This is an optimization exercise on Yosys and OpenROAD, whose aim is small area and a short achievable clock period, not a production implementation. Where RTL was checked, it was by simulation tests only, not by an equivalence proof against the original. Not every run is shown, and edits may drop behaviour that the tests do not exercise. No functional check of the RTL was part of runs 3 to 10.

`config.mk`:
```
export PLATFORM = sky130hd
export DESIGN_NAME = alu
export DESIGN_NICKNAME = alu
export VERILOG_FILES = /design/flow/design.v
export SDC_FILE = /design/flow/constraint.sdc
export NUM_CORES = 4
export LEC_CHECK = 0
export CAP_MARGIN = 20
export CORE_MARGIN = 2
export CORE_UTILIZATION = 45
export PLACE_DENSITY = 0.6
export SLEW_MARGIN = 20
```
`constraint.sdc`:
```
create_clock -name core_clock -period 13.0 [get_ports {i_clk}]
set_input_delay 2.6000 -clock core_clock [delete_from_list [all_inputs] [get_ports {i_clk}]]
set_output_delay 2.6000 -clock core_clock [all_outputs]
set_load 0.01 [all_outputs]
```
`design.v`:
```
module alu #(
    parameter DATA_WIDTH = 32,
    parameter INST_WIDTH = 4
)(
    input                   i_clk,
    input                   i_rst_n,
    input  [DATA_WIDTH-1:0] i_data_a,
    input  [DATA_WIDTH-1:0] i_data_b,
    input  [INST_WIDTH-1:0] i_inst,
    input                   i_valid,
    output [DATA_WIDTH-1:0] o_data,
    output                  o_overflow,
    output                  o_valid
);
reg [DATA_WIDTH-1:0] o_data_w, o_data_r;
reg                  o_overflow_w, o_overflow_r;
reg                  o_valid_w, o_valid_r;
integer i;
wire signed [DATA_WIDTH-1:0] signed_data_a_w, signed_data_a_r;
wire signed [DATA_WIDTH-1:0] signed_data_b_w, signed_data_b_r;
reg signed [DATA_WIDTH-1:0] data_ext;
assign o_data = o_data_r;
assign o_overflow = o_overflow_r;
assign o_valid = o_valid_r;
assign signed_data_a_w = i_data_a;
assign signed_data_b_w = i_data_b;
always @(*) begin
    data_ext = 0;
    i = 0;
    if (i_valid) begin
        case(i_inst) 
            4'd0: begin
                o_data_w = signed_data_a_w + signed_data_b_w;
                if (signed_data_a_w[DATA_WIDTH-1] == 0 && signed_data_b_w[DATA_WIDTH-1] == 0 && o_data_w[DATA_WIDTH-1] == 1)
                    o_overflow_w = 1;
                else if(signed_data_a_w[DATA_WIDTH-1] == 1 && signed_data_b_w[DATA_WIDTH-1] == 1 && o_data_w[DATA_WIDTH-1] == 0)
                    o_overflow_w = 1;
                else
                    o_overflow_w = 0;
                o_valid_w = 1;
            end
            4'd1: begin
                o_data_w = signed_data_a_w - signed_data_b_w;
                if (signed_data_a_w[DATA_WIDTH-1] == 0 && signed_data_b_w[DATA_WIDTH-1] == 1 && o_data_w[DATA_WIDTH-1] == 1)
                    o_overflow_w = 1;
                else if(signed_data_a_w[DATA_WIDTH-1] == 1 && signed_data_b_w[DATA_WIDTH-1] == 0 && o_data_w[DATA_WIDTH-1] == 0)
                    o_overflow_w = 1;
                else
                    o_overflow_w = 0;
                o_valid_w = 1;
            end
            4'd2: begin
                {data_ext, o_data_w} = signed_data_a_w * signed_data_b_w;
                o_overflow_w = {data_ext, o_data_w[DATA_WIDTH-1]} == 0? 0: data_ext == -1? 0:1;
                o_valid_w = 1;
            end
            4'd3: begin
                o_overflow_w = 0;
                o_data_w = signed_data_a_w > signed_data_b_w? signed_data_a_w : signed_data_b_w;
                o_valid_w = 1;
            end
            4'd4: begin
                o_overflow_w = 0;
                o_data_w = signed_data_a_w < signed_data_b_w? signed_data_a_w : signed_data_b_w;
                o_valid_w = 1;
            end
            4'd5: begin 
                {o_overflow_w, o_data_w} = i_data_a + i_data_b;
                o_valid_w = 1;
            end
            4'd6: begin
                {o_overflow_w, o_data_w} = i_data_a - i_data_b;
                o_valid_w = 1;
            end
            4'd7: begin
                {data_ext, o_data_w} = i_data_a * i_data_b;
                o_overflow_w = data_ext == 0? 0 : 1;
                o_valid_w = 1;
            end
            4'd8: begin
                o_overflow_w = 0;
                o_data_w = i_data_a > i_data_b? i_data_a:i_data_b;
                o_valid_w = 1;
            end
            4'd9: begin
                o_overflow_w = 0;
                o_data_w = i_data_a < i_data_b? i_data_a:i_data_b;
                o_valid_w = 1;
            end
            4'd10: begin
                o_overflow_w = 0;
                o_data_w = i_data_a & i_data_b;
                o_valid_w = 1;
            end
            4'd11: begin
                o_overflow_w = 0;
                o_data_w = i_data_a | i_data_b;
                o_valid_w = 1;
            end
            4'd12: begin
                o_overflow_w = 0;
                o_data_w = i_data_a ^ i_data_b;
                o_valid_w = 1;
            end
            4'd13: begin
                o_overflow_w = 0;
                o_data_w = ~i_data_a;
                o_valid_w = 1;
            end
            4'd14: begin
                o_overflow_w = 0;
                for(i = 0; i < DATA_WIDTH; i = i + 1) begin
                    o_data_w[i] = i_data_a[DATA_WIDTH-1-i];
                end
                o_valid_w = 1;
            end
        default: begin
            o_valid_w = 1;
            o_data_w = 0;
            o_overflow_w = 0;
        end
    endcase
    end else begin
        o_valid_w = 0;
        o_data_w = 0;
        o_overflow_w = 0;
    end
end
always @(posedge i_clk or negedge i_rst_n) begin
    if (~i_rst_n) begin
        o_data_r <= 0;
        o_overflow_r <= 0;
        o_valid_r <= 0;
    end else begin
        o_data_r <= o_data_w;
        o_overflow_r <= o_overflow_w;
        o_valid_r <= o_valid_w;
    end
end
endmodule
```
`run.sh`:
```
#!/bin/bash
# synth_recipe.tcl (not shown) runs the flow's synth.tcl, then flattens the netlist and writes it again
# the make line also repeats each setting of config.mk as NAME=value (left out here)
make -C /OpenROAD-flow-scripts/flow DESIGN_CONFIG=/design/flow/config.mk WORK_HOME=/design/flow/orfs CLKGATE_MAP_FILE= SYNTH_SCRIPT=/design/flow/synth_recipe.tcl finish
```
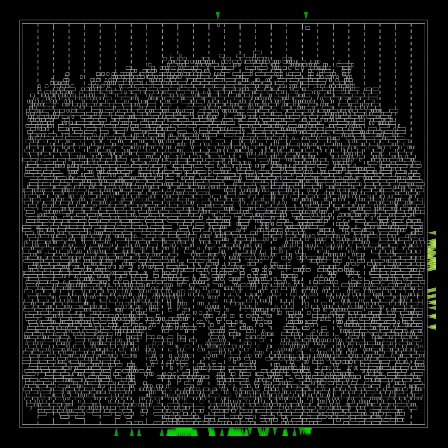
Run 1: cell placement
fin util: 0.484
number of flip-flops and latches: 34
final non-filler cell total: 8316

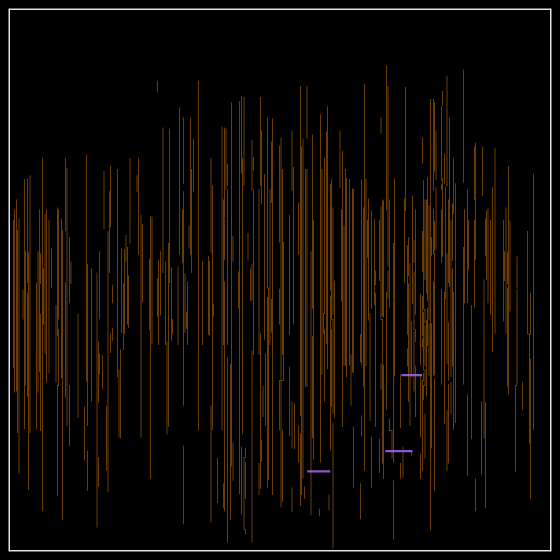
Run 1: metal layers overlaid
Two of the layers only.
M5: shown in purple, wire length 42.3 um. M4: shown in orange, wire length 25.4 mm.

==> impl_metrics.toml, run 1 <==
[synthesis]
muxShareOfSynthArea = 0.00247
synth_edf_count = 0
yosysWarnings = 1
synth_fa_ha_area_frac = 0.616
yosys.area_share.simple = 0.120
synth_top_family_by_area = "adder cells"
synth_fp_nets = 8642
synth_cell_types = 88
synth_top_area_share = 0.511
synth_compound_area_frac = 0.0998
yosys.area_share.xor_xnor = 0.0200
syn_avg_cell_area_um2 = 8.73
ys_seq_area_frac = 0.0147

[clocking]
tritoncts = "built"
htreeDepth = 2
post_cts_buffers = 0
cts_buffer_depth = 2
cts-resized-gates = 0
hold_buffers = 0
cts_buffers = 5
numClockSinks = 34

[route]
wirelength_um = 234000
first_pass_iters = 6
postRouteAntennaNets = 0
post-route-drc-count = 0
met1Wirelength_um = 85000
drtIter0Drc = 4860
dr_wl_met2_um = 105000
met3_length_um = 19100
drt-vias-per-instance = 5.81

[finish]
layout_common_cells = "inv_1, fa_1, nand2_1, nor2_1, ha_1"
clockNetworkAreaShare = 0.00314
area_delta_synth_final_pct = 6.88
register_area_um2 = 851
reg.largest.list = "o_data_r: 32 flops, o_overflow_r: 1 flops, o_valid_r: 1 flops"
multi_input_gates = 4635
fillers = 12500
drive_gt1_frac = 0.0463
clkbuf_count = 5
layout_commonest_cell = "inv_1"
diodes = 3
largest_reg_flops = 32
num-nonclk-buffers = 340
seqAreaFraction = 0.0138

[global_route]
grt_usage = 0.368
met3_usage = 0.0600
grt_pass1_wl_um = 348000
overflow = 0
antenna_found_initial = 5
gr-usage-met2 = 0.582
use_met1 = 0.445

[timing]
period_needed_ns = 12.73
layout_setup_ws_ns = 0.270
finalCritPeriodShare = 0.979
worst_pin_slew_ns = 1.21
max_slew_margin = 0.183

[worst_setup_path]
path_max_fanout = 18
arrival_ns = 12.94
path_buf_inv = 11
cp_top_family = "adder cells"
max_stage_delay_ns = 0.74
required_ns = 13.21
crit_type = "in2reg"
crit_slowest_cell = "a2111oi_4"
cp.depth = 33
critical_path.startpoint_type = "primary input"
setup.worst_path.end = "o_overflow_r"
critPathCaptureType = "flip-flop"

[floorplanning]
start_util = 0.453
tapCellCount = 1662
die_y_um = 362
dieArea_um2 = 131000
num_rows = 131

[status]
status = "complete, no violations"

[placed_design]
gp_congestion = 1.10
place_ws_ns = -0.170
dp_hpwl_um = 198000
placed_cells = 8302

[flow_run]
max_cap_viol_count = 0
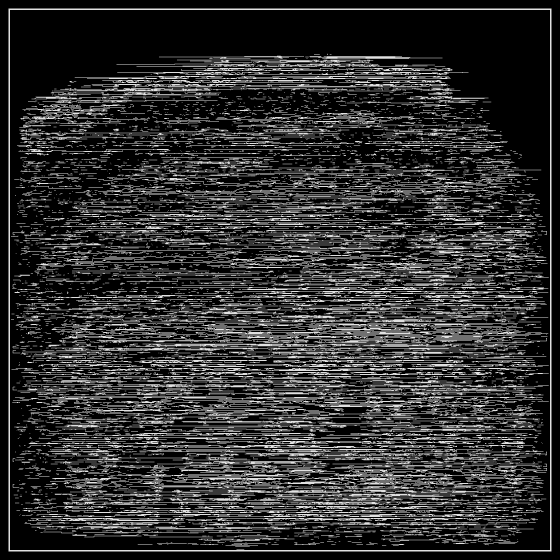
Run 1: signal wires on met1
The longest straight run is 104 um. The wires run mostly horizontal. The layer carries 85.0 mm of wire.

-- run 1: cell usage after synthesis, types with 12 or more instances --
master,count
o221ai_1,14
nor2_1,655
o211ai_1,27
o21a_1,15
nor2b_1,25
nand4_1,43
nor3_1,43
xor2_1,53
xnor2_1,79
nor4_1,17
mux2i_1,12
o21bai_1,30
a221oi_1,27
a31oi_1,22
and3_1,18
o21ai_1,13
a21oi_1,260
o31ai_1,22
clkbuf_1,229
o21ai_0,158
dfrtp_1,34
a21o_1,57
nand3_1,45
a211oi_1,22
buf_2,17
buf_1,61
fa_1,1474
nand2b_1,24
clkinv_1,13
nand2_1,739
inv_1,1611
o22ai_1,38
ha_1,484
a221o_1,51
-- run 1: through the flow --
| stage | TNS [ns] | hold WS (ns) | instance area [um^2] |
|---|---|---|---|
| 6_report | 0 | 2.42 | 61700 |
| 5_1_grt | 0 | 2.50 | 61700 |
| 4_1_cts | 0 | 2.45 | 61600 |
| 3_5_place_dp | -0.170 | 2.80 | 61400 |
| 3_3_place_gp | -0.111 | 2.79 | 61400 |
| 2_1_floorplan | 0 | 2.30 | 57700 |
Run 1, placement density heat map:
The bar under the picture is 100 um long. The die is cut into 36 by 36 equal tiles; dark purple is low, yellow is high, 0 to 100% covered.
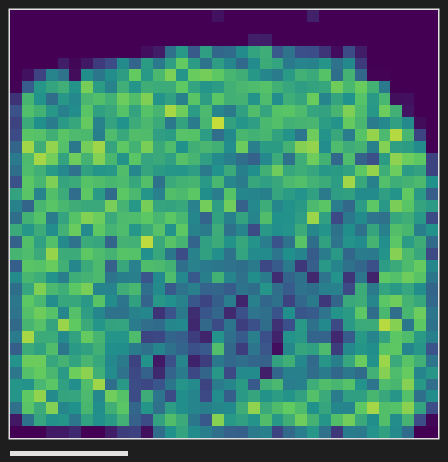

==> run 2: changes to the inputs <==
==> design.v (replaced) <==
module alu #(
    parameter DATA_WIDTH = 32,
    parameter INST_WIDTH = 4
)(
    input                   i_clk,
    input                   i_rst_n,
    input  [DATA_WIDTH-1:0] i_data_a,
    input  [DATA_WIDTH-1:0] i_data_b,
    input  [INST_WIDTH-1:0] i_inst,
    input                   i_valid,
    output [DATA_WIDTH-1:0] o_data,
    output                  o_overflow,
    output                  o_valid
);
reg [31:0] o_data_r;
reg        o_overflow_r;
reg        o_valid_r;
assign o_data     = o_data_r;
assign o_overflow = o_overflow_r;
assign o_valid    = o_valid_r;
wire [31:0] a = i_data_a;
wire [31:0] b = i_data_b;
wire [3:0]  op = i_inst;
wire sub = (op == 4'd1) | (op == 4'd3) | (op == 4'd4) | (op == 4'd6) |
           (op == 4'd8) | (op == 4'd9);
wire [31:0] bx = b ^ {32{sub}};
wire [32:0] s = {1'b0, a} + {1'b0, bx} + {32'd0, sub};
wire c32 = s[32];
wire c31 = a[31] ^ bx[31] ^ s[31];
wire v_add = c31 ^ c32;
wire lt_u = ~c32;
wire lt_s = a[31] ^ b[31] ^ lt_u;
wire [32:0] p = {1'b0, a} * {1'b0, b};
wire sgn = ~op[2];                        
wire [31:0] xa = a ^ {32{sgn & a[31]}};
wire [31:0] xb = b ^ {32{sgn & b[31]}};
reg  [31:0] ta, tb;                       
integer i;
always @(*) begin
    ta[31] = xa[31];
    tb[31] = xb[31];
    for (i = 30; i >= 0; i = i - 1) begin
        ta[i] = ta[i+1] | xa[i];
        tb[i] = tb[i+1] | xb[i];
    end
end
reg ge32, ge31;                           
always @(*) begin
    ge32 = 1'b0;
    ge31 = 1'b0;
    for (i = 1; i <= 31; i = i + 1) begin
        ge32 = ge32 | (ta[i] & tb[32-i]);
        ge31 = ge31 | (ta[i] & tb[31-i]);
    end
    ge31 = ge31 | (ta[0] & tb[31]);
end
wire ps32 = p[32] ^ (a[31] & b[0]) ^ (b[31] & a[0]);
wire e31 = ge31 & ~ge32;
wire sneg = a[31] ^ b[31];
wire ov_smul = ge32 | (~sneg & (e31 | p[31] | ps32)) | (sneg & e31 & ~ps32);
wire ov_umul = ge32 | p[32];
reg [31:0] d_w;
reg        ov_w;
always @(*) begin
    d_w = 32'd0;
    ov_w = 1'b0;
    case (op)
        4'd0: begin d_w = s[31:0]; ov_w = v_add; end
        4'd1: begin d_w = s[31:0]; ov_w = v_add; end
        4'd2: begin d_w = p[31:0]; ov_w = ov_smul; end
        4'd3: d_w = lt_s ? b : a;
        4'd4: d_w = lt_s ? a : b;
        4'd5: begin d_w = s[31:0]; ov_w = c32; end
        4'd6: begin d_w = s[31:0]; ov_w = lt_u; end
        4'd7: begin d_w = p[31:0]; ov_w = ov_umul; end
        4'd8: d_w = lt_u ? b : a;
        4'd9: d_w = lt_u ? a : b;
        4'd10: d_w = a & b;
        4'd11: d_w = a | b;
        4'd12: d_w = a ^ b;
        4'd13: d_w = ~a;
        4'd14: for (i = 0; i < 32; i = i + 1) d_w[i] = a[31-i];
        default: ;
    endcase
    if (!i_valid) begin
        d_w = 32'd0;
        ov_w = 1'b0;
    end
end
always @(posedge i_clk or negedge i_rst_n) begin
    if (~i_rst_n) begin
        o_data_r     <= 32'd0;
        o_overflow_r <= 1'b0;
        o_valid_r    <= 1'b0;
    end else begin
        o_data_r     <= d_w;
        o_overflow_r <= ov_w;
        o_valid_r    <= i_valid;
    end
end
endmodule
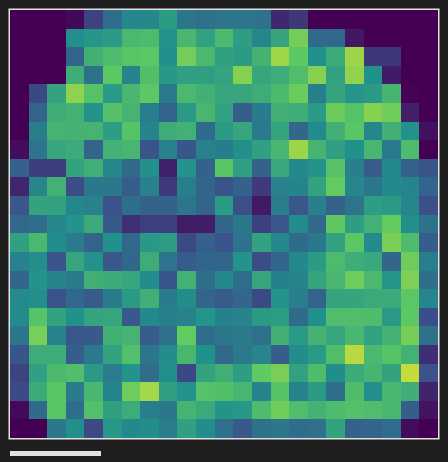
Run 2: placement density heat map
The bar under the picture is 50 um long. The die is cut into 23 by 23 equal tiles; dark purple is low, yellow is high, 0 to 100% covered.
The fullest tile reaches 91%. 7.0% of the tiles are nearly empty. 5.5% of the tiles are over 75% full. The mean over all tiles is 46%.

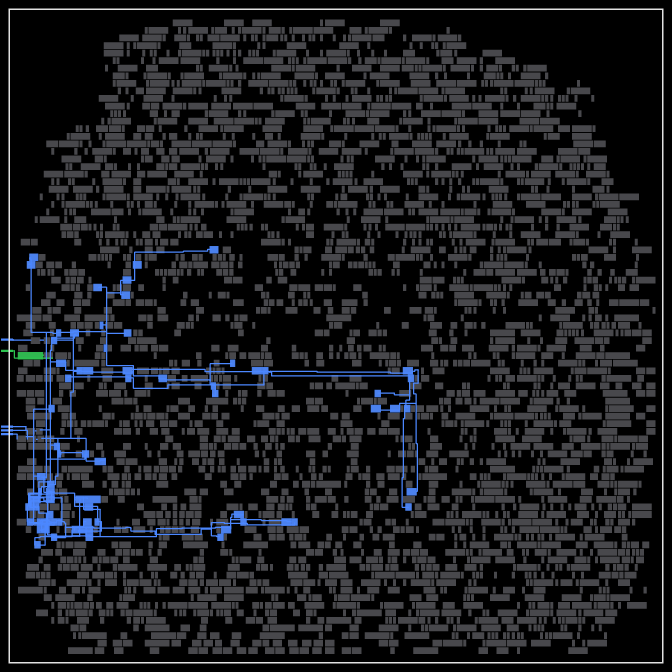
Run 2: port wiring
o_valid: shown in green, bits 1, direction output, edge left, end cells 1, buffers 1, wire 18.3 um. i_inst: shown in blue, bits 4, direction input, edge left, end cells 75, buffers 7, wire 1460 um.

==> impl_metrics.toml, run 2 <==
[finish]
layout_common_cells = "inv_1, nand2_1, fa_1, nor2_1, ha_1"
multi_input_gates = 2175
clockNetworkAreaShare = 0.00582
largest_reg_flops = 32
fin_util = 0.495
reg.largest.list = "o_data_r: 32 flops, o_overflow_r: 1 flops, o_valid_r: 1 flops"
diodes = 2
clkbuf_count = 6
stdcell_count = 3739
final_area_um2 = 26000
seqAreaFraction = 0.0327
drive_gt1_frac = 0.0466
area_delta_synth_final_pct = 8.83
fillers = 5274
top_register = "o_data_r"
register_area_um2 = 851
n_sequential_cell = 34
layout_commonest_cell = "inv_1"
num-nonclk-buffers = 200

[timing]
hold_viol = 0
fin_hold_ws_ns = 2.31
layout_setup_ws_ns = 1.78
fin_tns_setup_ns = 0
worst_pin_slew_ns = 1.14
max_slew_margin = 0.235
maxSlewViolCount = 0
setup_viol = 0
period_needed_ns = 11.22
finalCritPeriodShare = 0.863

[worst_setup_path]
max_stage_delay_ns = 1.22
required_ns = 13.17
critical_path.startpoint_type = "primary input"
path_buf_inv = 7
cp.depth = 28
arrival_ns = 11.39
critPathCaptureType = "flip-flop"
path_max_fanout = 17
cp_top_family = "adder cells"
crit_type = "in2reg"
crit_slowest_cell = "clkdlybuf4s50_1"

[floorplanning]
tapCellCount = 688
dieArea_um2 = 55000
num_rows = 84
start_util = 0.455
die_y_um = 234

[synthesis]
synth_top_area_share = 0.368
synthArstFlopShare = 1.00
synth-seq-cells = 34
synthTopCellsByArea = "fa_1, ha_1, inv_1"
ys.flop_type = "dfrtp_1"
yosysWarnings = 1
ys_seq_area_frac = 0.0356
synth.most_common_cell = "inv_1"
synth_cell_types = 79
synth_fp_nets = 3746
synth_edf_count = 0
syn_avg_cell_area_um2 = 7.92
synth_commonest_cells = "inv_1, nand2_1, fa_1"

[clocking]
hold_buffers = 0
numClockSinks = 34
post_cts_buffers = 0
htreeDepth = 2
cts-resized-gates = 0
root_buffer = "clkbuf_16"
cts_buffers = 5
tritoncts = "built"
cts_buffer_depth = 2

[route]
dr_wl_met2_um = 43700
first_pass_iters = 5
met1Wirelength_um = 41800
met3_length_um = 11100
postRouteAntennaNets = 0
drt-vias-per-instance = 6.03
post-route-drc-count = 0
drtIter0Drc = 2655

[global_route]
met3_usage = 0.0866
overflow = 0
grt_pass1_wl_um = 152000
use_met1 = 0.516
gr-usage-met2 = 0.574
antenna_found_initial = 3

[placed_design]
place_ws_ns = 1.54
gp_congestion = 1.03
placed_cells = 3728
placed_area_um2 = 25800
dp_hpwl_um = 81600

[flow_run]
max_cap_viol_count = 0

[status]
status = "complete, no violations"
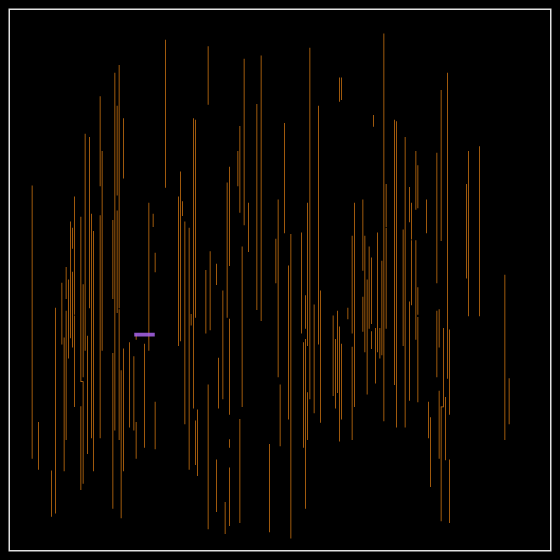
Run 2: metal layers overlaid
Two of the layers only.
Total GRT Usage: 0.384
Detailed Route WL: 104000 um
via count: 22.5k
WL/cell: 27.8 um

## run 2: cell count changes after synthesis, sizes merged, moves of 97 or more
cell,previous run,this run
fa,1474,439
a21oi,263,90
nand2,739,489
o21ai,173,76
nor2,655,231
clkbuf,230,130
ha,484,219
inv,1621,621
## run 2: cells by family after synthesis
kind of cell,count (synthesis),share of synthesized area
AND/OR/NAND/NOR,891,0.158
buffers and inverters,808,0.128
adder cells (fa/ha/maj),658,0.482
AO/OA/AOI/OAI,444,0.128
XOR/XNOR,162,0.0594
flip-flops,34,0.0356
multiplexers,20,0.00906
## run 2: path summary, 6_finish.rpt
check / start / to / slack, ns
max: i_data_a[9] / o_data_r[31] / 1.78
min in group core_clock: i_valid / o_valid_r / 2.90
min: i_rst_n / o_overflow_r / 2.31
max in group asynchronous: i_rst_n / o_data_r[17] / 10.27
Run 2, cell placement:
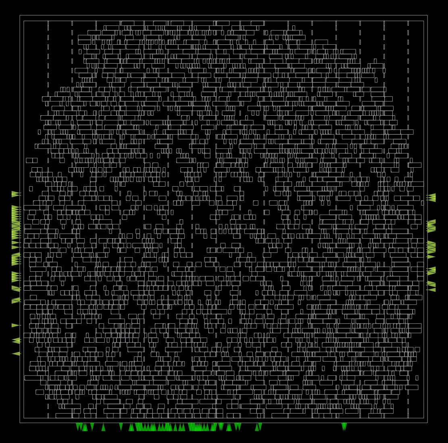

## Run 3: large edit since run 2, in outline
design.v: 101 -> 1074 lines; modules unchanged: 0
  alu: edited, 101 -> 873 lines
  cpa: new, 131 lines
  ltu: new, 3 lines
  ovf: new, 42 lines
  omux: new, 3 lines
  outsel: new, 14 lines
  fa: new, 4 lines
  ha: new, 4 lines
==> module cpa as of run 3 <==
module cpa (
    input  [32:0] t0, t1,
    input  [31:0] a, b,
    input         mul, addop, sub,
    output [32:0] s
);
wire [32:0] x = (t0 & {33{mul}}) | {1'b0, a & {32{addop}}};
wire [32:0] y = (t1 & {33{mul}}) | {1'b0, (b ^ {32{sub}}) & {32{addop}}};
wire [32:0] p0 = x ^ y;
wire [32:0] g0 = x & y;
wire gg1 = g0[32] | (p0[32] & g0[31]);
wire pp1 = p0[32] & p0[31];
wire gg2 = g0[30] | (p0[30] & g0[29]);
wire pp2 = p0[30] & p0[29];
wire gg3 = g0[28] | (p0[28] & g0[27]);
wire pp3 = p0[28] & p0[27];
wire gg4 = g0[26] | (p0[26] & g0[25]);
wire pp4 = p0[26] & p0[25];
wire gg5 = g0[24] | (p0[24] & g0[23]);
wire pp5 = p0[24] & p0[23];
wire gg6 = g0[22] | (p0[22] & g0[21]);
wire pp6 = p0[22] & p0[21];
wire gg7 = g0[20] | (p0[20] & g0[19]);
wire pp7 = p0[20] & p0[19];
wire gg8 = g0[18] | (p0[18] & g0[17]);
wire pp8 = p0[18] & p0[17];
wire gg9 = g0[16] | (p0[16] & g0[15]);
wire pp9 = p0[16] & p0[15];
wire gg10 = g0[14] | (p0[14] & g0[13]);
wire pp10 = p0[14] & p0[13];
wire gg11 = g0[12] | (p0[12] & g0[11]);
wire pp11 = p0[12] & p0[11];
wire gg12 = g0[10] | (p0[10] & g0[9]);
wire pp12 = p0[10] & p0[9];
wire gg13 = g0[8] | (p0[8] & g0[7]);
wire pp13 = p0[8] & p0[7];
wire gg14 = g0[6] | (p0[6] & g0[5]);
wire pp14 = p0[6] & p0[5];
wire gg15 = g0[4] | (p0[4] & g0[3]);
wire pp15 = p0[4] & p0[3];
wire gg16 = g0[2] | (p0[2] & g0[1]);
wire pp16 = p0[2] & p0[1];
wire gg17 = g0[0] | (p0[0] & sub);
wire gg18 = gg2 | (pp2 & gg3);
wire pp18 = pp2 & pp3;
wire gg19 = gg4 | (pp4 & gg5);
wire pp19 = pp4 & pp5;
wire gg20 = gg6 | (pp6 & gg7);
wire pp20 = pp6 & pp7;
wire gg21 = gg8 | (pp8 & gg9);
wire pp21 = pp8 & pp9;
wire gg22 = gg10 | (pp10 & gg11);
wire pp22 = pp10 & pp11;
wire gg23 = gg12 | (pp12 & gg13);
wire pp23 = pp12 & pp13;
wire gg24 = gg14 | (pp14 & gg15);
wire pp24 = pp14 & pp15;
wire gg25 = gg16 | (pp16 & gg17);
wire gg26 = gg18 | (pp18 & gg19);
wire pp26 = pp18 & pp19;
wire gg27 = gg20 | (pp20 & gg21);
wire pp27 = pp20 & pp21;
wire gg28 = gg22 | (pp22 & gg23);
wire pp28 = pp22 & pp23;
wire gg29 = gg24 | (pp24 & gg25);
wire gg30 = gg26 | (pp26 & gg27);
wire pp30 = pp26 & pp27;
wire gg31 = gg28 | (pp28 & gg29);
wire gg32 = gg30 | (pp30 & gg31);
wire gg33 = gg27 | (pp27 & gg31);
wire gg34 = gg19 | (pp19 & gg33);
wire gg35 = gg21 | (pp21 & gg31);
wire gg36 = gg23 | (pp23 & gg29);
wire gg37 = gg1 | (pp1 & gg32);
wire gg38 = gg3 | (pp3 & gg34);
wire gg39 = gg5 | (pp5 & gg33);
wire gg40 = gg7 | (pp7 & gg35);
wire gg41 = gg9 | (pp9 & gg31);
wire gg42 = gg11 | (pp11 & gg36);
wire gg43 = gg13 | (pp13 & gg29);
wire gg44 = gg15 | (pp15 & gg25);
wire gg45 = g0[31] | (p0[31] & gg32);
wire gg46 = g0[29] | (p0[29] & gg38);
wire gg47 = g0[27] | (p0[27] & gg34);
wire gg48 = g0[25] | (p0[25] & gg39);
wire gg49 = g0[23] | (p0[23] & gg33);
wire gg50 = g0[21] | (p0[21] & gg40);
wire gg51 = g0[19] | (p0[19] & gg35);
wire gg52 = g0[17] | (p0[17] & gg41);
wire gg53 = g0[15] | (p0[15] & gg31);
wire gg54 = g0[13] | (p0[13] & gg42);
wire gg55 = g0[11] | (p0[11] & gg36);
wire gg56 = g0[9] | (p0[9] & gg43);
wire gg57 = g0[7] | (p0[7] & gg29);
wire gg58 = g0[5] | (p0[5] & gg44);
wire gg59 = g0[3] | (p0[3] & gg25);
wire gg60 = g0[1] | (p0[1] & gg17);
assign s[0] = p0[0] ^ sub;
assign s[1] = p0[1] ^ gg17;
assign s[2] = p0[2] ^ gg60;
assign s[3] = p0[3] ^ gg25;
assign s[4] = p0[4] ^ gg59;
assign s[5] = p0[5] ^ gg44;
assign s[6] = p0[6] ^ gg58;
assign s[7] = p0[7] ^ gg29;
assign s[8] = p0[8] ^ gg57;
assign s[9] = p0[9] ^ gg43;
assign s[10] = p0[10] ^ gg56;
assign s[11] = p0[11] ^ gg36;
assign s[12] = p0[12] ^ gg55;
assign s[13] = p0[13] ^ gg42;
assign s[14] = p0[14] ^ gg54;
assign s[15] = p0[15] ^ gg31;
assign s[16] = p0[16] ^ gg53;
assign s[17] = p0[17] ^ gg41;
assign s[18] = p0[18] ^ gg52;
assign s[19] = p0[19] ^ gg35;
assign s[20] = p0[20] ^ gg51;
assign s[21] = p0[21] ^ gg40;
assign s[22] = p0[22] ^ gg50;
assign s[23] = p0[23] ^ gg33;
assign s[24] = p0[24] ^ gg49;
assign s[25] = p0[25] ^ gg39;
assign s[26] = p0[26] ^ gg48;
assign s[27] = p0[27] ^ gg34;
assign s[28] = p0[28] ^ gg47;
assign s[29] = p0[29] ^ gg38;
assign s[30] = p0[30] ^ gg46;
assign s[31] = p0[31] ^ gg32;
assign s[32] = p0[32] ^ gg45;
endmodule
==> module ltu as of run 3 <==
module ltu (input [31:0] a, input [31:0] b, output lt);
assign lt = a < b;
endmodule
==> module ha as of run 3 <==
module ha (input x, input y, output s, output c);
assign s = x ^ y;
assign c = x & y;
endmodule
==> module fa as of run 3 <==
module fa (input x, input y, input z, output s, output c);
assign s = x ^ y ^ z;
assign c = (x & y) | (x & z) | (y & z);
endmodule
==> module outsel as of run 3 <==
module outsel (
    input  [31:0] a, b, s,
    input         e11, e10, e01, e00, erev,
    output [31:0] d
);
genvar k;
generate
    for (k = 0; k < 32; k = k + 1) begin : g
        wire f = (a[k] & b[k] & e11) | (a[k] & ~b[k] & e10) |
                 (~a[k] & b[k] & e01) | (~a[k] & ~b[k] & e00);
        assign d[k] = s[k] | f | (a[31-k] & erev);
    end
endgenerate
endmodule
==> module ovf as of run 3 <==
module ovf (
    input  [31:0] a, b,
    input  [3:0]  op,
    input         valid, sub,
    output reg [3:0] ovt
);
wire sgn = ~op[2];                        
wire [31:0] xa = a ^ {32{sgn & a[31]}};
wire [31:0] xb = b ^ {32{sgn & b[31]}};
reg  [31:0] tb;                           
reg ge32, ge31;
integer i;
always @(*) begin
    tb[31] = xb[31];
    for (i = 30; i >= 0; i = i - 1)
        tb[i] = tb[i+1] | xb[i];
    ge32 = 1'b0;
    ge31 = xa[0] & tb[31];
    for (i = 1; i <= 31; i = i + 1) begin
        ge32 = ge32 | (xa[i] & tb[32-i]);
        ge31 = ge31 | (xa[i] & tb[31-i]);
    end
end
wire e31 = ge31 & ~ge32;
wire sneg = a[31] ^ b[31];
wire k32 = (a[31] & b[0]) ^ (b[31] & a[0]);    
wire x31 = a[31] ^ b[31] ^ sub;                
always @(*) begin
    case (op)
        4'd0, 4'd1: ovt = {x31, ~x31, ~x31, x31};            
        4'd2: ovt = {ge32 | ~sneg | (sneg & e31 & k32),
                     ge32 | ~sneg | (sneg & e31 & ~k32),
                     ge32 | (~sneg & (e31 | ~k32)) | (sneg & e31 & k32),
                     ge32 | (~sneg & (e31 | k32)) | (sneg & e31 & ~k32)};
        4'd5: ovt = 4'b1010;                                 
        4'd6: ovt = 4'b0101;                                 
        4'd7: ovt = {1'b1, ge32, 1'b1, ge32};
        default: ovt = 4'b0000;
    endcase
    if (!valid) ovt = 4'b0000;
end
endmodule
==> module omux as of run 3 <==
module omux (input [3:0] t, input s31, input s32, output y);
assign y = t[{s31, s32}];
endmodule
--- a/config.mk
+++ b/config.mk
@@ -10,3 +10,6 @@
 export CORE_UTILIZATION = 45
 export PLACE_DENSITY = 0.6
+export SETUP_SLACK_MARGIN = 4
 export SLEW_MARGIN = 20
+export SYNTH_HIERARCHICAL = 1
+export SYNTH_MINIMUM_KEEP_SIZE = 0
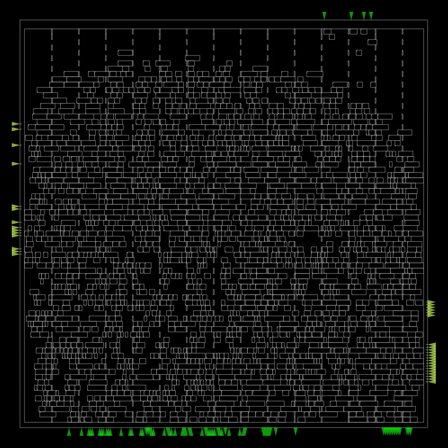
Run 3: cell placement
fill count: 3746
CORE AREA: 41100 um^2
fin util: 0.535
tap cell count: 532
sequential cell area share: 0.0387

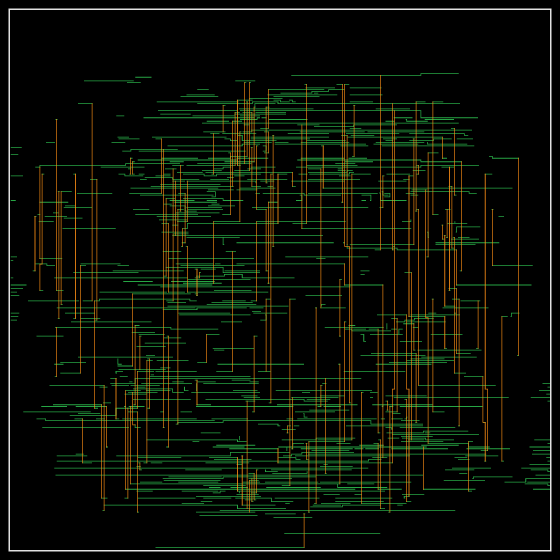
Run 3: metal layers overlaid
Two of the layers only.
M4: shown in orange, wire length 5100 um. M3: shown in green, wire length 9530 um.

==> impl_metrics.toml, run 3 <==
[timing]
maxSlewViolCount = 0
fin_hold_ws_ns = 2.40
rsz0062_at_grt = "yes"
layout_setup_ws_ns = 3.93
finalCritPeriodShare = 0.698
max_slew_margin = 0.240
period_needed_ns = 9.07
fin_tns_setup_ns = 0
hold_viol = 0
worst_pin_slew_ns = 1.14
setup_viol = 0

[clocking]
cts_buffers = 5
tritoncts = "built"
root_buffer = "clkbuf_16"
cts-resized-gates = 206
htreeDepth = 2
cts_buffer_depth = 2
hold_buffers = 0
numClockSinks = 34
post_cts_buffers = 54

[worst_setup_path]
critical_path.startpoint_type = "primary input"
crit_type = "in2reg"
path_buf_inv = 2
startpoint = "i_data_a[17]"
arrival_ns = 9.24
path_max_fanout = 17
cp_top_family = "adder cells"
max_stage_delay_ns = 0.95
crit_slowest_cell = "dlygate4sd2_1"
required_ns = 13.16
setup.worst_path.end = "o_overflow_r"
critPathCaptureType = "flip-flop"
cp.depth = 21

[route]
postRouteAntennaNets = 0
post-route-drc-count = 0
wl_per_cell_um = 30.4
first_pass_iters = 7
dr_total_vias = 18600
wirelength_um = 81000
drt-vias-per-instance = 6.98
drtIter0Drc = 2523

[finish]
reg.largest.list = "o_data_r: 32 flops, o_overflow_r: 1 flops, o_valid_r: 1 flops"
diodes = 0
layout_commonest_cell = "xnor2_1"
register_area_um2 = 851
top_register = "o_data_r"
final_area_um2 = 22000
multiInputGateArea_um2 = 17200
largest_reg_flops = 32
layout_common_cells = "xnor2_1, a22oi_1, fa_1, nand2_1, buf_4"
area_delta_synth_final_pct = 16.7
stdcell_count = 2664
drive_gt1_frac = 0.168

[global_route]
grt_pass1_wl_um = 120000
antenna_found_initial = 1
grt_usage = 0.367
overflow = 0

[synthesis]
synthArstFlopShare = 1.00
synthTopCellsByArea = "fa_1, xnor2_1, a22oi_1"
ys.flop_type = "dfrtp_1"
syn_area_um2 = 18800
yosysWarnings = 8
synth_fp_nets = 2490
synth-seq-cells = 34
yosys.area_share.xor_xnor = 0.156
synth_cell_types = 102
synth_top_family_by_area = "adder cells"
synth_edf_count = 0
ys_seq_area_frac = 0.0452
synth.most_common_cell = "xnor2_1"
yosys.area_share.simple = 0.112
synth_fa_ha_area_frac = 0.328
synth_compound_area_frac = 0.244
muxShareOfSynthArea = 0.0440
synth_top_area_share = 0.257
syn_avg_cell_area_um2 = 9.09
synth_commonest_cells = "xnor2_1, a22oi_1, fa_1"

[placed_design]
placed_area_um2 = 20100
gp_congestion = 0.946
place_ws_ns = 1.86
placed_cells = 2574

[floorplanning]
dieArea_um2 = 43500
die_y_um = 209
num_rows = 74

[flow_run]
max_cap_viol_count = 0

[status]
status = "complete, no violations"
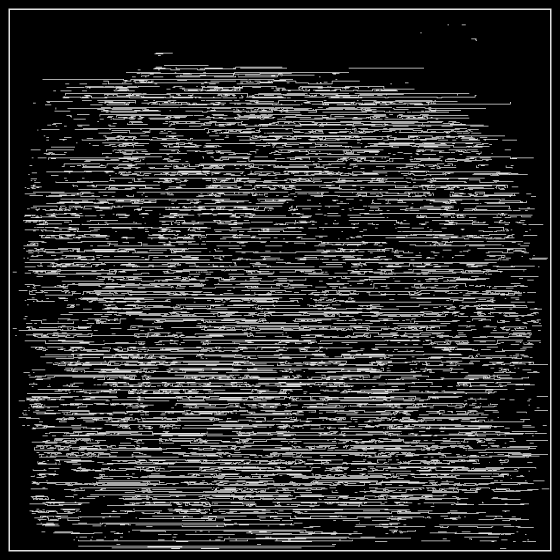
Run 3: signal wires on met1
The layer holds 37% of the routed length. The wires run mostly horizontal. The longest straight run is 98.9 um.

-- run 3: cell types whose count changed after synthesis, sizes merged, moves of 33 or more --
| cell | delta |
|---|---|
| a22o | +63 |
| mux4 | +33 |
| ha | -113 |
| nand2 | -356 |
| a22oi | +207 |
| a21oi | -38 |
| nor2 | -183 |
| xnor2 | +139 |
| a221oi | -35 |
| inv | -538 |
| fa | -197 |
-- run 3: per-layer routing --
| layer | vias to the layer above | global-route usage | share of wire |
|---|---|---|---|
| met5 | - | 0 | 0 |
| met4 | 0 | 0.187 | 0.063 |
| met3 | 334 | 0.0930 | 0.12 |
| met2 | 1309 | 0.573 | 0.45 |
| met1 | 9323 | 0.472 | 0.37 |
| li1 | 7622 | - | - |
-- run 3: cell families after synthesis --
logic type,after synthesis
xor gates and xnor gates,333
other,1
adders and majority gates,348
DFF,34
buffers and inverters,298
AOI/OAI and AO/OA,616
muxes,37
and+or+nand+nor,404
-- run 3: area by class of cell --
class / count / share of cell area
timing repair buffer: 260 / 0.119
multi-input combinational: 1740 / 0.783
clock buffer: 5 / 0.00569
clock inverter: 3 / 0.00313
tap: 532 / 0.0303
sequential: 34 / 0.0387
timing repair inverter: 3 / 0.00114
inverter: 87 / 0.0188
Run 3, port wiring:
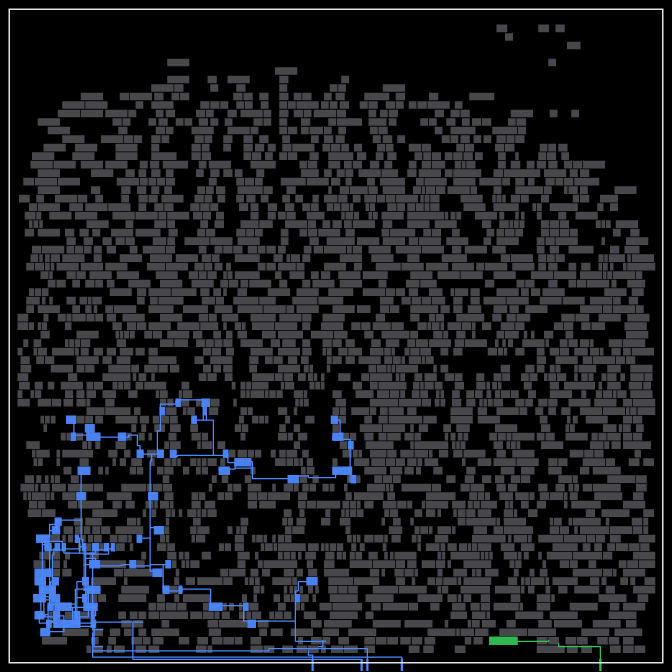

==> run 4: changes to the inputs <==
--- a/config.mk
+++ b/config.mk
@@ -11,3 +11,3 @@
 export PLACE_DENSITY = 0.6
-export SETUP_SLACK_MARGIN = 4
+export SETUP_SLACK_MARGIN = 0
 export SLEW_MARGIN = 20
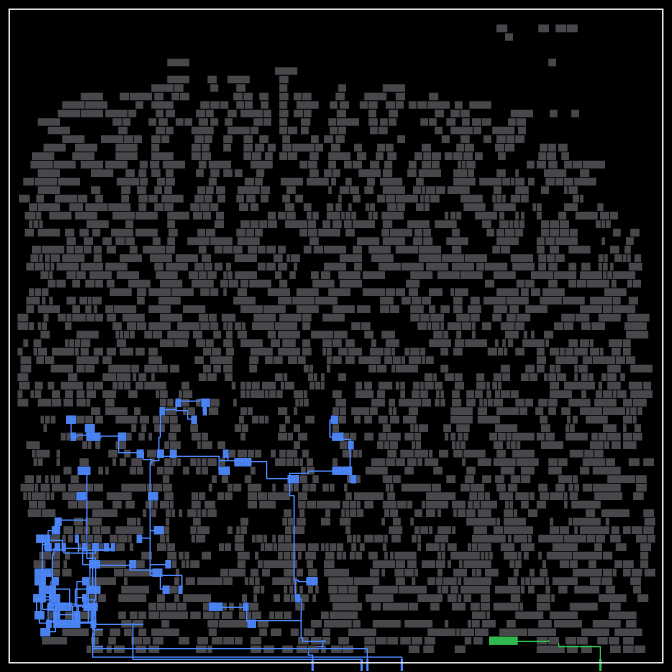
Run 4: port wiring
I/O Pins: 105
PortBufs: 104

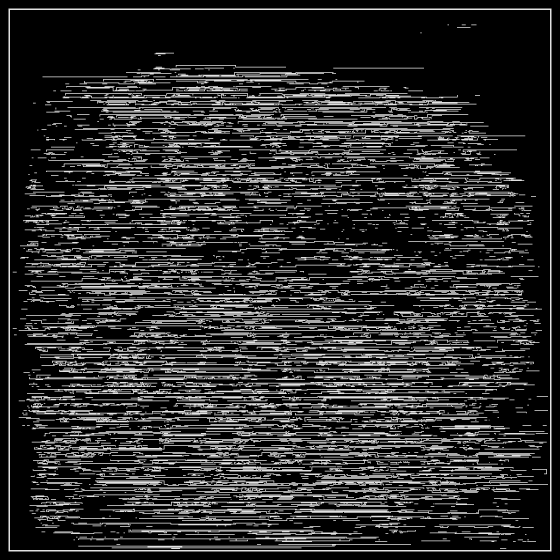
Run 4: signal wires on met1
The wires run mostly horizontal. The layer holds 39% of the routed length. The layer carries 29.8 mm of wire. The longest straight run is 98.9 um.

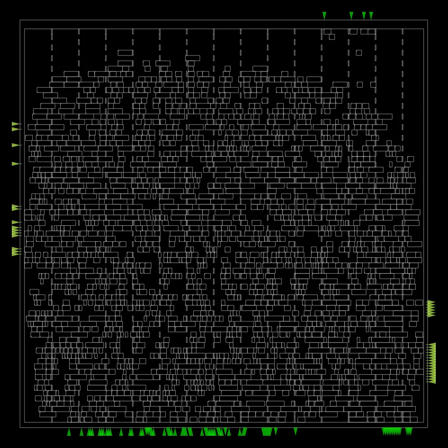
Run 4: cell placement
fin util: 0.494
fill count: 3906

==> impl_metrics.toml, run 4 <==
[status]
status = "complete, no violations"

[global_route]
grt_usage = 0.349
antenna_found_initial = 1
overflow = 0
grt_busiest_layer = "met2"
grt_pass1_wl_um = 114000
met3_usage = 0.0694

[worst_setup_path]
cp_top_family = "adder cells"
required_ns = 13.17
path_buf_inv = 3
arrival_ns = 11.16
crit_type = "in2reg"
max_stage_delay_ns = 0.96
cp.depth = 22

[route]
wl_per_cell_um = 29.6
first_pass_iters = 8
drtIter0Drc = 2238
wirelength_um = 76500

[synthesis]
syn_avg_cell_area_um2 = 9.09
synth.most_common_cell = "xnor2_1"
synth_commonest_cells = "xnor2_1, a22oi_1, fa_1"
yosys.area_share.xor_xnor = 0.156
synth_top_family_by_area = "adder cells"
synth_fa_ha_area_frac = 0.328
synthTopCellsByArea = "fa_1, xnor2_1, a22oi_1"
ys.flop_type = "dfrtp_1"
synth_compound_area_frac = 0.244
muxShareOfSynthArea = 0.0440
synth_edf_count = 0
synthArstFlopShare = 1.00
synth_fp_nets = 2490
synth_cell_types = 102

[clocking]
cts_buffer_depth = 2
cts-resized-gates = 0
tritoncts = "built"
htreeDepth = 2
post_cts_buffers = 0
numClockSinks = 34

[finish]
biggestCellCategory = "multi-input combinational cells"
multi_input_area_share = 0.822
layout.nonclk_buf_frac = 0.0778
diodes = 1
clkbuf_count = 5
layout_common_cells = "xnor2_1, a22oi_1, fa_1, nand2_1, ha_1"
clockNetworkAreaShare = 0.00954
layout_commonest_cell = "xnor2_1"
largest_reg_flops = 32
multi_input_gates = 1739
reg.largest.list = "o_data_r: 32 flops, o_overflow_r: 1 flops, o_valid_r: 1 flops"
multiInputGateArea_um2 = 16700

[floorplanning]
tapCellCount = 532
num_rows = 74
dieArea_um2 = 43500
design.core.area_um2 = 41100
die_y_um = 209

[placed_design]
gp_congestion = 0.946
dp_hpwl_um = 53900

[timing]
maxSlewViolCount = 0
hold_viol = 0
setup_viol = 0
fin_tns_setup_ns = 0
period_needed_ns = 10.99
worst_pin_slew_ns = 1.26

[flow_run]
max_cap_viol_count = 0
-- run 4: cell count changes in the layout (fill, tap and decap cells not counted), sizes merged, moves of 3 or more --
cell	delta
clkdlybuf4s50	+23
clkdlybuf4s15	-8
buf	-78
clkinvlp	-3
clkbuf	-5
dlygate4sd2	-6
-- run 4: routing by layer --
layer | wire, um | vias to the layer above
met5 | 0 | -
met4 | 4190 | 0
met3 | 8300 | 256
met2 | 34300 | 1228
met1 | 29800 | 9010
li1 | - | 7444
-- run 4: per-module statistics from Yosys (local to each module, per instance) --
module,flops+latches,copies in the design
ovf,0,1
alu,34,1
fa,0,225
omux,0,1
ha,0,30
cpa,0,1
ltu,0,1
outsel,0,1
-- run 4: through the flow --
step / worst slack, ns / std cells / instance area [um^2]
finish: 2.01 / 2583 / 20300
global route: 1.75 / 2582 / 20300
CTS: 2.14 / 2582 / 20300
detailed placement: 1.86 / 2574 / 20100
global placement: 2.00 / 2574 / 20100
floorplan: 4.09 / 2071 / 18800
Run 4, placement density heat map:
The bar under the picture is 50 um long. The die is cut into 21 by 21 equal tiles; dark purple is low, yellow is high, 0 to 100% covered.
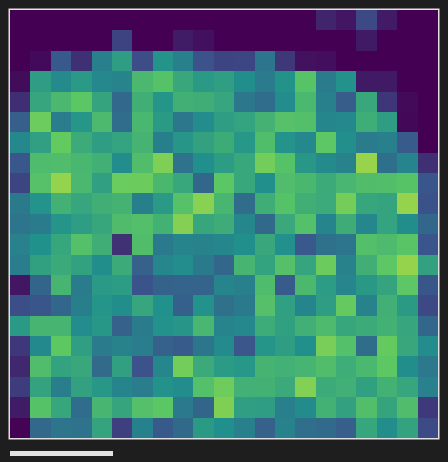

==> run 5: changes to the inputs <==
--- a/design.v
+++ b/design.v
@@ -1016,16 +1016,31 @@
 wire [31:0] xb = b ^ {32{sgn & b[31]}};
-reg  [31:0] tb;                           
-reg ge32, ge31;
-integer i;
-always @(*) begin
-    tb[31] = xb[31];
-    for (i = 30; i >= 0; i = i - 1)
-        tb[i] = tb[i+1] | xb[i];
-    ge32 = 1'b0;
-    ge31 = xa[0] & tb[31];
-    for (i = 1; i <= 31; i = i + 1) begin
-        ge32 = ge32 | (xa[i] & tb[32-i]);
-        ge31 = ge31 | (xa[i] & tb[31-i]);
+wire [32:0] tb;                           
+wire [31:0] lb;                           
+wire [8:0]  hb;                           
+assign tb[32] = 1'b0;
+assign hb[8] = 1'b0;
+genvar g;
+generate
+    for (g = 0; g < 8; g = g + 1) begin : g_sfx
+        sfx4 u (.x(xb[4*g+3:4*g]), .t(lb[4*g+3:4*g]));
+        assign hb[g] = hb[g+1] | lb[4*g];
+        assign tb[4*g+3:4*g] = lb[4*g+3:4*g] | {4{hb[g+1]}};
     end
-end
+endgenerate
+wire [31:0] q32, q31;
+generate
+    for (g = 0; g < 32; g = g + 1) begin : g_q
+        assign q32[g] = (g == 0) ? 1'b0 : tb[32-g];
+        assign q31[g] = tb[31-g];
+    end
+endgenerate
+wire [3:0] h32, h31;
+generate
+    for (g = 0; g < 4; g = g + 1) begin : g_h
+        ao8 u32 (.p(xa[8*g+7:8*g]), .q(q32[8*g+7:8*g]), .y(h32[g]));
+        ao8 u31 (.p(xa[8*g+7:8*g]), .q(q31[8*g+7:8*g]), .y(h31[g]));
+    end
+endgenerate
+wire ge32 = |h32;
+wire ge31 = |h31;
 wire e31 = ge31 & ~ge32;
@@ -1049,2 +1064,11 @@
 endmodule
+module sfx4 (input [3:0] x, output [3:0] t);
+assign t[3] = x[3];
+assign t[2] = t[3] | x[2];
+assign t[1] = t[2] | x[1];
+assign t[0] = t[1] | x[0];
+endmodule
+module ao8 (input [7:0] p, input [7:0] q, output y);
+assign y = |(p & q);
+endmodule
 module omux (input [3:0] t, input s31, input s32, output y);
--- a/config.mk
+++ b/config.mk
@@ -11,3 +11,3 @@
 export PLACE_DENSITY = 0.6
-export SETUP_SLACK_MARGIN = 0
+export SETUP_SLACK_MARGIN = 4
 export SLEW_MARGIN = 20
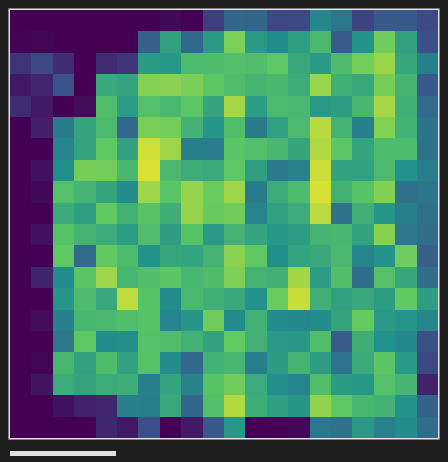
Run 5: placement density heat map
The bar under the picture is 50 um long. The die is cut into 20 by 20 equal tiles; dark purple is low, yellow is high, 0 to 100% covered.
CORE AREA: 38700 um^2
starting density of the core: 0.457
fin util: 0.540

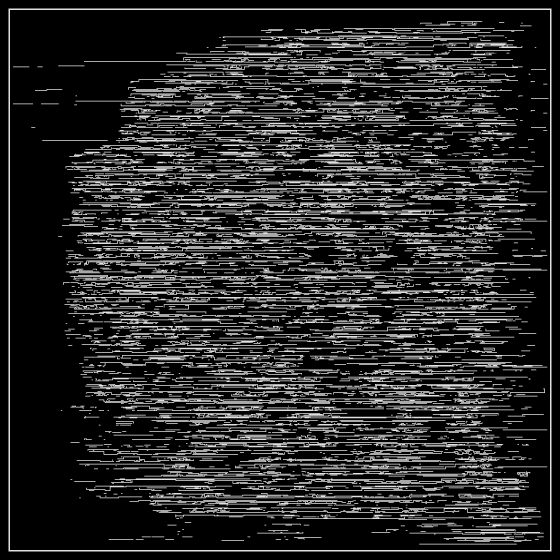
Run 5: signal wires on met1
2115 nets have wire on it. The longest straight run is 56.1 um. The layer holds 39% of the routed length. The layer carries 26.9 mm of wire. The wires run mostly horizontal.

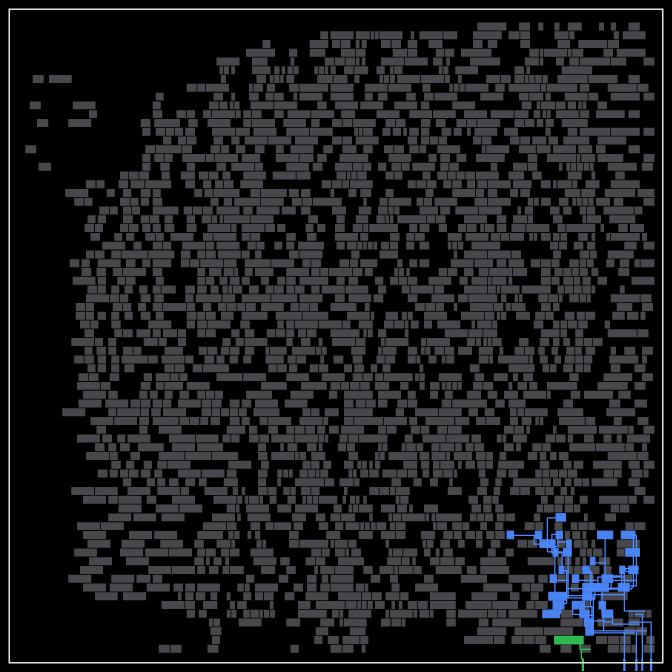
Run 5: port wiring

==> impl_metrics.toml, run 5 <==
[worst_setup_path]
cp_top_family = "adder cells"
max_stage_delay_ns = 0.53
startpoint = "i_data_b[12]"
cp.depth = 23
path_buf_inv = 3
arrival_ns = 9.12

[finish]
register_area_um2 = 851
diodes = 0
top_register = "o_data_r"
stdcell_count = 2449
non_clock_inverter_count = 85
multiInputGateArea_um2 = 16300
biggestCellCategory = "multi-input combinational cells"
seqAreaFraction = 0.0407
layout.nonclk_buf_frac = 0.118
num-nonclk-buffers = 239
multi_input_gates = 1565
fillers = 3500
clockNetworkAreaShare = 0.00724
final_area_um2 = 20900
n_sequential_cell = 34

[global_route]
grt_pass1_wl_um = 99900
grt_usage = 0.321
antenna_found_initial = 1

[clocking]
cts-resized-gates = 176
cts_buffers = 5
post_cts_buffers = 29
hold_buffers = 0
tritoncts = "built"
numClockSinks = 34

[timing]
maxSlewViolCount = 0
fin_hold_ws_ns = 2.39
rsz0062_at_grt = "no"
layout_setup_ws_ns = 4.05

[synthesis]
synthArstFlopShare = 1.00
synth_compound_area_frac = 0.215
syn_area_um2 = 17700
synth_commonest_cells = "xnor2_1, a22oi_1, fa_1"
synth_top_area_share = 0.274
synth-seq-cells = 34
synth_cell_types = 70
synth_edf_count = 0
synthTopCellsByArea = "fa_1, xnor2_1, a22oi_1"
ys_seq_area_frac = 0.0481
ys.flop_type = "dfrtp_1"
syn_avg_cell_area_um2 = 9.49
synth_fa_ha_area_frac = 0.349

[route]
drt-vias-per-instance = 6.68
dr_total_vias = 16400
wl_per_cell_um = 28.2
first_pass_iters = 8
postRouteAntennaNets = 0

[flow_run]
max_cap_viol_count = 0

[status]
status = "complete, no violations"

[placed_design]
place_ws_ns = 2.17

[floorplanning]
dieArea_um2 = 40900
tapCellCount = 518
run 5: changes by cell type after synthesis, moves of 9 or more:
cell,delta
o22ai_1,-10
or3_1,+10
clkbuf_1,-36
a22oi_1,+30
nor2_1,-32
a31oi_1,-14
nor3_1,-19
o21ai_0,-22
nand2_1,-34
nand3_1,-16
or4_1,+9
a21oi_1,-22
xnor2_1,+45
run 5: modules after synthesis (local to each module, per instance):
module / flops+latches / copies in the design
alu: 34 / 1
ao8: 0 / 8
cpa: 0 / 1
fa: 0 / 225
ha: 0 / 30
ltu: 0 / 1
omux: 0 / 1
outsel: 0 / 1
ovf: 0 / 1
sfx4: 0 / 8
run 5: per-layer routing:
layer	track usage	vias to the layer above	routed length (um)
li1	-	6760	-
met1	0.431	8301	26900
met2	0.513	1100	31600
met3	0.0647	196	7960
met4	0.118	0	2590
met5	0	-	0
Run 5, cell placement:
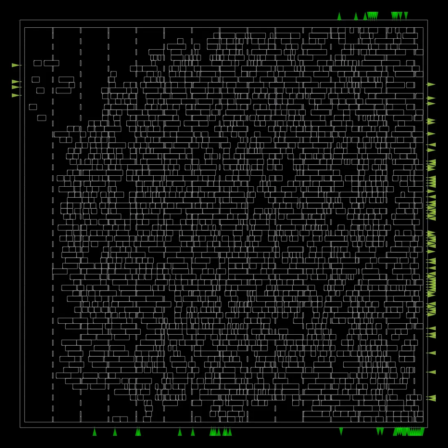

==> run 6: changes to the inputs <==
--- a/config.mk
+++ b/config.mk
@@ -11,3 +11,3 @@
 export PLACE_DENSITY = 0.6
-export SETUP_SLACK_MARGIN = 4
+export SETUP_SLACK_MARGIN = 5
 export SLEW_MARGIN = 20
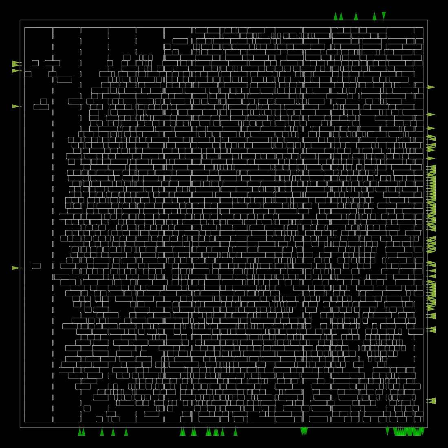
Run 6: cell placement
fill count: 2904
fin util: 0.637

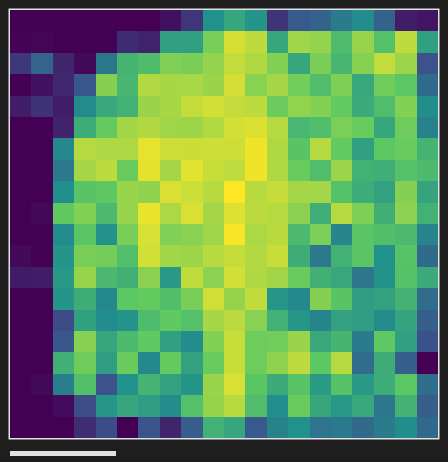
Run 6: placement density heat map
The bar under the picture is 50 um long. The die is cut into 20 by 20 equal tiles; dark purple is low, yellow is high, 0 to 100% covered.
The emptiest ninth of the die: upper left. 10% of the tiles are nearly empty. The mean over all tiles is 59%. 40% of the tiles are over 75% full. The densest ninth of the die: center. The fullest tile reaches 100%.

==> impl_metrics.toml, run 6 <==
[status]
status = "complete, no violations"

[route]
wirelength_um = 87100
postRouteAntennaNets = 0
wl_per_cell_um = 32.9
met1Wirelength_um = 29400
dr_wl_met2_um = 35900
dr_total_vias = 18600

[finish]
non_clock_inverter_count = 84
seqAreaFraction = 0.0345
multi_input_area_share = 0.703
clkbuf_count = 7
diodes = 0
drive_gt1_frac = 0.332
layout_common_cells = "xnor2_1, a22oi_1, buf_4, fa_1, nand2_1"
largest_reg_flops = 32
multi_input_gates = 1568
top_register = "o_data_r"

[worst_setup_path]
cp.depth = 24
cp_top_family = "adder cells"
crit_slowest_cell = "fa_1"
max_stage_delay_ns = 0.58
path_buf_inv = 4
arrival_ns = 8.99

[global_route]
use_met1 = 0.502
met3_usage = 0.168
grt_busiest_layer = "met2"

[timing]
setup_viol = 0
hold_viol = 0
maxSlewViolCount = 0
rsz0062_at_grt = "yes"
finalCritPeriodShare = 0.678
fin_tns_setup_ns = 0
period_needed_ns = 8.82

[clocking]
numClockSinks = 34
cts_buffer_depth = 2
htreeDepth = 2
root_buffer = "clkbuf_16"

[synthesis]
muxShareOfSynthArea = 0.0457
synth_top_family_by_area = "adder cells"
syn_avg_cell_area_um2 = 9.49
synth_commonest_cells = "xnor2_1, a22oi_1, fa_1"
synth_fa_ha_area_frac = 0.349
synth_fp_nets = 2284
ys_seq_area_frac = 0.0481
synth.most_common_cell = "xnor2_1"
ys.flop_type = "dfrtp_1"
synth_edf_count = 0
syn_area_um2 = 17700

[placed_design]
placed_cells = 2354
gp_congestion = 0.900
dp_hpwl_um = 44800
port_buffers = 104

[power_and_ir_drop]
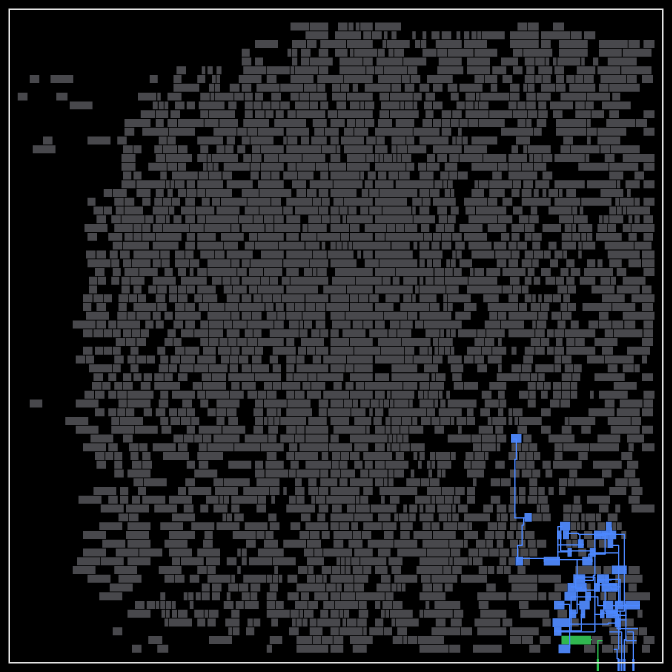
Run 6: port wiring

run 6: repair_timing:
| item | 4_1_cts | 5_1_grt |
|---|---|---|
| gates resized for setup | 507 | 136 |
| pin swaps | 153 | 152 |
| setup buffers | 183 | 72 |
| endpoints found under the setup margin | 24 | 20 |
| gates cloned | 31 | 3 |
| hold buffers | 0 | 0 |
run 6: worst max-delay path by stage:
stage / from / end / slack (ns)
global placement: i_data_b[3] / o_overflow_r / 2.61
detailed placement: i_data_b[5] / o_overflow_r / 2.61
global route: i_data_b[5] / o_overflow_r / 4.15
CTS: i_data_b[24] / o_overflow_r / 4.42
floorplan: i_data_b[5] / o_overflow_r / 4.71
finish: i_data_b[5] / o_overflow_r / 4.18
run 6: through the flow:
| step | hold WS [ns] | area [um^2] | setup slack, ns |
|---|---|---|---|
| 3_3_place_gp | 2.74 | 19300 | 2.61 |
| 2_1_floorplan | 2.30 | 18200 | 4.71 |
| 6_report | 2.40 | 24700 | 4.18 |
| 5_1_grt | 2.47 | 24700 | 4.15 |
| 3_5_place_dp | 2.75 | 19300 | 2.61 |
| 4_1_cts | 2.43 | 23400 | 4.42 |
Run 6, signal wires on met1:
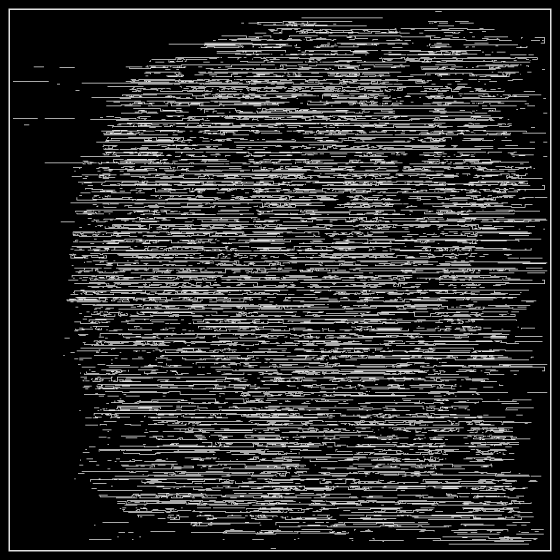

==> run 7: changes to the inputs <==
--- a/config.mk
+++ b/config.mk
@@ -11,3 +11,3 @@
 export PLACE_DENSITY = 0.6
-export SETUP_SLACK_MARGIN = 5
+export SETUP_SLACK_MARGIN = 3
 export SLEW_MARGIN = 20
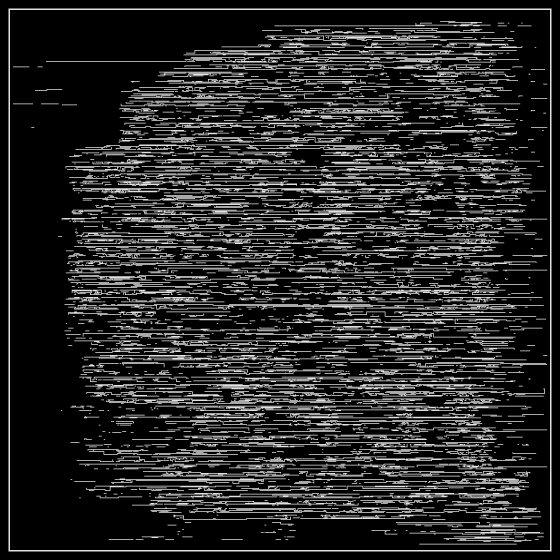
Run 7: signal wires on met1
The longest straight run is 64.4 um. The layer carries 25.8 mm of wire. The wires run mostly horizontal. The layer holds 40% of the routed length. 2034 nets have wire on it.

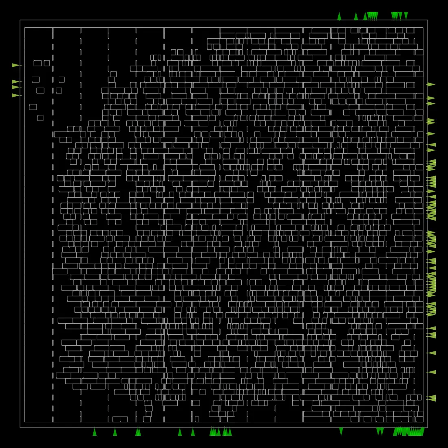
Run 7: cell placement
fin util: 0.502
fill count: 3632
final non-filler cell total: 2377

==> impl_metrics.toml, run 7 <==
[status]
status = "complete, no violations"

[timing]
fin_hold_ws_ns = 2.39
fin_tns_setup_ns = 0
worst_pin_slew_ns = 1.06
period_needed_ns = 9.83
finalCritPeriodShare = 0.756
setup_viol = 0
max_slew_margin = 0.290
hold_viol = 0
rsz0062_at_grt = "no"

[route]
postRouteAntennaNets = 0
top_layer = "met4"
met1Wirelength_um = 25800
met3_length_um = 6800
drtIter0Drc = 1712
post-route-drc-count = 0
wirelength_um = 64800
dr_wl_met2_um = 30200
dr_total_vias = 15700
first_pass_iters = 7

[finish]
seqAreaFraction = 0.0438
layout_commonest_cell = "xnor2_1"
non_clock_inverter_count = 82
area_delta_synth_final_pct = 9.77
diodes = 0
num-nonclk-buffers = 170
clkbuf_count = 6
largest_reg_flops = 32
multiInputGateArea_um2 = 15800
layout_common_cells = "xnor2_1, a22oi_1, fa_1, nand2_1, ha_1"
clockNetworkAreaShare = 0.00779
multi_input_gates = 1565
register_area_um2 = 851
final_area_um2 = 19400
n_sequential_cell = 34
biggestCellCategory = "multi-input combinational cells"
layout.nonclk_buf_frac = 0.0819
multi_input_area_share = 0.816
top_register = "o_data_r"
drive_gt1_frac = 0.0855

[synthesis]
synth.most_common_cell = "xnor2_1"
synth_commonest_cells = "xnor2_1, a22oi_1, fa_1"
synthArstFlopShare = 1.00
synth_fp_nets = 2284
synth_top_area_share = 0.274
synth_edf_count = 0
yosysWarnings = 8
synthTopCellsByArea = "fa_1, xnor2_1, a22oi_1"
syn_area_um2 = 17700
synth-seq-cells = 34
ys_seq_area_frac = 0.0481
ys.flop_type = "dfrtp_1"

[global_route]
grt_pass1_wl_um = 98400
use_met1 = 0.425
met3_usage = 0.0629
overflow = 0
grt_usage = 0.315
gr-usage-met2 = 0.507
grt_busiest_layer = "met2"
antenna_found_initial = 2

[worst_setup_path]
arrival_ns = 10.00
max_stage_delay_ns = 0.95
cp.depth = 21
path_max_fanout = 17
crit_slowest_cell = "clkdlybuf4s50_1"
crit_type = "in2reg"
required_ns = 13.17
critPathCaptureType = "flip-flop"
setup.worst_path.end = "o_overflow_r"
path_buf_inv = 2
critical_path.startpoint_type = "primary input"

[clocking]
cts_buffers = 5
hold_buffers = 0
root_buffer = "clkbuf_16"
numClockSinks = 34
htreeDepth = 2
cts_buffer_depth = 2

[placed_design]
dp_hpwl_um = 45200
place_ws_ns = 2.17
gp_congestion = 0.936
port_buffers = 104
placed_area_um2 = 19000

[floorplanning]
design.core.area_um2 = 38700
io_pins = 105
tapCellCount = 518
num_rows = 72
dieArea_um2 = 40900

[flow_run]
max_cap_viol_count = 0
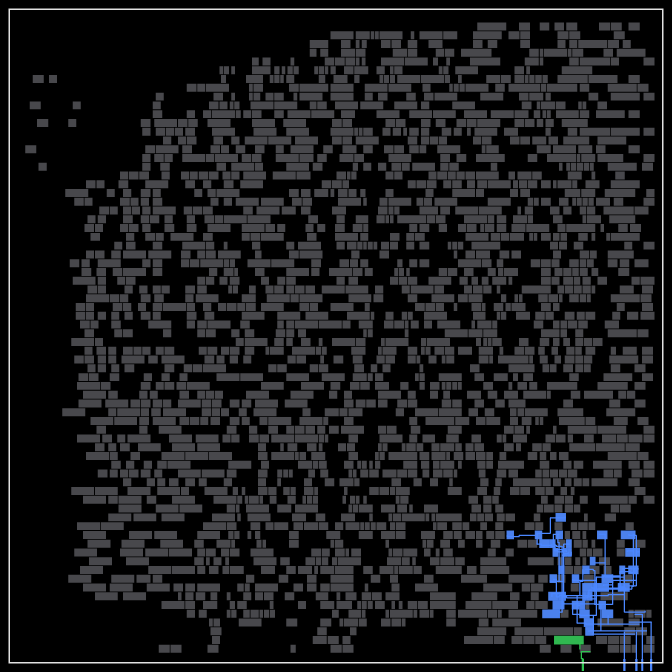
Run 7: port wiring
o_valid: shown in green, bits 1, direction output, edge bottom, end cells 1, buffers 1, wire 9.10 um. i_inst: shown in blue, bits 4, direction input, edge bottom, end cells 40, buffers 4, wire 515 um.

==> run 7: changes by cell type in the layout (fill, tap and decap cells not counted), sizes merged, moves of 3 or more <==
cell / before / now
clkbuf: 11 / 8
dlymetal6s2s: 3 / 12
bufbuf: 19 / 0
clkdlybuf4s50: 47 / 83
bufinv: 3 / 0
dlygate4sd2: 20 / 4
clkdlybuf4s15: 6 / 0
buf: 339 / 69
==> run 7: kinds of logic after synthesis <==
group                    synth area share
AO/OA/AOI/OAI                       0.215
XOR/XNOR                            0.186
adder cells (fa/ha/maj)             0.349
buffers and inverters              0.0657
flip-flops                         0.0481
multiplexers                       0.0457
other                            0.000424
AND/OR/NAND/NOR                    0.0899
==> run 7: Yosys stat by module (local to each module, per instance) <==
module	area (um^2)	cells inside	flops+latches
alu	6960	926	34
ao8	36.3	5	0
cpa	2310	275	0
fa	20.0	1	0
ha	12.5	1	0
ltu	777	108	0
omux	22.5	1	0
outsel	1150	79	0
ovf	1090	149	0
sfx4	27.5	4	0
==> run 7: what timing repair did <==
action | 4_1_cts | 5_1_grt
endpoints found under the setup margin | 6 | 1
resized for setup | 31 | 26
setup buffers | 9 | 0
endpoints found under the hold margin | 0 | 0
cloned | 0 | 0
pin swaps | 2 | 0
Run 7, metal layers overlaid:
Two of the layers only.
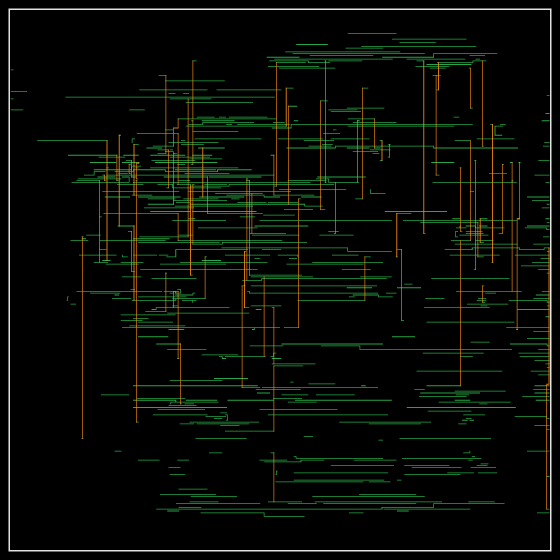

==> run 8: changes to the inputs <==
==> flow/run.sh (new file) <==
#!/bin/bash
# The standard ORFS layout (standard synthesis included), except that the
# port buffers are plain buffers (buf_4) rather than the delay cell that
# buffer_ports picks on its own; every port still gets its buffer.
set -uo pipefail
export BUFFER_PORTS_ARGS="-buffer_cell sky130_fd_sc_hd__buf_4"
bash standard.sh finish > flow_make.log 2>&1
status=$?
cp -r orfs/logs flow_logs 2>/dev/null || true
exit $status
==> standard.sh (new file) <==
#!/bin/bash
# synth_recipe.tcl (not shown) runs the flow's synth.tcl, then flattens the netlist and writes it again
# the make line also repeats each setting of config.mk as NAME=value (left out here)
make -C /OpenROAD-flow-scripts/flow DESIGN_CONFIG=/design/flow/config.mk WORK_HOME=/design/flow/orfs CLKGATE_MAP_FILE= SYNTH_SCRIPT=/design/flow/synth_recipe.tcl "${@:-finish}"
--- a/config.mk
+++ b/config.mk
@@ -11,3 +11,3 @@
 export PLACE_DENSITY = 0.6
-export SETUP_SLACK_MARGIN = 3
+export SETUP_SLACK_MARGIN = 4
 export SLEW_MARGIN = 20
removed: run.sh
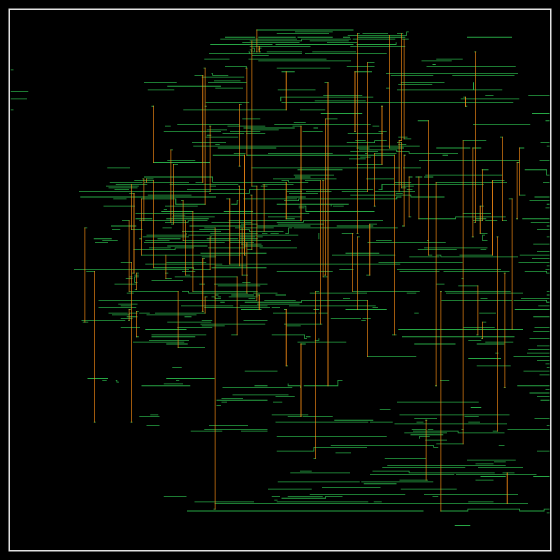
Run 8: metal layers overlaid
Two of the layers only.
WL/cell: 28.5 um
via count: 15.9k

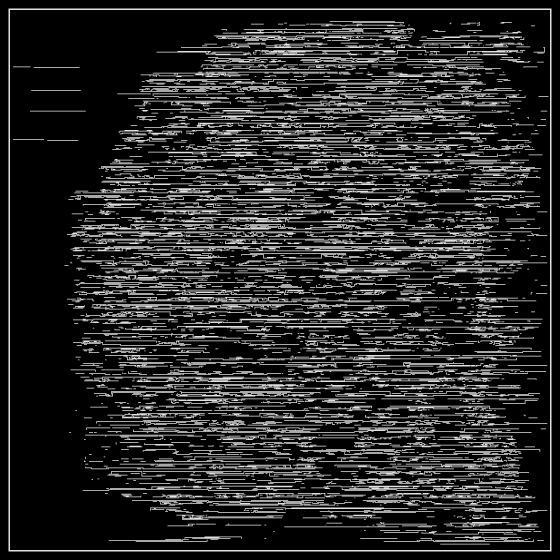
Run 8: signal wires on met1
The wires run mostly horizontal. The layer carries 26.5 mm of wire. 2048 nets have wire on it. The longest straight run is 69.0 um.

==> impl_metrics.toml, run 8 <==
[status]
status = "complete, no violations"

[floorplanning]
design.core.area_um2 = 38700
die_y_um = 202
start_util = 0.457
dieArea_um2 = 40900
die_width_um = 202
num_rows = 72
io_pins = 105

[finish]
diodes = 0
final_area_um2 = 19700
largest_reg_flops = 32
layout_common_cells = "xnor2_1, a22oi_1, fa_1, buf_4, nand2_1"
reg.largest.list = "o_data_r: 32 flops, o_overflow_r: 1 flops, o_valid_r: 1 flops"
top_register = "o_data_r"
drive_gt1_frac = 0.157
layout_commonest_cell = "xnor2_1"
area_delta_synth_final_pct = 11.4
fillers = 3628
stdcell_count = 2383
fin_util = 0.509
fin_nets = 2283

[flow_run]
max_cap_viol_count = 0

[clocking]
path_clk_slew_ns = 0.06
htreeDepth = 2
post_cts_buffers = 26
numClockSinks = 34
cts-resized-gates = 68
tritoncts = "built"
hold_buffers = 0
cts_buffer_depth = 2
root_buffer = "clkbuf_16"
cts_buffers = 5

[synthesis]
synthArstFlopShare = 1.00
yosysTopAreaCell = "fa_1"
synth_commonest_cells = "xnor2_1, a22oi_1, fa_1"
synth_top_area_share = 0.274
ys_seq_area_frac = 0.0481
synth_cell_types = 70
synth_edf_count = 0
synthCells = 1865
synth_fp_nets = 2284
syn_area_um2 = 17700
synth_fa_ha_area_frac = 0.349
ys.flop_type = "dfrtp_1"
yosys.area_share.simple = 0.0899
yosys.area_share.xor_xnor = 0.186
synth-seq-cells = 34
synth.most_common_cell = "xnor2_1"
synth_top_family_by_area = "adder cells"
muxShareOfSynthArea = 0.0457
syn_avg_cell_area_um2 = 9.49
synth_compound_area_frac = 0.215
synthTopCellsByArea = "fa_1, xnor2_1, a22oi_1"
yosysWarnings = 8

[timing]
hold_viol = 0
maxSlewViolCount = 0
max_slew_margin = 0.303
rsz0062_at_grt = "no"
layout_setup_ws_ns = 4.05
max_freq_ghz = 0.112
period_needed_ns = 8.95
worst_pin_slew_ns = 1.05
fin_tns_setup_ns = 0
setup_viol = 0
finalCritPeriodShare = 0.688
fin_hold_ws_ns = 2.26

[global_route]
antenna_found_initial = 0
grt_pass1_vias = 16000
grt_pass1_wl_um = 101000
grt_max_degree = 66
grt_usage = 0.325
overflow = 0

[placed_design]
dp_hpwl_um = 45100
gp_congestion = 0.932
port_buffers = 104
placed_area_um2 = 18500
placed_cells = 2328
place_ws_ns = 2.74

[route]
drt-vias-per-instance = 6.69
wirelength_um = 68000
postRouteAntennaNets = 0
drtIter0Drc = 1812
post-route-drc-count = 0
first_pass_iters = 6

[worst_setup_path]
path_max_fanout = 11
critPathMostFrequentCell = "fa_1"
cp.depth = 23
cp_top_family = "adder cells"
arrival_ns = 9.11
critPathCaptureType = "flip-flop"
crit_type = "in2reg"
critical_path.startpoint_type = "primary input"
cp_cell_sequence = "buf_4 > nand2b_1 > o21ai_4 > buf_4 > buf_4 > a22oi_1 > xnor2_1 > fa_1 > fa_1 > fa_1 > fa_1 > ha_1 > a22o_1 > ha_1 > a21oi_1 > o21ai_0 > a221oi_2 > o21ai_1 > a21oi_2 > o21ai_1 > fa_2 > xnor2_2 > mux4_2"
path_buf_inv = 3
crit_slowest_cell = "fa_1"
required_ns = 13.16
max_stage_delay_ns = 0.54

[worst_hold_path]
worstHoldPathType = "in2async"
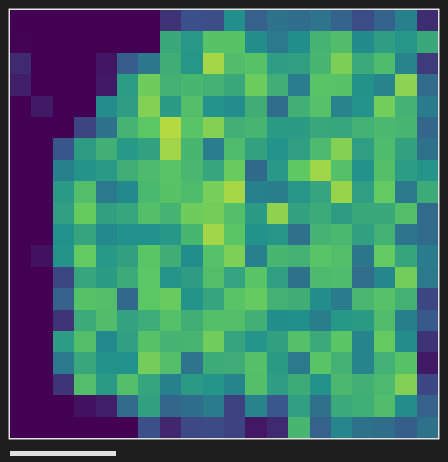
Run 8: placement density heat map
The bar under the picture is 50 um long. The die is cut into 20 by 20 equal tiles; dark purple is low, yellow is high, 0 to 100% covered.
The densest ninth of the die: center. The mean over all tiles is 47%. 14% of the tiles are nearly empty. The fullest tile reaches 89%.

[run 8: worst max-delay path by stage]
stage / from / to / slack, ns
global placement: i_data_b[1] / o_overflow_r / 2.76
CTS: i_data_b[4] / o_overflow_r / 4.01
detailed placement: i_data_b[1] / o_overflow_r / 2.74
global route: i_data_b[10] / o_overflow_r / 3.93
finish: i_data_b[10] / o_overflow_r / 4.05
floorplan: i_data_b[5] / o_overflow_r / 4.09
[run 8: metal layers]
metal | share of wire | vias to the layer above | GRT usage
met3 | 0.11 | 196 | 0.0626
met4 | 0.042 | 0 | 0.135
li1 | - | 6632 | -
met5 | 0 | - | 0
met2 | 0.46 | 1101 | 0.518
met1 | 0.39 | 8004 | 0.433
[run 8: area by class of cell]
type	count	area (um^2)	area share
multi-input cells	1566	16100	0.816
repair buffers	175	1620	0.0821
flip-flops and latches	34	851	0.0432
well taps	518	648	0.0329
inverters	82	368	0.0187
clock buffers	7	143	0.00724
clock inverters	1	5.00	0.000254
Run 8, cell placement:
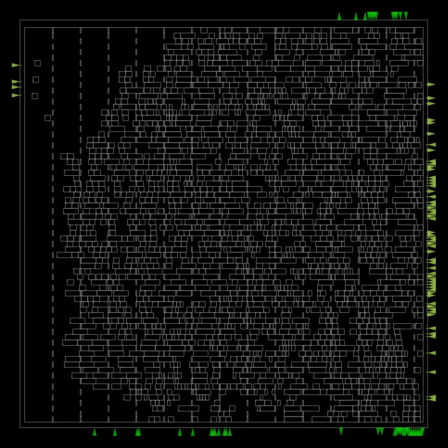

==> run 9: changes to the inputs <==
--- a/design.v
+++ b/design.v
@@ -838,5 +838,6 @@
 wire [32:0] tr1 = {fs255, fs240, fs225, fs210, fs196, fs182, fs169, fs156, fs144, fs132, fs121, fs110, fs100, fs90, fs81, fs72, fs64, fs56, fs49, fs42, fs36, fs30, fs25, fs20, fs16, fs12, fs9, fs6, fs4, fs2, fs1, 1'b0, pp0_0};
-wire [32:0] s;
+wire [31:0] s;
+wire c31, p31, g31, q32;
 cpa u_cpa (.t0(tr0), .t1(tr1), .a(a), .b(b), .mul(is_mul), .addop(addop),
-           .sub(sub), .s(s));
+           .sub(sub), .s(s), .c31(c31), .p31(p31), .g31(g31), .q32(q32));
 wire lt_u;
@@ -847,3 +848,3 @@
 wire ov_w;
-omux u_omux (.t(ovt), .s31(s[31]), .s32(s[32]), .y(ov_w));
+ovsel u_ovsel (.t(ovt), .p31(p31), .g31(g31), .q32(q32), .c31(c31), .y(ov_w));
 wire lt = op[3] ? lt_u : lt_s;           
@@ -859,3 +860,3 @@
 wire [31:0] d_w;
-outsel u_out (.a(a), .b(b), .s(s[31:0]), .e11(e11), .e10(e10), .e01(e01),
+outsel u_out (.a(a), .b(b), .s(s), .e11(e11), .e10(e10), .e01(e01),
               .e00(e00), .erev(erev), .d(d_w));
@@ -877,8 +878,15 @@
     input         mul, addop, sub,
-    output [32:0] s
-);
+    output [31:0] s,
+    output        c31, p31, g31, q32    
+);                                      
+wire addp = addop & ~sub;
 wire [32:0] x = (t0 & {33{mul}}) | {1'b0, a & {32{addop}}};
-wire [32:0] y = (t1 & {33{mul}}) | {1'b0, (b ^ {32{sub}}) & {32{addop}}};
-wire [32:0] p0 = x ^ y;
-wire [32:0] g0 = x & y;
+wire [32:0] y = (t1 & {33{mul}}) | {1'b0, (b & {32{addp}}) | (~b & {32{sub}})};
+wire [32:0] p0, g0;
+genvar k;
+generate
+    for (k = 0; k < 33; k = k + 1) begin : g_pg
+        ha u_pg (.x(x[k]), .y(y[k]), .s(p0[k]), .c(g0[k]));
+    end
+endgenerate
 wire gg1 = g0[32] | (p0[32] & g0[31]);
@@ -1002,3 +1010,6 @@
 assign s[31] = p0[31] ^ gg32;
-assign s[32] = p0[32] ^ gg45;
+assign c31 = gg32;
+assign p31 = p0[31];
+assign g31 = g0[31];
+assign q32 = p0[32];
 endmodule
@@ -1073,2 +1084,11 @@
 endmodule
+module ovsel (input [3:0] t, input p31, input g31, input q32, input c31, output y);
+wire y0, y1;
+omux u0 (.t(t), .s31(p31), .s32(q32 ^ g31), .y(y0));
+omux u1 (.t(t), .s31(~p31), .s32(q32 ^ (g31 | p31)), .y(y1));
+mx2 u2 (.a(y0), .b(y1), .s(c31), .y(y));
+endmodule
+module mx2 (input a, input b, input s, output y);
+assign y = s ? b : a;
+endmodule
 module omux (input [3:0] t, input s31, input s32, output y);
--- a/config.mk
+++ b/config.mk
@@ -11,3 +11,3 @@
 export PLACE_DENSITY = 0.6
-export SETUP_SLACK_MARGIN = 4
+export SETUP_SLACK_MARGIN = 4.5
 export SLEW_MARGIN = 20
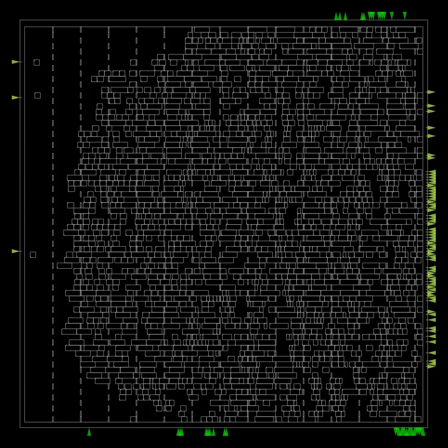
Run 9: cell placement
fin util: 0.528
tap cell count: 518

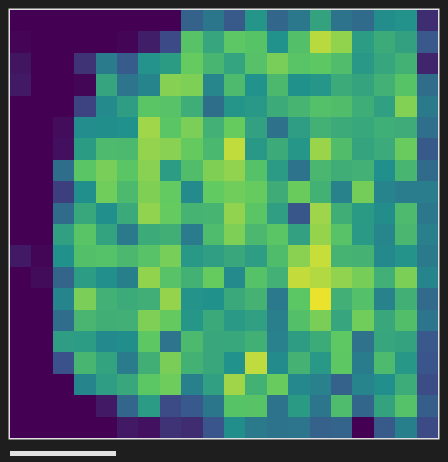
Run 9: placement density heat map
The bar under the picture is 50 um long. The die is cut into 20 by 20 equal tiles; dark purple is low, yellow is high, 0 to 100% covered.
starting density of the core: 0.456
CORE AREA: 38600 um^2

==> impl_metrics.toml, run 9 <==
[route]
post-route-drc-count = 0
first_pass_iters = 6
wl_per_cell_um = 29.9
drt-vias-per-instance = 6.85
wirelength_um = 72100
postRouteAntennaNets = 0

[finish]
biggestCellCategory = "multi-input combinational cells"
stdcell_count = 2410
final_area_um2 = 20400
clkbuf_count = 7
seqAreaFraction = 0.0417
non_clock_inverter_count = 58
num-nonclk-buffers = 195
register_area_um2 = 851
multi_input_gates = 1597
n_sequential_cell = 34
fin_nets = 2312
area_delta_synth_final_pct = 15.6
largest_reg_flops = 32

[synthesis]
synth_fp_nets = 2292
ys_seq_area_frac = 0.0482
synthArstFlopShare = 1.00
synth-seq-cells = 34
synth_compound_area_frac = 0.218
synthCells = 1871
muxShareOfSynthArea = 0.0485
yosys.area_share.simple = 0.109
synthTopCellsByArea = "fa_1, xnor2_1, a22oi_1"
synth_edf_count = 0
yosys.area_share.xor_xnor = 0.171
synth_fa_ha_area_frac = 0.344
yosysTopAreaCell = "fa_1"
synth_commonest_cells = "xnor2_1, a22oi_1, fa_1"
syn_avg_cell_area_um2 = 9.43

[worst_setup_path]
cp.depth = 23
cp_cell_sequence = "buf_4 > nand2b_1 > o21ai_4 > buf_4 > clkbuf_16 > a22oi_1 > xnor2_1 > fa_1 > fa_1 > fa_1 > fa_2 > fa_1 > ha_1 > a221o_1 > ha_2 > nand2_1 > nor2_2 > o21ai_4 > a21oi_1 > ha_1 > nor2_1 > xnor2_1 > a211o_1"
required_ns = 13.19
path_buf_inv = 3
critPathCaptureType = "flip-flop"
crit_type = "in2reg"
cp_top_family = "adder cells"
critPathMostFrequentCell = "fa_1"

[clocking]
cts_buffer_depth = 2
numClockSinks = 34
cts_buffers = 5
root_buffer = "clkbuf_16"

[placed_design]
dp_hpwl_um = 44800
port_buffers = 104

[timing]
period_needed_ns = 8.42
rsz0062_at_grt = "yes"
worst_pin_slew_ns = 0.986
setup_viol = 0
max_freq_ghz = 0.119
finalCritPeriodShare = 0.648
hold_viol = 0
fin_tns_setup_ns = 0

[flow_run]
max_cap_viol_count = 0

[global_route]
grt_usage = 0.330
antenna_found_initial = 0
grt_pass1_wl_um = 102000
overflow = 0

[status]
status = "complete, no violations"
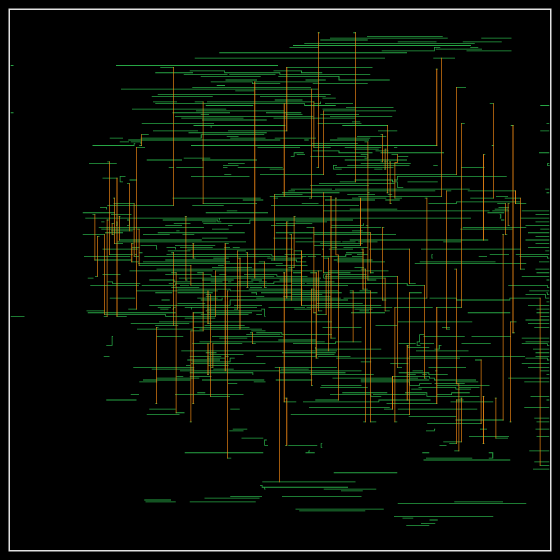
Run 9: metal layers overlaid
Two of the layers only.
M4: shown in orange, wire length 3180 um. M3: shown in green, wire length 9100 um.

## run 9: changes by cell type after synthesis, moves of 9 or more
| cell | change |
|---|---|
| nor2b_1 | +33 |
| fa_1 | -17 |
| ha_1 | +19 |
| inv_1 | -26 |
| a22o_1 | -32 |
| a221o_1 | +33 |
| nor2_1 | +20 |
| xor2_1 | -38 |
| clkbuf_1 | +9 |
## run 9: worst max path at each step
stage,startpoint,end,slack (ns)
5_1_grt,i_data_b[4],o_data_r[30],4.42
3_3_place_gp,i_data_b[20],o_overflow_r,3.74
2_1_floorplan,i_data_b[13],o_data_r[30],4.52
6_report,i_data_b[4],o_data_r[30],4.58
3_5_place_dp,i_data_b[1],o_data_r[28],3.62
4_1_cts,i_data_b[11],o_data_r[28],4.50
## run 9: layer usage
metal,track usage,vias to the layer above,share of wire
li1,-,6778,-
met1,0.446,8264,0.38
met2,0.523,1237,0.45
met3,0.0692,238,0.13
met4,0.119,0,0.044
met5,0,-,0
## run 9: per-stage QoR
stage | util | hold WS [ns]
6_report | 0.528 | 2.26
5_1_grt | 0.528 | 2.30
4_1_cts | 0.494 | 2.29
3_5_place_dp | 0.478 | 2.60
3_3_place_gp | 0.478 | 2.59
2_1_floorplan | - | 2.30
Run 9, port wiring:
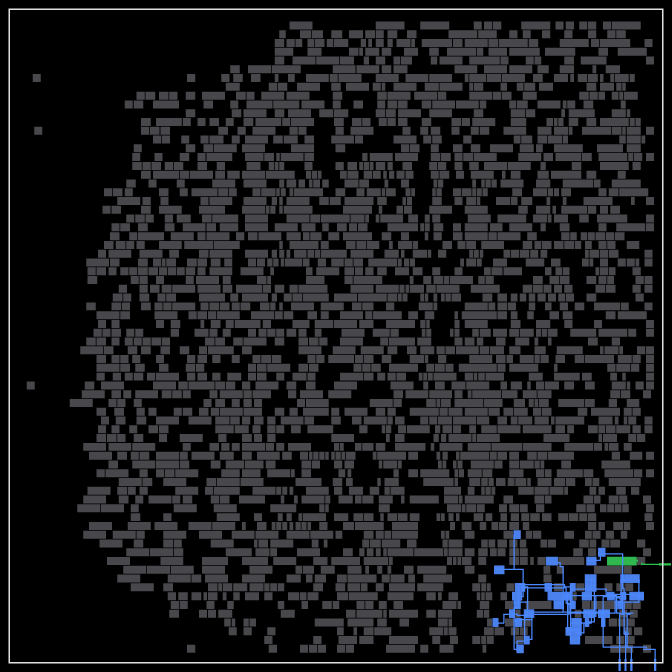

==> run 10: changes to the inputs <==
--- a/config.mk
+++ b/config.mk
@@ -11,3 +11,3 @@
 export PLACE_DENSITY = 0.6
-export SETUP_SLACK_MARGIN = 4.5
+export SETUP_SLACK_MARGIN = 4
 export SLEW_MARGIN = 20
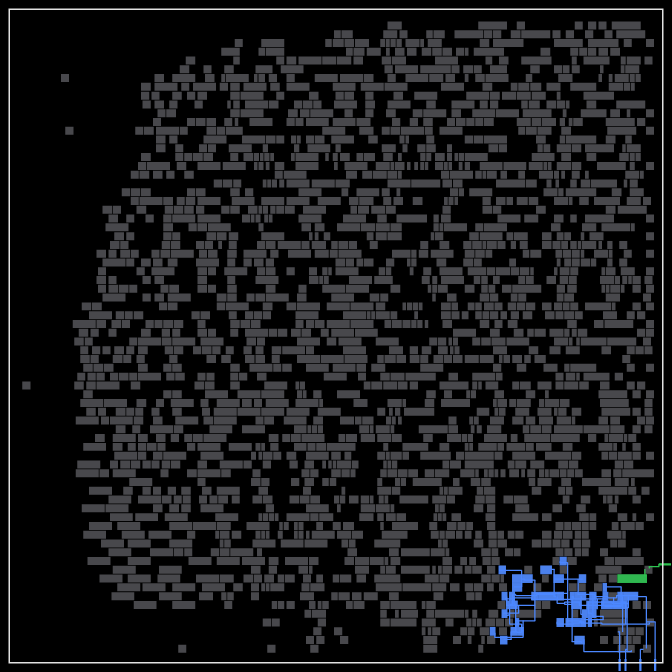
Run 10: port wiring

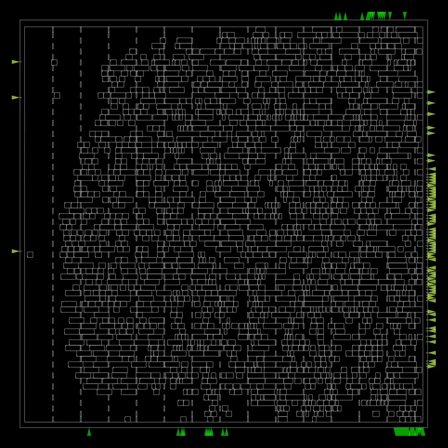
Run 10: cell placement
final non-filler cell total: 2349
fill count: 3609

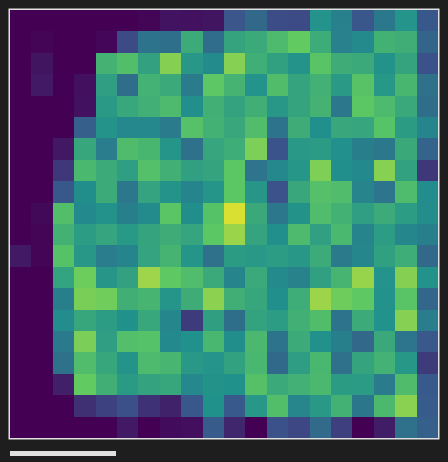
Run 10: placement density heat map
The bar under the picture is 50 um long. The die is cut into 20 by 20 equal tiles; dark purple is low, yellow is high, 0 to 100% covered.
14% of the tiles are nearly empty. 5.5% of the tiles are over 75% full. The fullest tile reaches 95%. The mean over all tiles is 45%.

==> impl_metrics.toml, run 10 <==
[global_route]
grt_pass1_wl_um = 102000
grt_pass1_vias = 16000
gr-usage-met2 = 0.511
grt_max_degree = 74
grt_usage = 0.330
antenna_found_initial = 0
overflow = 0
use_met1 = 0.440

[synthesis]
syn_avg_cell_area_um2 = 9.43
synthCells = 1871
synth.most_common_cell = "xnor2_1"
syn_area_um2 = 17600

[timing]
fin_hold_ws_ns = 2.29
layout_setup_ws_ns = 4.19
max_slew_margin = 0.293
setup_viol = 0
maxSlewViolCount = 0
worst_pin_slew_ns = 1.06

[worst_setup_path]
arrival_ns = 9.00
critPathCaptureType = "flip-flop"
max_stage_delay_ns = 0.52
cp_cell_sequence = "buf_4 > ha_1 > nand2b_1 > clkinvlp_4 > xnor2_1 > fa_1 > fa_1 > fa_1 > fa_1 > fa_1 > fa_1 > ha_1 > a221o_1 > ha_1 > nor2_2 > xnor2_1 > mux4_2 > mux2_4"

[clocking]
post_cts_buffers = 1
numClockSinks = 34
htreeDepth = 2
tritoncts = "built"

[finish]
reg.largest.list = "o_data_r: 32 flops, o_overflow_r: 1 flops, o_valid_r: 1 flops"
largest_reg_flops = 32
final_area_um2 = 18800
drive_gt1_frac = 0.122
diodes = 1
biggestCellCategory = "multi-input combinational cells"

[status]
status = "complete, no violations"

[placed_design]
placed_area_um2 = 18400
dp_hpwl_um = 45100
port_buffers = 104
placed_cells = 2332

[route]
dr_total_vias = 15900
drt-vias-per-instance = 6.79
postRouteAntennaNets = 0

[worst_hold_path]
worstHoldPathType = "in2async"

[flow_run]
max_cap_viol_count = 0

[floorplanning]
start_util = 0.456
design.core.area_um2 = 38600
die_y_um = 202
## run 10: cells by family after synthesis
logic type | Yosys count
AND/OR/NAND/NOR | 358
other | 2
AO/OA/AOI/OAI | 509
buffers and inverters | 240
flip-flops | 34
multiplexers | 38
adder cells (fa/ha/maj) | 350
XOR/XNOR | 340
## run 10: critical path: cells and delay by family
family | cells | cell delay, ns
adder cells (fa/ha/maj) | 9 | 3.74
AO/OA/AOI/OAI | 1 | 0.36
multiplexers | 2 | 0.78
AND/OR/NAND/NOR | 2 | 0.31
buffers and inverters | 2 | 0.63
XOR/XNOR | 2 | 0.55
## run 10: routing by layer
metal	share of wire	wire length (um)
met1	0.39	26700
met2	0.45	30400
met3	0.12	8030
met4	0.041	2800
met5	0	0
## run 10: per-module statistics from Yosys, one instance, submodules excluded, excerpt
module	copies in the design	cell area (um^2)	flops+latches	cells inside
cpa	1	1770	0	242
ha	63	12.5	0	1
outsel	1	1150	0	79
ovsel	1	27.5	0	4
mx2	1	15.0	0	1
ao8	8	36.3	0	5
ltu	1	777	0	108
sfx4	8	27.5	0	4
fa	225	20.0	0	1
omux	2	22.5	0	1
Run 10, signal wires on met1:
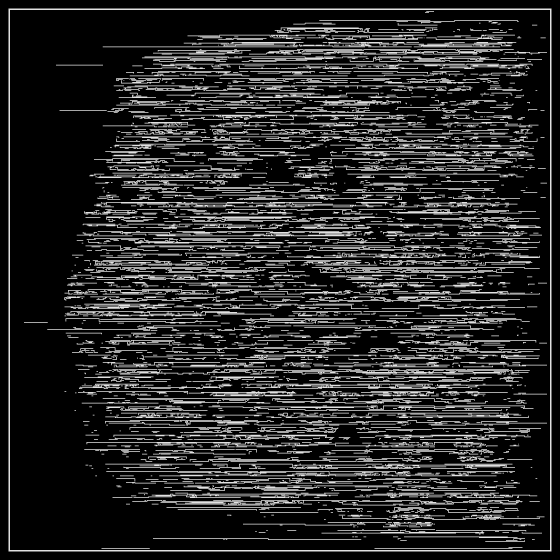

==> run 11: too many edits to list; what changed since run 10 <==
design.v: 1118 -> 914 lines; modules unchanged: 2
  alu: edited, 874 -> 906 lines
  removed: cpa, ltu, ovf, sfx4, ao8, ovsel, mx2, omux, outsel
==> run.sh (new file) <==
#!/bin/bash
# synth_recipe.tcl (not shown) runs the flow's synth.tcl, then flattens the netlist and writes it again
# the make line also repeats each setting of config.mk as NAME=value (left out here)
make -C /OpenROAD-flow-scripts/flow DESIGN_CONFIG=/design/flow/config.mk WORK_HOME=/design/flow/orfs CLKGATE_MAP_FILE= SYNTH_SCRIPT=/design/flow/synth_recipe.tcl finish
--- a/config.mk
+++ b/config.mk
@@ -10,5 +10,4 @@
 export CORE_UTILIZATION = 45
 export PLACE_DENSITY = 0.6
-export SETUP_SLACK_MARGIN = 4
 export SLEW_MARGIN = 20
 export SYNTH_HIERARCHICAL = 1
removed: flow/run.sh
removed: standard.sh
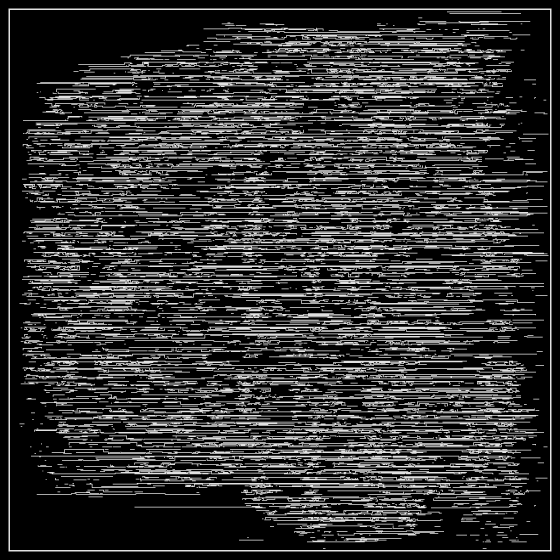
Run 11: signal wires on met1
The longest straight run is 67.6 um. 2483 nets have wire on it. The wires run mostly horizontal.

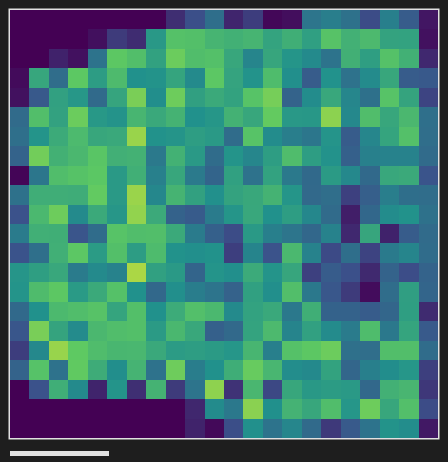
Run 11: placement density heat map
The bar under the picture is 50 um long. The die is cut into 22 by 22 equal tiles; dark purple is low, yellow is high, 0 to 100% covered.
fin util: 0.498
CORE AREA: 44300 um^2
starting density of the core: 0.457

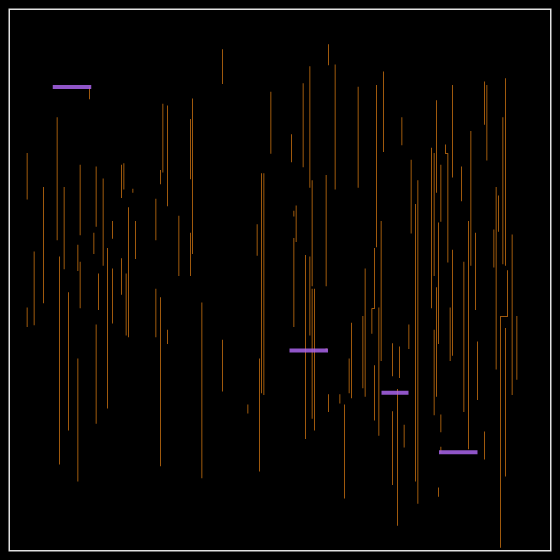
Run 11: metal layers overlaid
Two of the layers only.
M5: shown in purple, wire length 50.6 um. M4: shown in orange, wire length 4110 um.

==> impl_metrics.toml, run 11 <==
[worst_setup_path]
path_buf_inv = 2
max_stage_delay_ns = 1.03
critical_path.startpoint_type = "primary input"
crit_slowest_cell = "ha_1"
path_max_fanout = 92
cp_top_family = "adder cells"
arrival_ns = 11.90
crit_type = "in2reg"
critPathMostFrequentCell = "fa_1"

[clocking]
path_clk_slew_ns = 0.07
cts_buffer_depth = 2
hold_buffers = 0
tritoncts = "built"
cts-resized-gates = 0
post_cts_buffers = 0
cts_buffers = 5
htreeDepth = 2
root_buffer = "clkbuf_16"
numClockSinks = 34

[synthesis]
synth_fp_nets = 2894
synth.most_common_cell = "xnor2_1"
synthTopCellsByArea = "fa_1, xnor2_1, ha_1"
yosysWarnings = 7
synth-seq-cells = 34
synth_top_family_by_area = "adder cells"
synth_compound_area_frac = 0.271
ys.flop_type = "dfrtp_1"
yosys.area_share.simple = 0.123
yosys.area_share.xor_xnor = 0.144
synth_top_area_share = 0.223
syn_avg_cell_area_um2 = 8.45
synth_cell_types = 78
yosysTopAreaCell = "fa_1"
syn_area_um2 = 20300
synthArstFlopShare = 1.00
ys_seq_area_frac = 0.0420

[route]
drt-vias-per-instance = 6.93
drtIter0Drc = 3198
first_pass_iters = 9
postRouteAntennaNets = 0
dr_wl_met2_um = 40000
wirelength_um = 90500
post-route-drc-count = 0
met1Wirelength_um = 36200
dr_total_vias = 20400

[timing]
max_freq_ghz = 0.0853
setup_viol = 0
period_needed_ns = 11.72
fin_hold_ws_ns = 2.42
rsz0062_at_grt = "no"
fin_tns_setup_ns = 0
hold_viol = 0
worst_pin_slew_ns = 1.16
layout_setup_ws_ns = 1.28

[finish]
fin_nets = 2853
register_area_um2 = 851
drive_gt1_frac = 0.0705
diodes = 0
fillers = 4328
reg.largest.list = "o_data_r: 32 flops, o_overflow_r: 1 flops, o_valid_r: 1 flops"
top_register = "o_data_r"
stdcell_count = 2946
layout_commonest_cell = "xnor2_1"
layout_common_cells = "xnor2_1, a22oi_1, fa_1, ha_1, nor2_1"
final_area_um2 = 22100
multiInputGateArea_um2 = 18200
area_delta_synth_final_pct = 8.91

[global_route]
met3_usage = 0.0668
grt_pass1_wl_um = 134000
grt_busiest_layer = "met2"
use_met1 = 0.523
grt_pass1_vias = 19900
grt_max_degree = 93
overflow = 0

[worst_hold_path]
worstHoldPathType = "in2async"

[status]
status = "complete, no violations"

[floorplanning]
io_pins = 105
dieArea_um2 = 46700
num_rows = 77

[placed_design]
place_ws_ns = 1.10
placed_area_um2 = 21900
placed_cells = 2939
port_buffers = 104

[flow_run]
max_cap_viol_count = 0
[run 11: cell types whose count changed after synthesis, sizes merged, moves of 42 or more]
cell / delta
nor3: +42
a21oi: +47
nor2: +105
a21o: +62
clkbuf: +96
ha: +76
[run 11: per-module statistics from Yosys, one instance, submodules excluded]
module	cells	flip-flops and latches	cell area, um^2
alu	2141	34	15400
fa	1	0	20.0
ha	1	0	12.5
[run 11: cell type report]
cell class / instances / share of cell area
tap: 592 / 0.0336
inverter: 88 / 0.0150
multi-input combinational: 2022 / 0.826
sequential: 34 / 0.0386
timing repair buffer: 204 / 0.0809
clock buffer: 6 / 0.00630
[run 11: final timing paths]
kind	startpoint	end	slack (ns)	depth (start not counted)
worst max-delay path	i_inst[0]	o_overflow_r	1.28	26
worst min-delay path	i_rst_n	o_data_r[1]	2.42	1
max in group asynchronous	i_rst_n	o_data_r[14]	9.97	1
min in group core_clock	i_inst[2]	o_overflow_r	2.98	5
Run 11, cell placement:
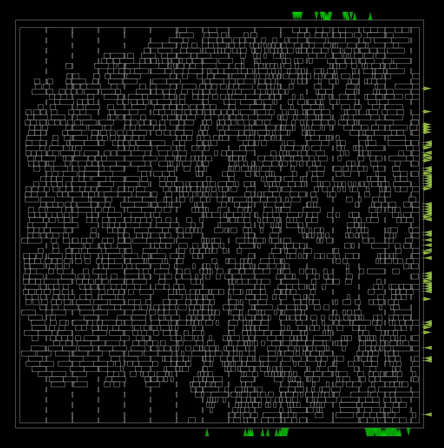

==> run 12: too many edits to list; what changed since run 11 <==
design.v: 914 -> 1118 lines; modules unchanged: 2
  alu: edited, 906 -> 874 lines
  cpa: new, 141 lines
  ltu: new, 3 lines
  ovf: new, 57 lines
  sfx4: new, 6 lines
  ao8: new, 3 lines
  ovsel: new, 6 lines
  mx2: new, 3 lines
  omux: new, 3 lines
  outsel: new, 14 lines
==> module ovsel as of run 12 <==
module ovsel (input [3:0] t, input p31, input g31, input q32, input c31, output y);
wire y0, y1;
omux u0 (.t(t), .s31(p31), .s32(q32 ^ g31), .y(y0));
omux u1 (.t(t), .s31(~p31), .s32(q32 ^ (g31 | p31)), .y(y1));
mx2 u2 (.a(y0), .b(y1), .s(c31), .y(y));
endmodule
==> module mx2 as of run 12 <==
module mx2 (input a, input b, input s, output y);
assign y = s ? b : a;
endmodule
==> module omux as of run 12 <==
module omux (input [3:0] t, input s31, input s32, output y);
assign y = t[{s31, s32}];
endmodule
==> module outsel as of run 12 <==
module outsel (
    input  [31:0] a, b, s,
    input         e11, e10, e01, e00, erev,
    output [31:0] d
);
genvar k;
generate
    for (k = 0; k < 32; k = k + 1) begin : g
        wire f = (a[k] & b[k] & e11) | (a[k] & ~b[k] & e10) |
                 (~a[k] & b[k] & e01) | (~a[k] & ~b[k] & e00);
        assign d[k] = s[k] | f | (a[31-k] & erev);
    end
endgenerate
endmodule
==> module sfx4 as of run 12 <==
module sfx4 (input [3:0] x, output [3:0] t);
assign t[3] = x[3];
assign t[2] = t[3] | x[2];
assign t[1] = t[2] | x[1];
assign t[0] = t[1] | x[0];
endmodule
==> module ao8 as of run 12 <==
module ao8 (input [7:0] p, input [7:0] q, output y);
assign y = |(p & q);
endmodule
==> module ovf as of run 12 <==
module ovf (
    input  [31:0] a, b,
    input  [3:0]  op,
    input         valid, sub,
    output reg [3:0] ovt
);
wire sgn = ~op[2];                        
wire [31:0] xa = a ^ {32{sgn & a[31]}};
wire [31:0] xb = b ^ {32{sgn & b[31]}};
wire [32:0] tb;                           
wire [31:0] lb;                           
wire [8:0]  hb;                           
assign tb[32] = 1'b0;
assign hb[8] = 1'b0;
genvar g;
generate
    for (g = 0; g < 8; g = g + 1) begin : g_sfx
        sfx4 u (.x(xb[4*g+3:4*g]), .t(lb[4*g+3:4*g]));
        assign hb[g] = hb[g+1] | lb[4*g];
        assign tb[4*g+3:4*g] = lb[4*g+3:4*g] | {4{hb[g+1]}};
    end
endgenerate
wire [31:0] q32, q31;
generate
    for (g = 0; g < 32; g = g + 1) begin : g_q
        assign q32[g] = (g == 0) ? 1'b0 : tb[32-g];
        assign q31[g] = tb[31-g];
    end
endgenerate
wire [3:0] h32, h31;
generate
    for (g = 0; g < 4; g = g + 1) begin : g_h
        ao8 u32 (.p(xa[8*g+7:8*g]), .q(q32[8*g+7:8*g]), .y(h32[g]));
        ao8 u31 (.p(xa[8*g+7:8*g]), .q(q31[8*g+7:8*g]), .y(h31[g]));
    end
endgenerate
wire ge32 = |h32;
wire ge31 = |h31;
wire e31 = ge31 & ~ge32;
wire sneg = a[31] ^ b[31];
wire k32 = (a[31] & b[0]) ^ (b[31] & a[0]);    
wire x31 = a[31] ^ b[31] ^ sub;                
always @(*) begin
    case (op)
        4'd0, 4'd1: ovt = {x31, ~x31, ~x31, x31};            
        4'd2: ovt = {ge32 | ~sneg | (sneg & e31 & k32),
                     ge32 | ~sneg | (sneg & e31 & ~k32),
                     ge32 | (~sneg & (e31 | ~k32)) | (sneg & e31 & k32),
                     ge32 | (~sneg & (e31 | k32)) | (sneg & e31 & ~k32)};
        4'd5: ovt = 4'b1010;                                 
        4'd6: ovt = 4'b0101;                                 
        4'd7: ovt = {1'b1, ge32, 1'b1, ge32};
        default: ovt = 4'b0000;
    endcase
    if (!valid) ovt = 4'b0000;
end
endmodule
==> module ltu as of run 12 <==
module ltu (input [31:0] a, input [31:0] b, output lt);
assign lt = a < b;
endmodule
==> flow/run.sh (new file) <==
#!/bin/bash
# The standard ORFS layout (standard synthesis included), except that the
# port buffers are plain buffers (buf_4) rather than the delay cell that
# buffer_ports picks on its own; every port still gets its buffer.
set -uo pipefail
export BUFFER_PORTS_ARGS="-buffer_cell sky130_fd_sc_hd__buf_4"
bash standard.sh finish > flow_make.log 2>&1
status=$?
cp -r orfs/logs flow_logs 2>/dev/null || true
exit $status
==> standard.sh (new file) <==
#!/bin/bash
# synth_recipe.tcl (not shown) runs the flow's synth.tcl, then flattens the netlist and writes it again
# the make line also repeats each setting of config.mk as NAME=value (left out here)
make -C /OpenROAD-flow-scripts/flow DESIGN_CONFIG=/design/flow/config.mk WORK_HOME=/design/flow/orfs CLKGATE_MAP_FILE= SYNTH_SCRIPT=/design/flow/synth_recipe.tcl "${@:-finish}"
--- a/config.mk
+++ b/config.mk
@@ -10,4 +10,5 @@
 export CORE_UTILIZATION = 45
 export PLACE_DENSITY = 0.6
+export SETUP_SLACK_MARGIN = 4.5
 export SLEW_MARGIN = 20
 export SYNTH_HIERARCHICAL = 1
removed: run.sh
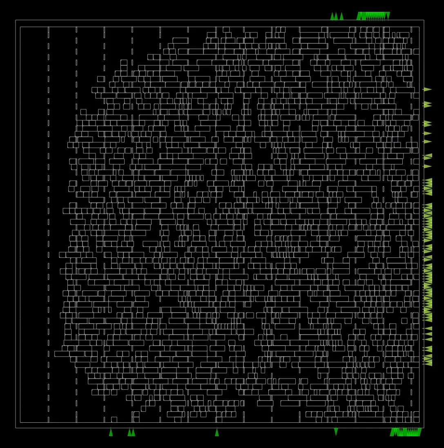
Run 12: cell placement
FP Rows: 72
final non-filler cell total: 2351

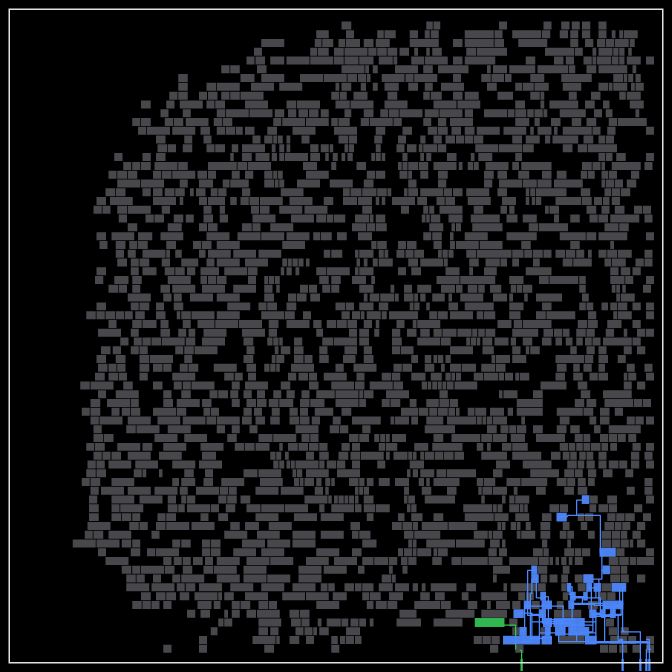
Run 12: port wiring
o_valid: shown in green, bits 1, direction output, edge bottom, end cells 1, buffers 1, wire 14.8 um. i_inst: shown in blue, bits 4, direction input, edge bottom, end cells 40, buffers 4, wire 506 um.

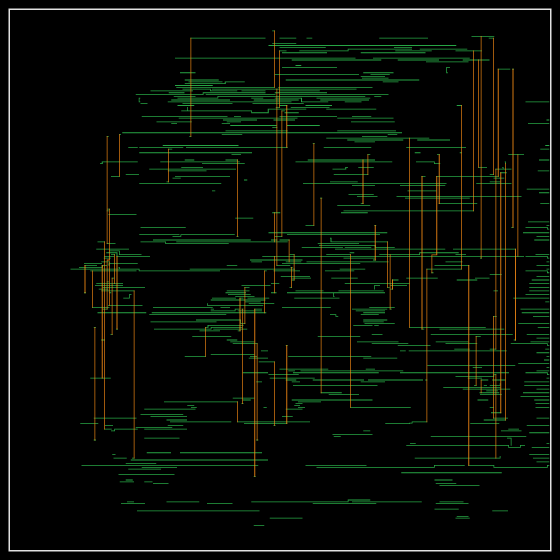
Run 12: metal layers overlaid
Two of the layers only.
M3: shown in green, wire length 6620 um. M4: shown in orange, wire length 2320 um.

==> impl_metrics.toml, run 12 <==
[global_route]
grt_usage = 0.322
grt_pass1_vias = 16000
grt_pass1_wl_um = 100000
met3_usage = 0.0545
grt_busiest_layer = "met2"
overflow = 0

[worst_setup_path]
arrival_ns = 8.50
crit_slowest_cell = "fa_1"
required_ns = 13.18
max_stage_delay_ns = 0.51
path_max_fanout = 19
critical_path.startpoint_type = "primary input"
critPathCaptureType = "flip-flop"

[synthesis]
synthArstFlopShare = 1.00
synthTopCellsByArea = "fa_1, xnor2_1, a22oi_1"
synth_commonest_cells = "xnor2_1, a22oi_1, fa_1"
yosysTopAreaCell = "fa_1"
synth.most_common_cell = "xnor2_1"
yosysWarnings = 8
synth_fp_nets = 2292
ys.flop_type = "dfrtp_1"
synth_top_area_share = 0.255
synthCells = 1871

[clocking]
numClockSinks = 34
htreeDepth = 2
root_buffer = "clkbuf_16"
path_clk_slew_ns = 0.06
cts_buffers = 5

[floorplanning]
design.core.area_um2 = 38600
start_util = 0.456
dieArea_um2 = 40800
die_width_um = 202

[timing]
maxSlewViolCount = 0
fin_hold_ws_ns = 2.28
max_slew_margin = 0.189
setup_viol = 0
layout_setup_ws_ns = 4.68
fin_tns_setup_ns = 0
max_freq_ghz = 0.120

[placed_design]
dp_hpwl_um = 44600
gp_congestion = 0.921
place_ws_ns = 3.45
placed_cells = 2333
port_buffers = 104

[flow_run]
max_cap_viol_count = 0

[finish]
layout_commonest_cell = "xnor2_1"
drive_gt1_frac = 0.130
fin_util = 0.492
area_delta_synth_final_pct = 7.78
reg.largest.list = "o_data_r: 32 flops, o_overflow_r: 1 flops, o_valid_r: 1 flops"
largest_reg_flops = 32
fin_nets = 2253

[route]
wl_per_cell_um = 28.3
top_layer = "met4"
wirelength_um = 66600
met1Wirelength_um = 27100
met3_length_um = 6620
drtIter0Drc = 1810
drt-vias-per-instance = 6.72
dr_total_vias = 15800
post-route-drc-count = 0

[status]
status = "complete, no violations"

[worst_hold_path]
worstHoldPathType = "in2async"
==> run 12: worst paths after layout <==
check | end | slack [ns] | startpoint | cells past startpoint
min | o_data_r[6] | 2.28 | i_rst_n | 1
max in group asynchronous | o_data_r[16] | 10.35 | i_rst_n | 1
min in group core_clock | o_valid_r | 2.49 | i_valid | 1
max | o_data_r[30] | 4.68 | i_data_b[3] | 21
==> run 12: area by class of cell <==
| type | instances | area [um^2] |
|---|---|---|
| clock buffers | 7 | 143 |
| clock inverters | 1 | 5.00 |
| fillers | 3644 | 19600 |
| inverters | 56 | 288 |
| multi-input cells | 1597 | 15900 |
| flip-flops and latches | 34 | 851 |
| well taps | 518 | 648 |
| repair buffers | 138 | 1170 |
==> run 12: kinds of logic (layout without fill, tap and decap cells) <==
group	Yosys count	after routing	synth area share
compound gates	509	509	0.218
xor+xnor	340	340	0.171
fa+ha+maj	350	350	0.344
buf+inv	240	202	0.0602
flops	34	34	0.0482
mux	38	38	0.0485
other cells	2	2	0.000426
simple gates	358	358	0.109
==> run 12: timing repair <==
item                       4_1_cts  5_1_grt
gates resized for setup         19       58
gates cloned                     0        2
setup endpoints to repair       16       10
pin swaps                        0        1
buffers inserted                 0        8
hold buffers                     0        0

==> screenshots <==
Metal layers overlaid.
Two of the layers only.
shot_01.png
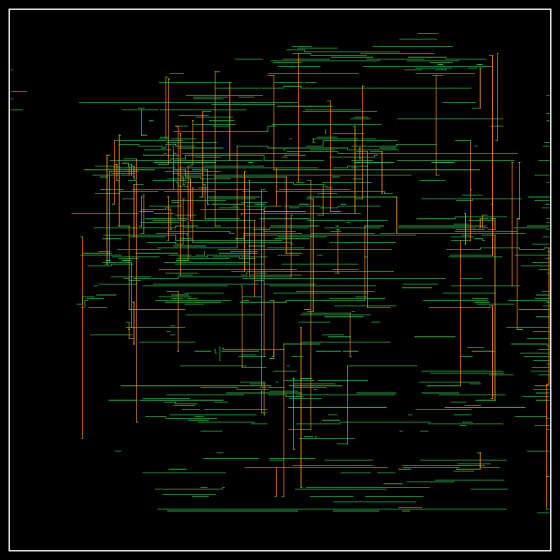
shot_02.png
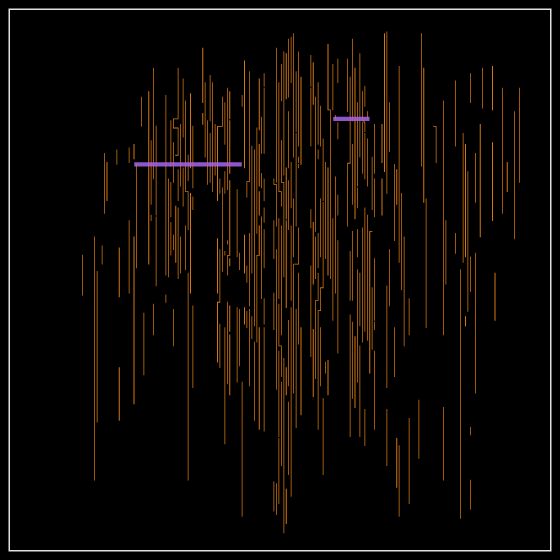
shot_03.png
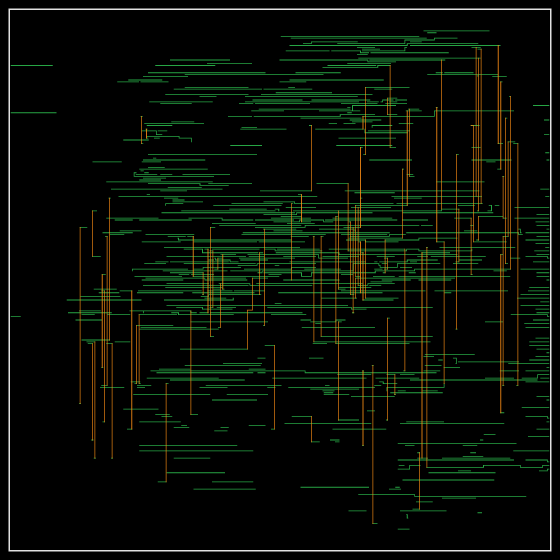
shot_04.png
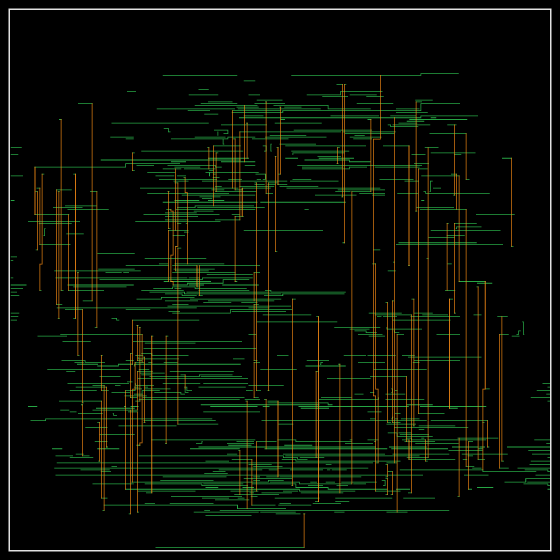
run 10: shot_03.png
run 5: shot_01.png
run 6: shot_02.png
run 4: shot_04.png

Key to shot_03.png:
M4: shown in orange, wire length 2800 um. M3: shown in green, wire length 8030 um.


==> layout pictures side by side <==
Placement density heat map.
Plate I
The bar under the picture is 50 um long. The die is cut into 20 by 20 equal tiles; dark purple is low, yellow is high, 0 to 100% covered.
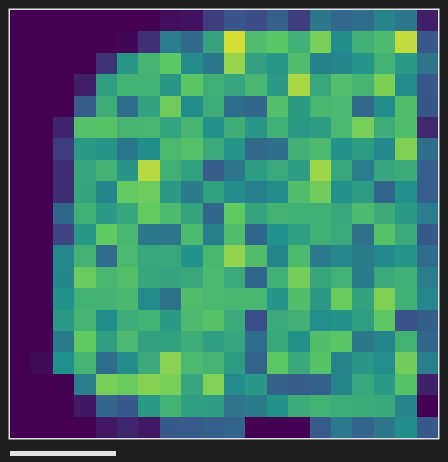
Plate II
The bar under the picture is 50 um long. The die is cut into 21 by 21 equal tiles; dark purple is low, yellow is high, 0 to 100% covered.
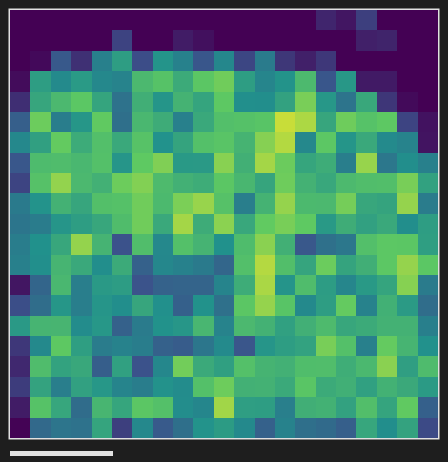
| picture | from |
|---|---|
| Plate II | run 3 |
| Plate I | run 12 |

-- afterwards: timing with drivers on the ports --
Ports are ideal in the flow. The routed layouts listed here were re-timed in OpenROAD. Step 1, drivers: a clkbuf_16 drives i_clk and a buf_2 each remaining input, both assumed. Step 2 also shifts input and output timing later by t, the mid clock arrival at the registers, as if the neighbouring blocks saw the same clock. a / b / c = ideal ports / drivers / drivers and shift; a / b = the first two.
run	t, ns	setup slack, ns	worst hold slack (ns)	latest minus earliest clock arrival (ns)	worst register clock-pin slew, ns
run 1	0.361	0.270 / 0.274 / -0.087	2.424 / 2.405 / 2.766	0.013 / 0.013	0.08 / 0.08
run 2	0.362	1.782 / 1.812 / 1.449	2.306 / 2.276 / 2.638	0.015 / 0.015	0.08 / 0.08
run 3	0.318	3.928 / 3.927 / 3.609	2.399 / 2.388 / 2.706	0.011 / 0.010	0.06 / 0.06
run 4	0.320	2.008 / 2.009 / 1.690	2.397 / 2.387 / 2.706	0.011 / 0.011	0.07 / 0.07
run 5	0.338	4.054 / 4.077 / 3.740	2.392 / 2.370 / 2.708	0.013 / 0.013	0.06 / 0.06
run 6	0.348	4.185 / 4.182 / 3.834	2.399 / 2.375 / 2.722	0.012 / 0.011	0.06 / 0.06
run 7	0.338	3.169 / 3.182 / 2.844	2.391 / 2.368 / 2.706	0.012 / 0.012	0.06 / 0.06
run 8	0.339	4.052 / 4.074 / 3.735	2.262 / 2.241 / 2.580	0.004 / 0.004	0.06 / 0.06
run 9	0.338	4.581 / 4.534 / 4.196	2.263 / 2.246 / 2.583	0.003 / 0.003	0.06 / 0.06
run 10	0.345	4.192 / 4.182 / 3.837	2.286 / 2.264 / 2.609	0.007 / 0.008	0.06 / 0.06
run 11	0.359	1.280 / 1.315 / 0.955	2.423 / 2.389 / 2.748	0.015 / 0.015	0.07 / 0.07
run 12	0.346	4.683 / 4.645 / 4.299	2.279 / 2.255 / 2.601	0.009 / 0.008	0.06 / 0.06
With both steps, setup timing fails in run 1, where it was met with ideal ports. The setup slack of run 9, which loses most, moves by -0.047 ns with the drivers and by -0.385 ns with both steps.
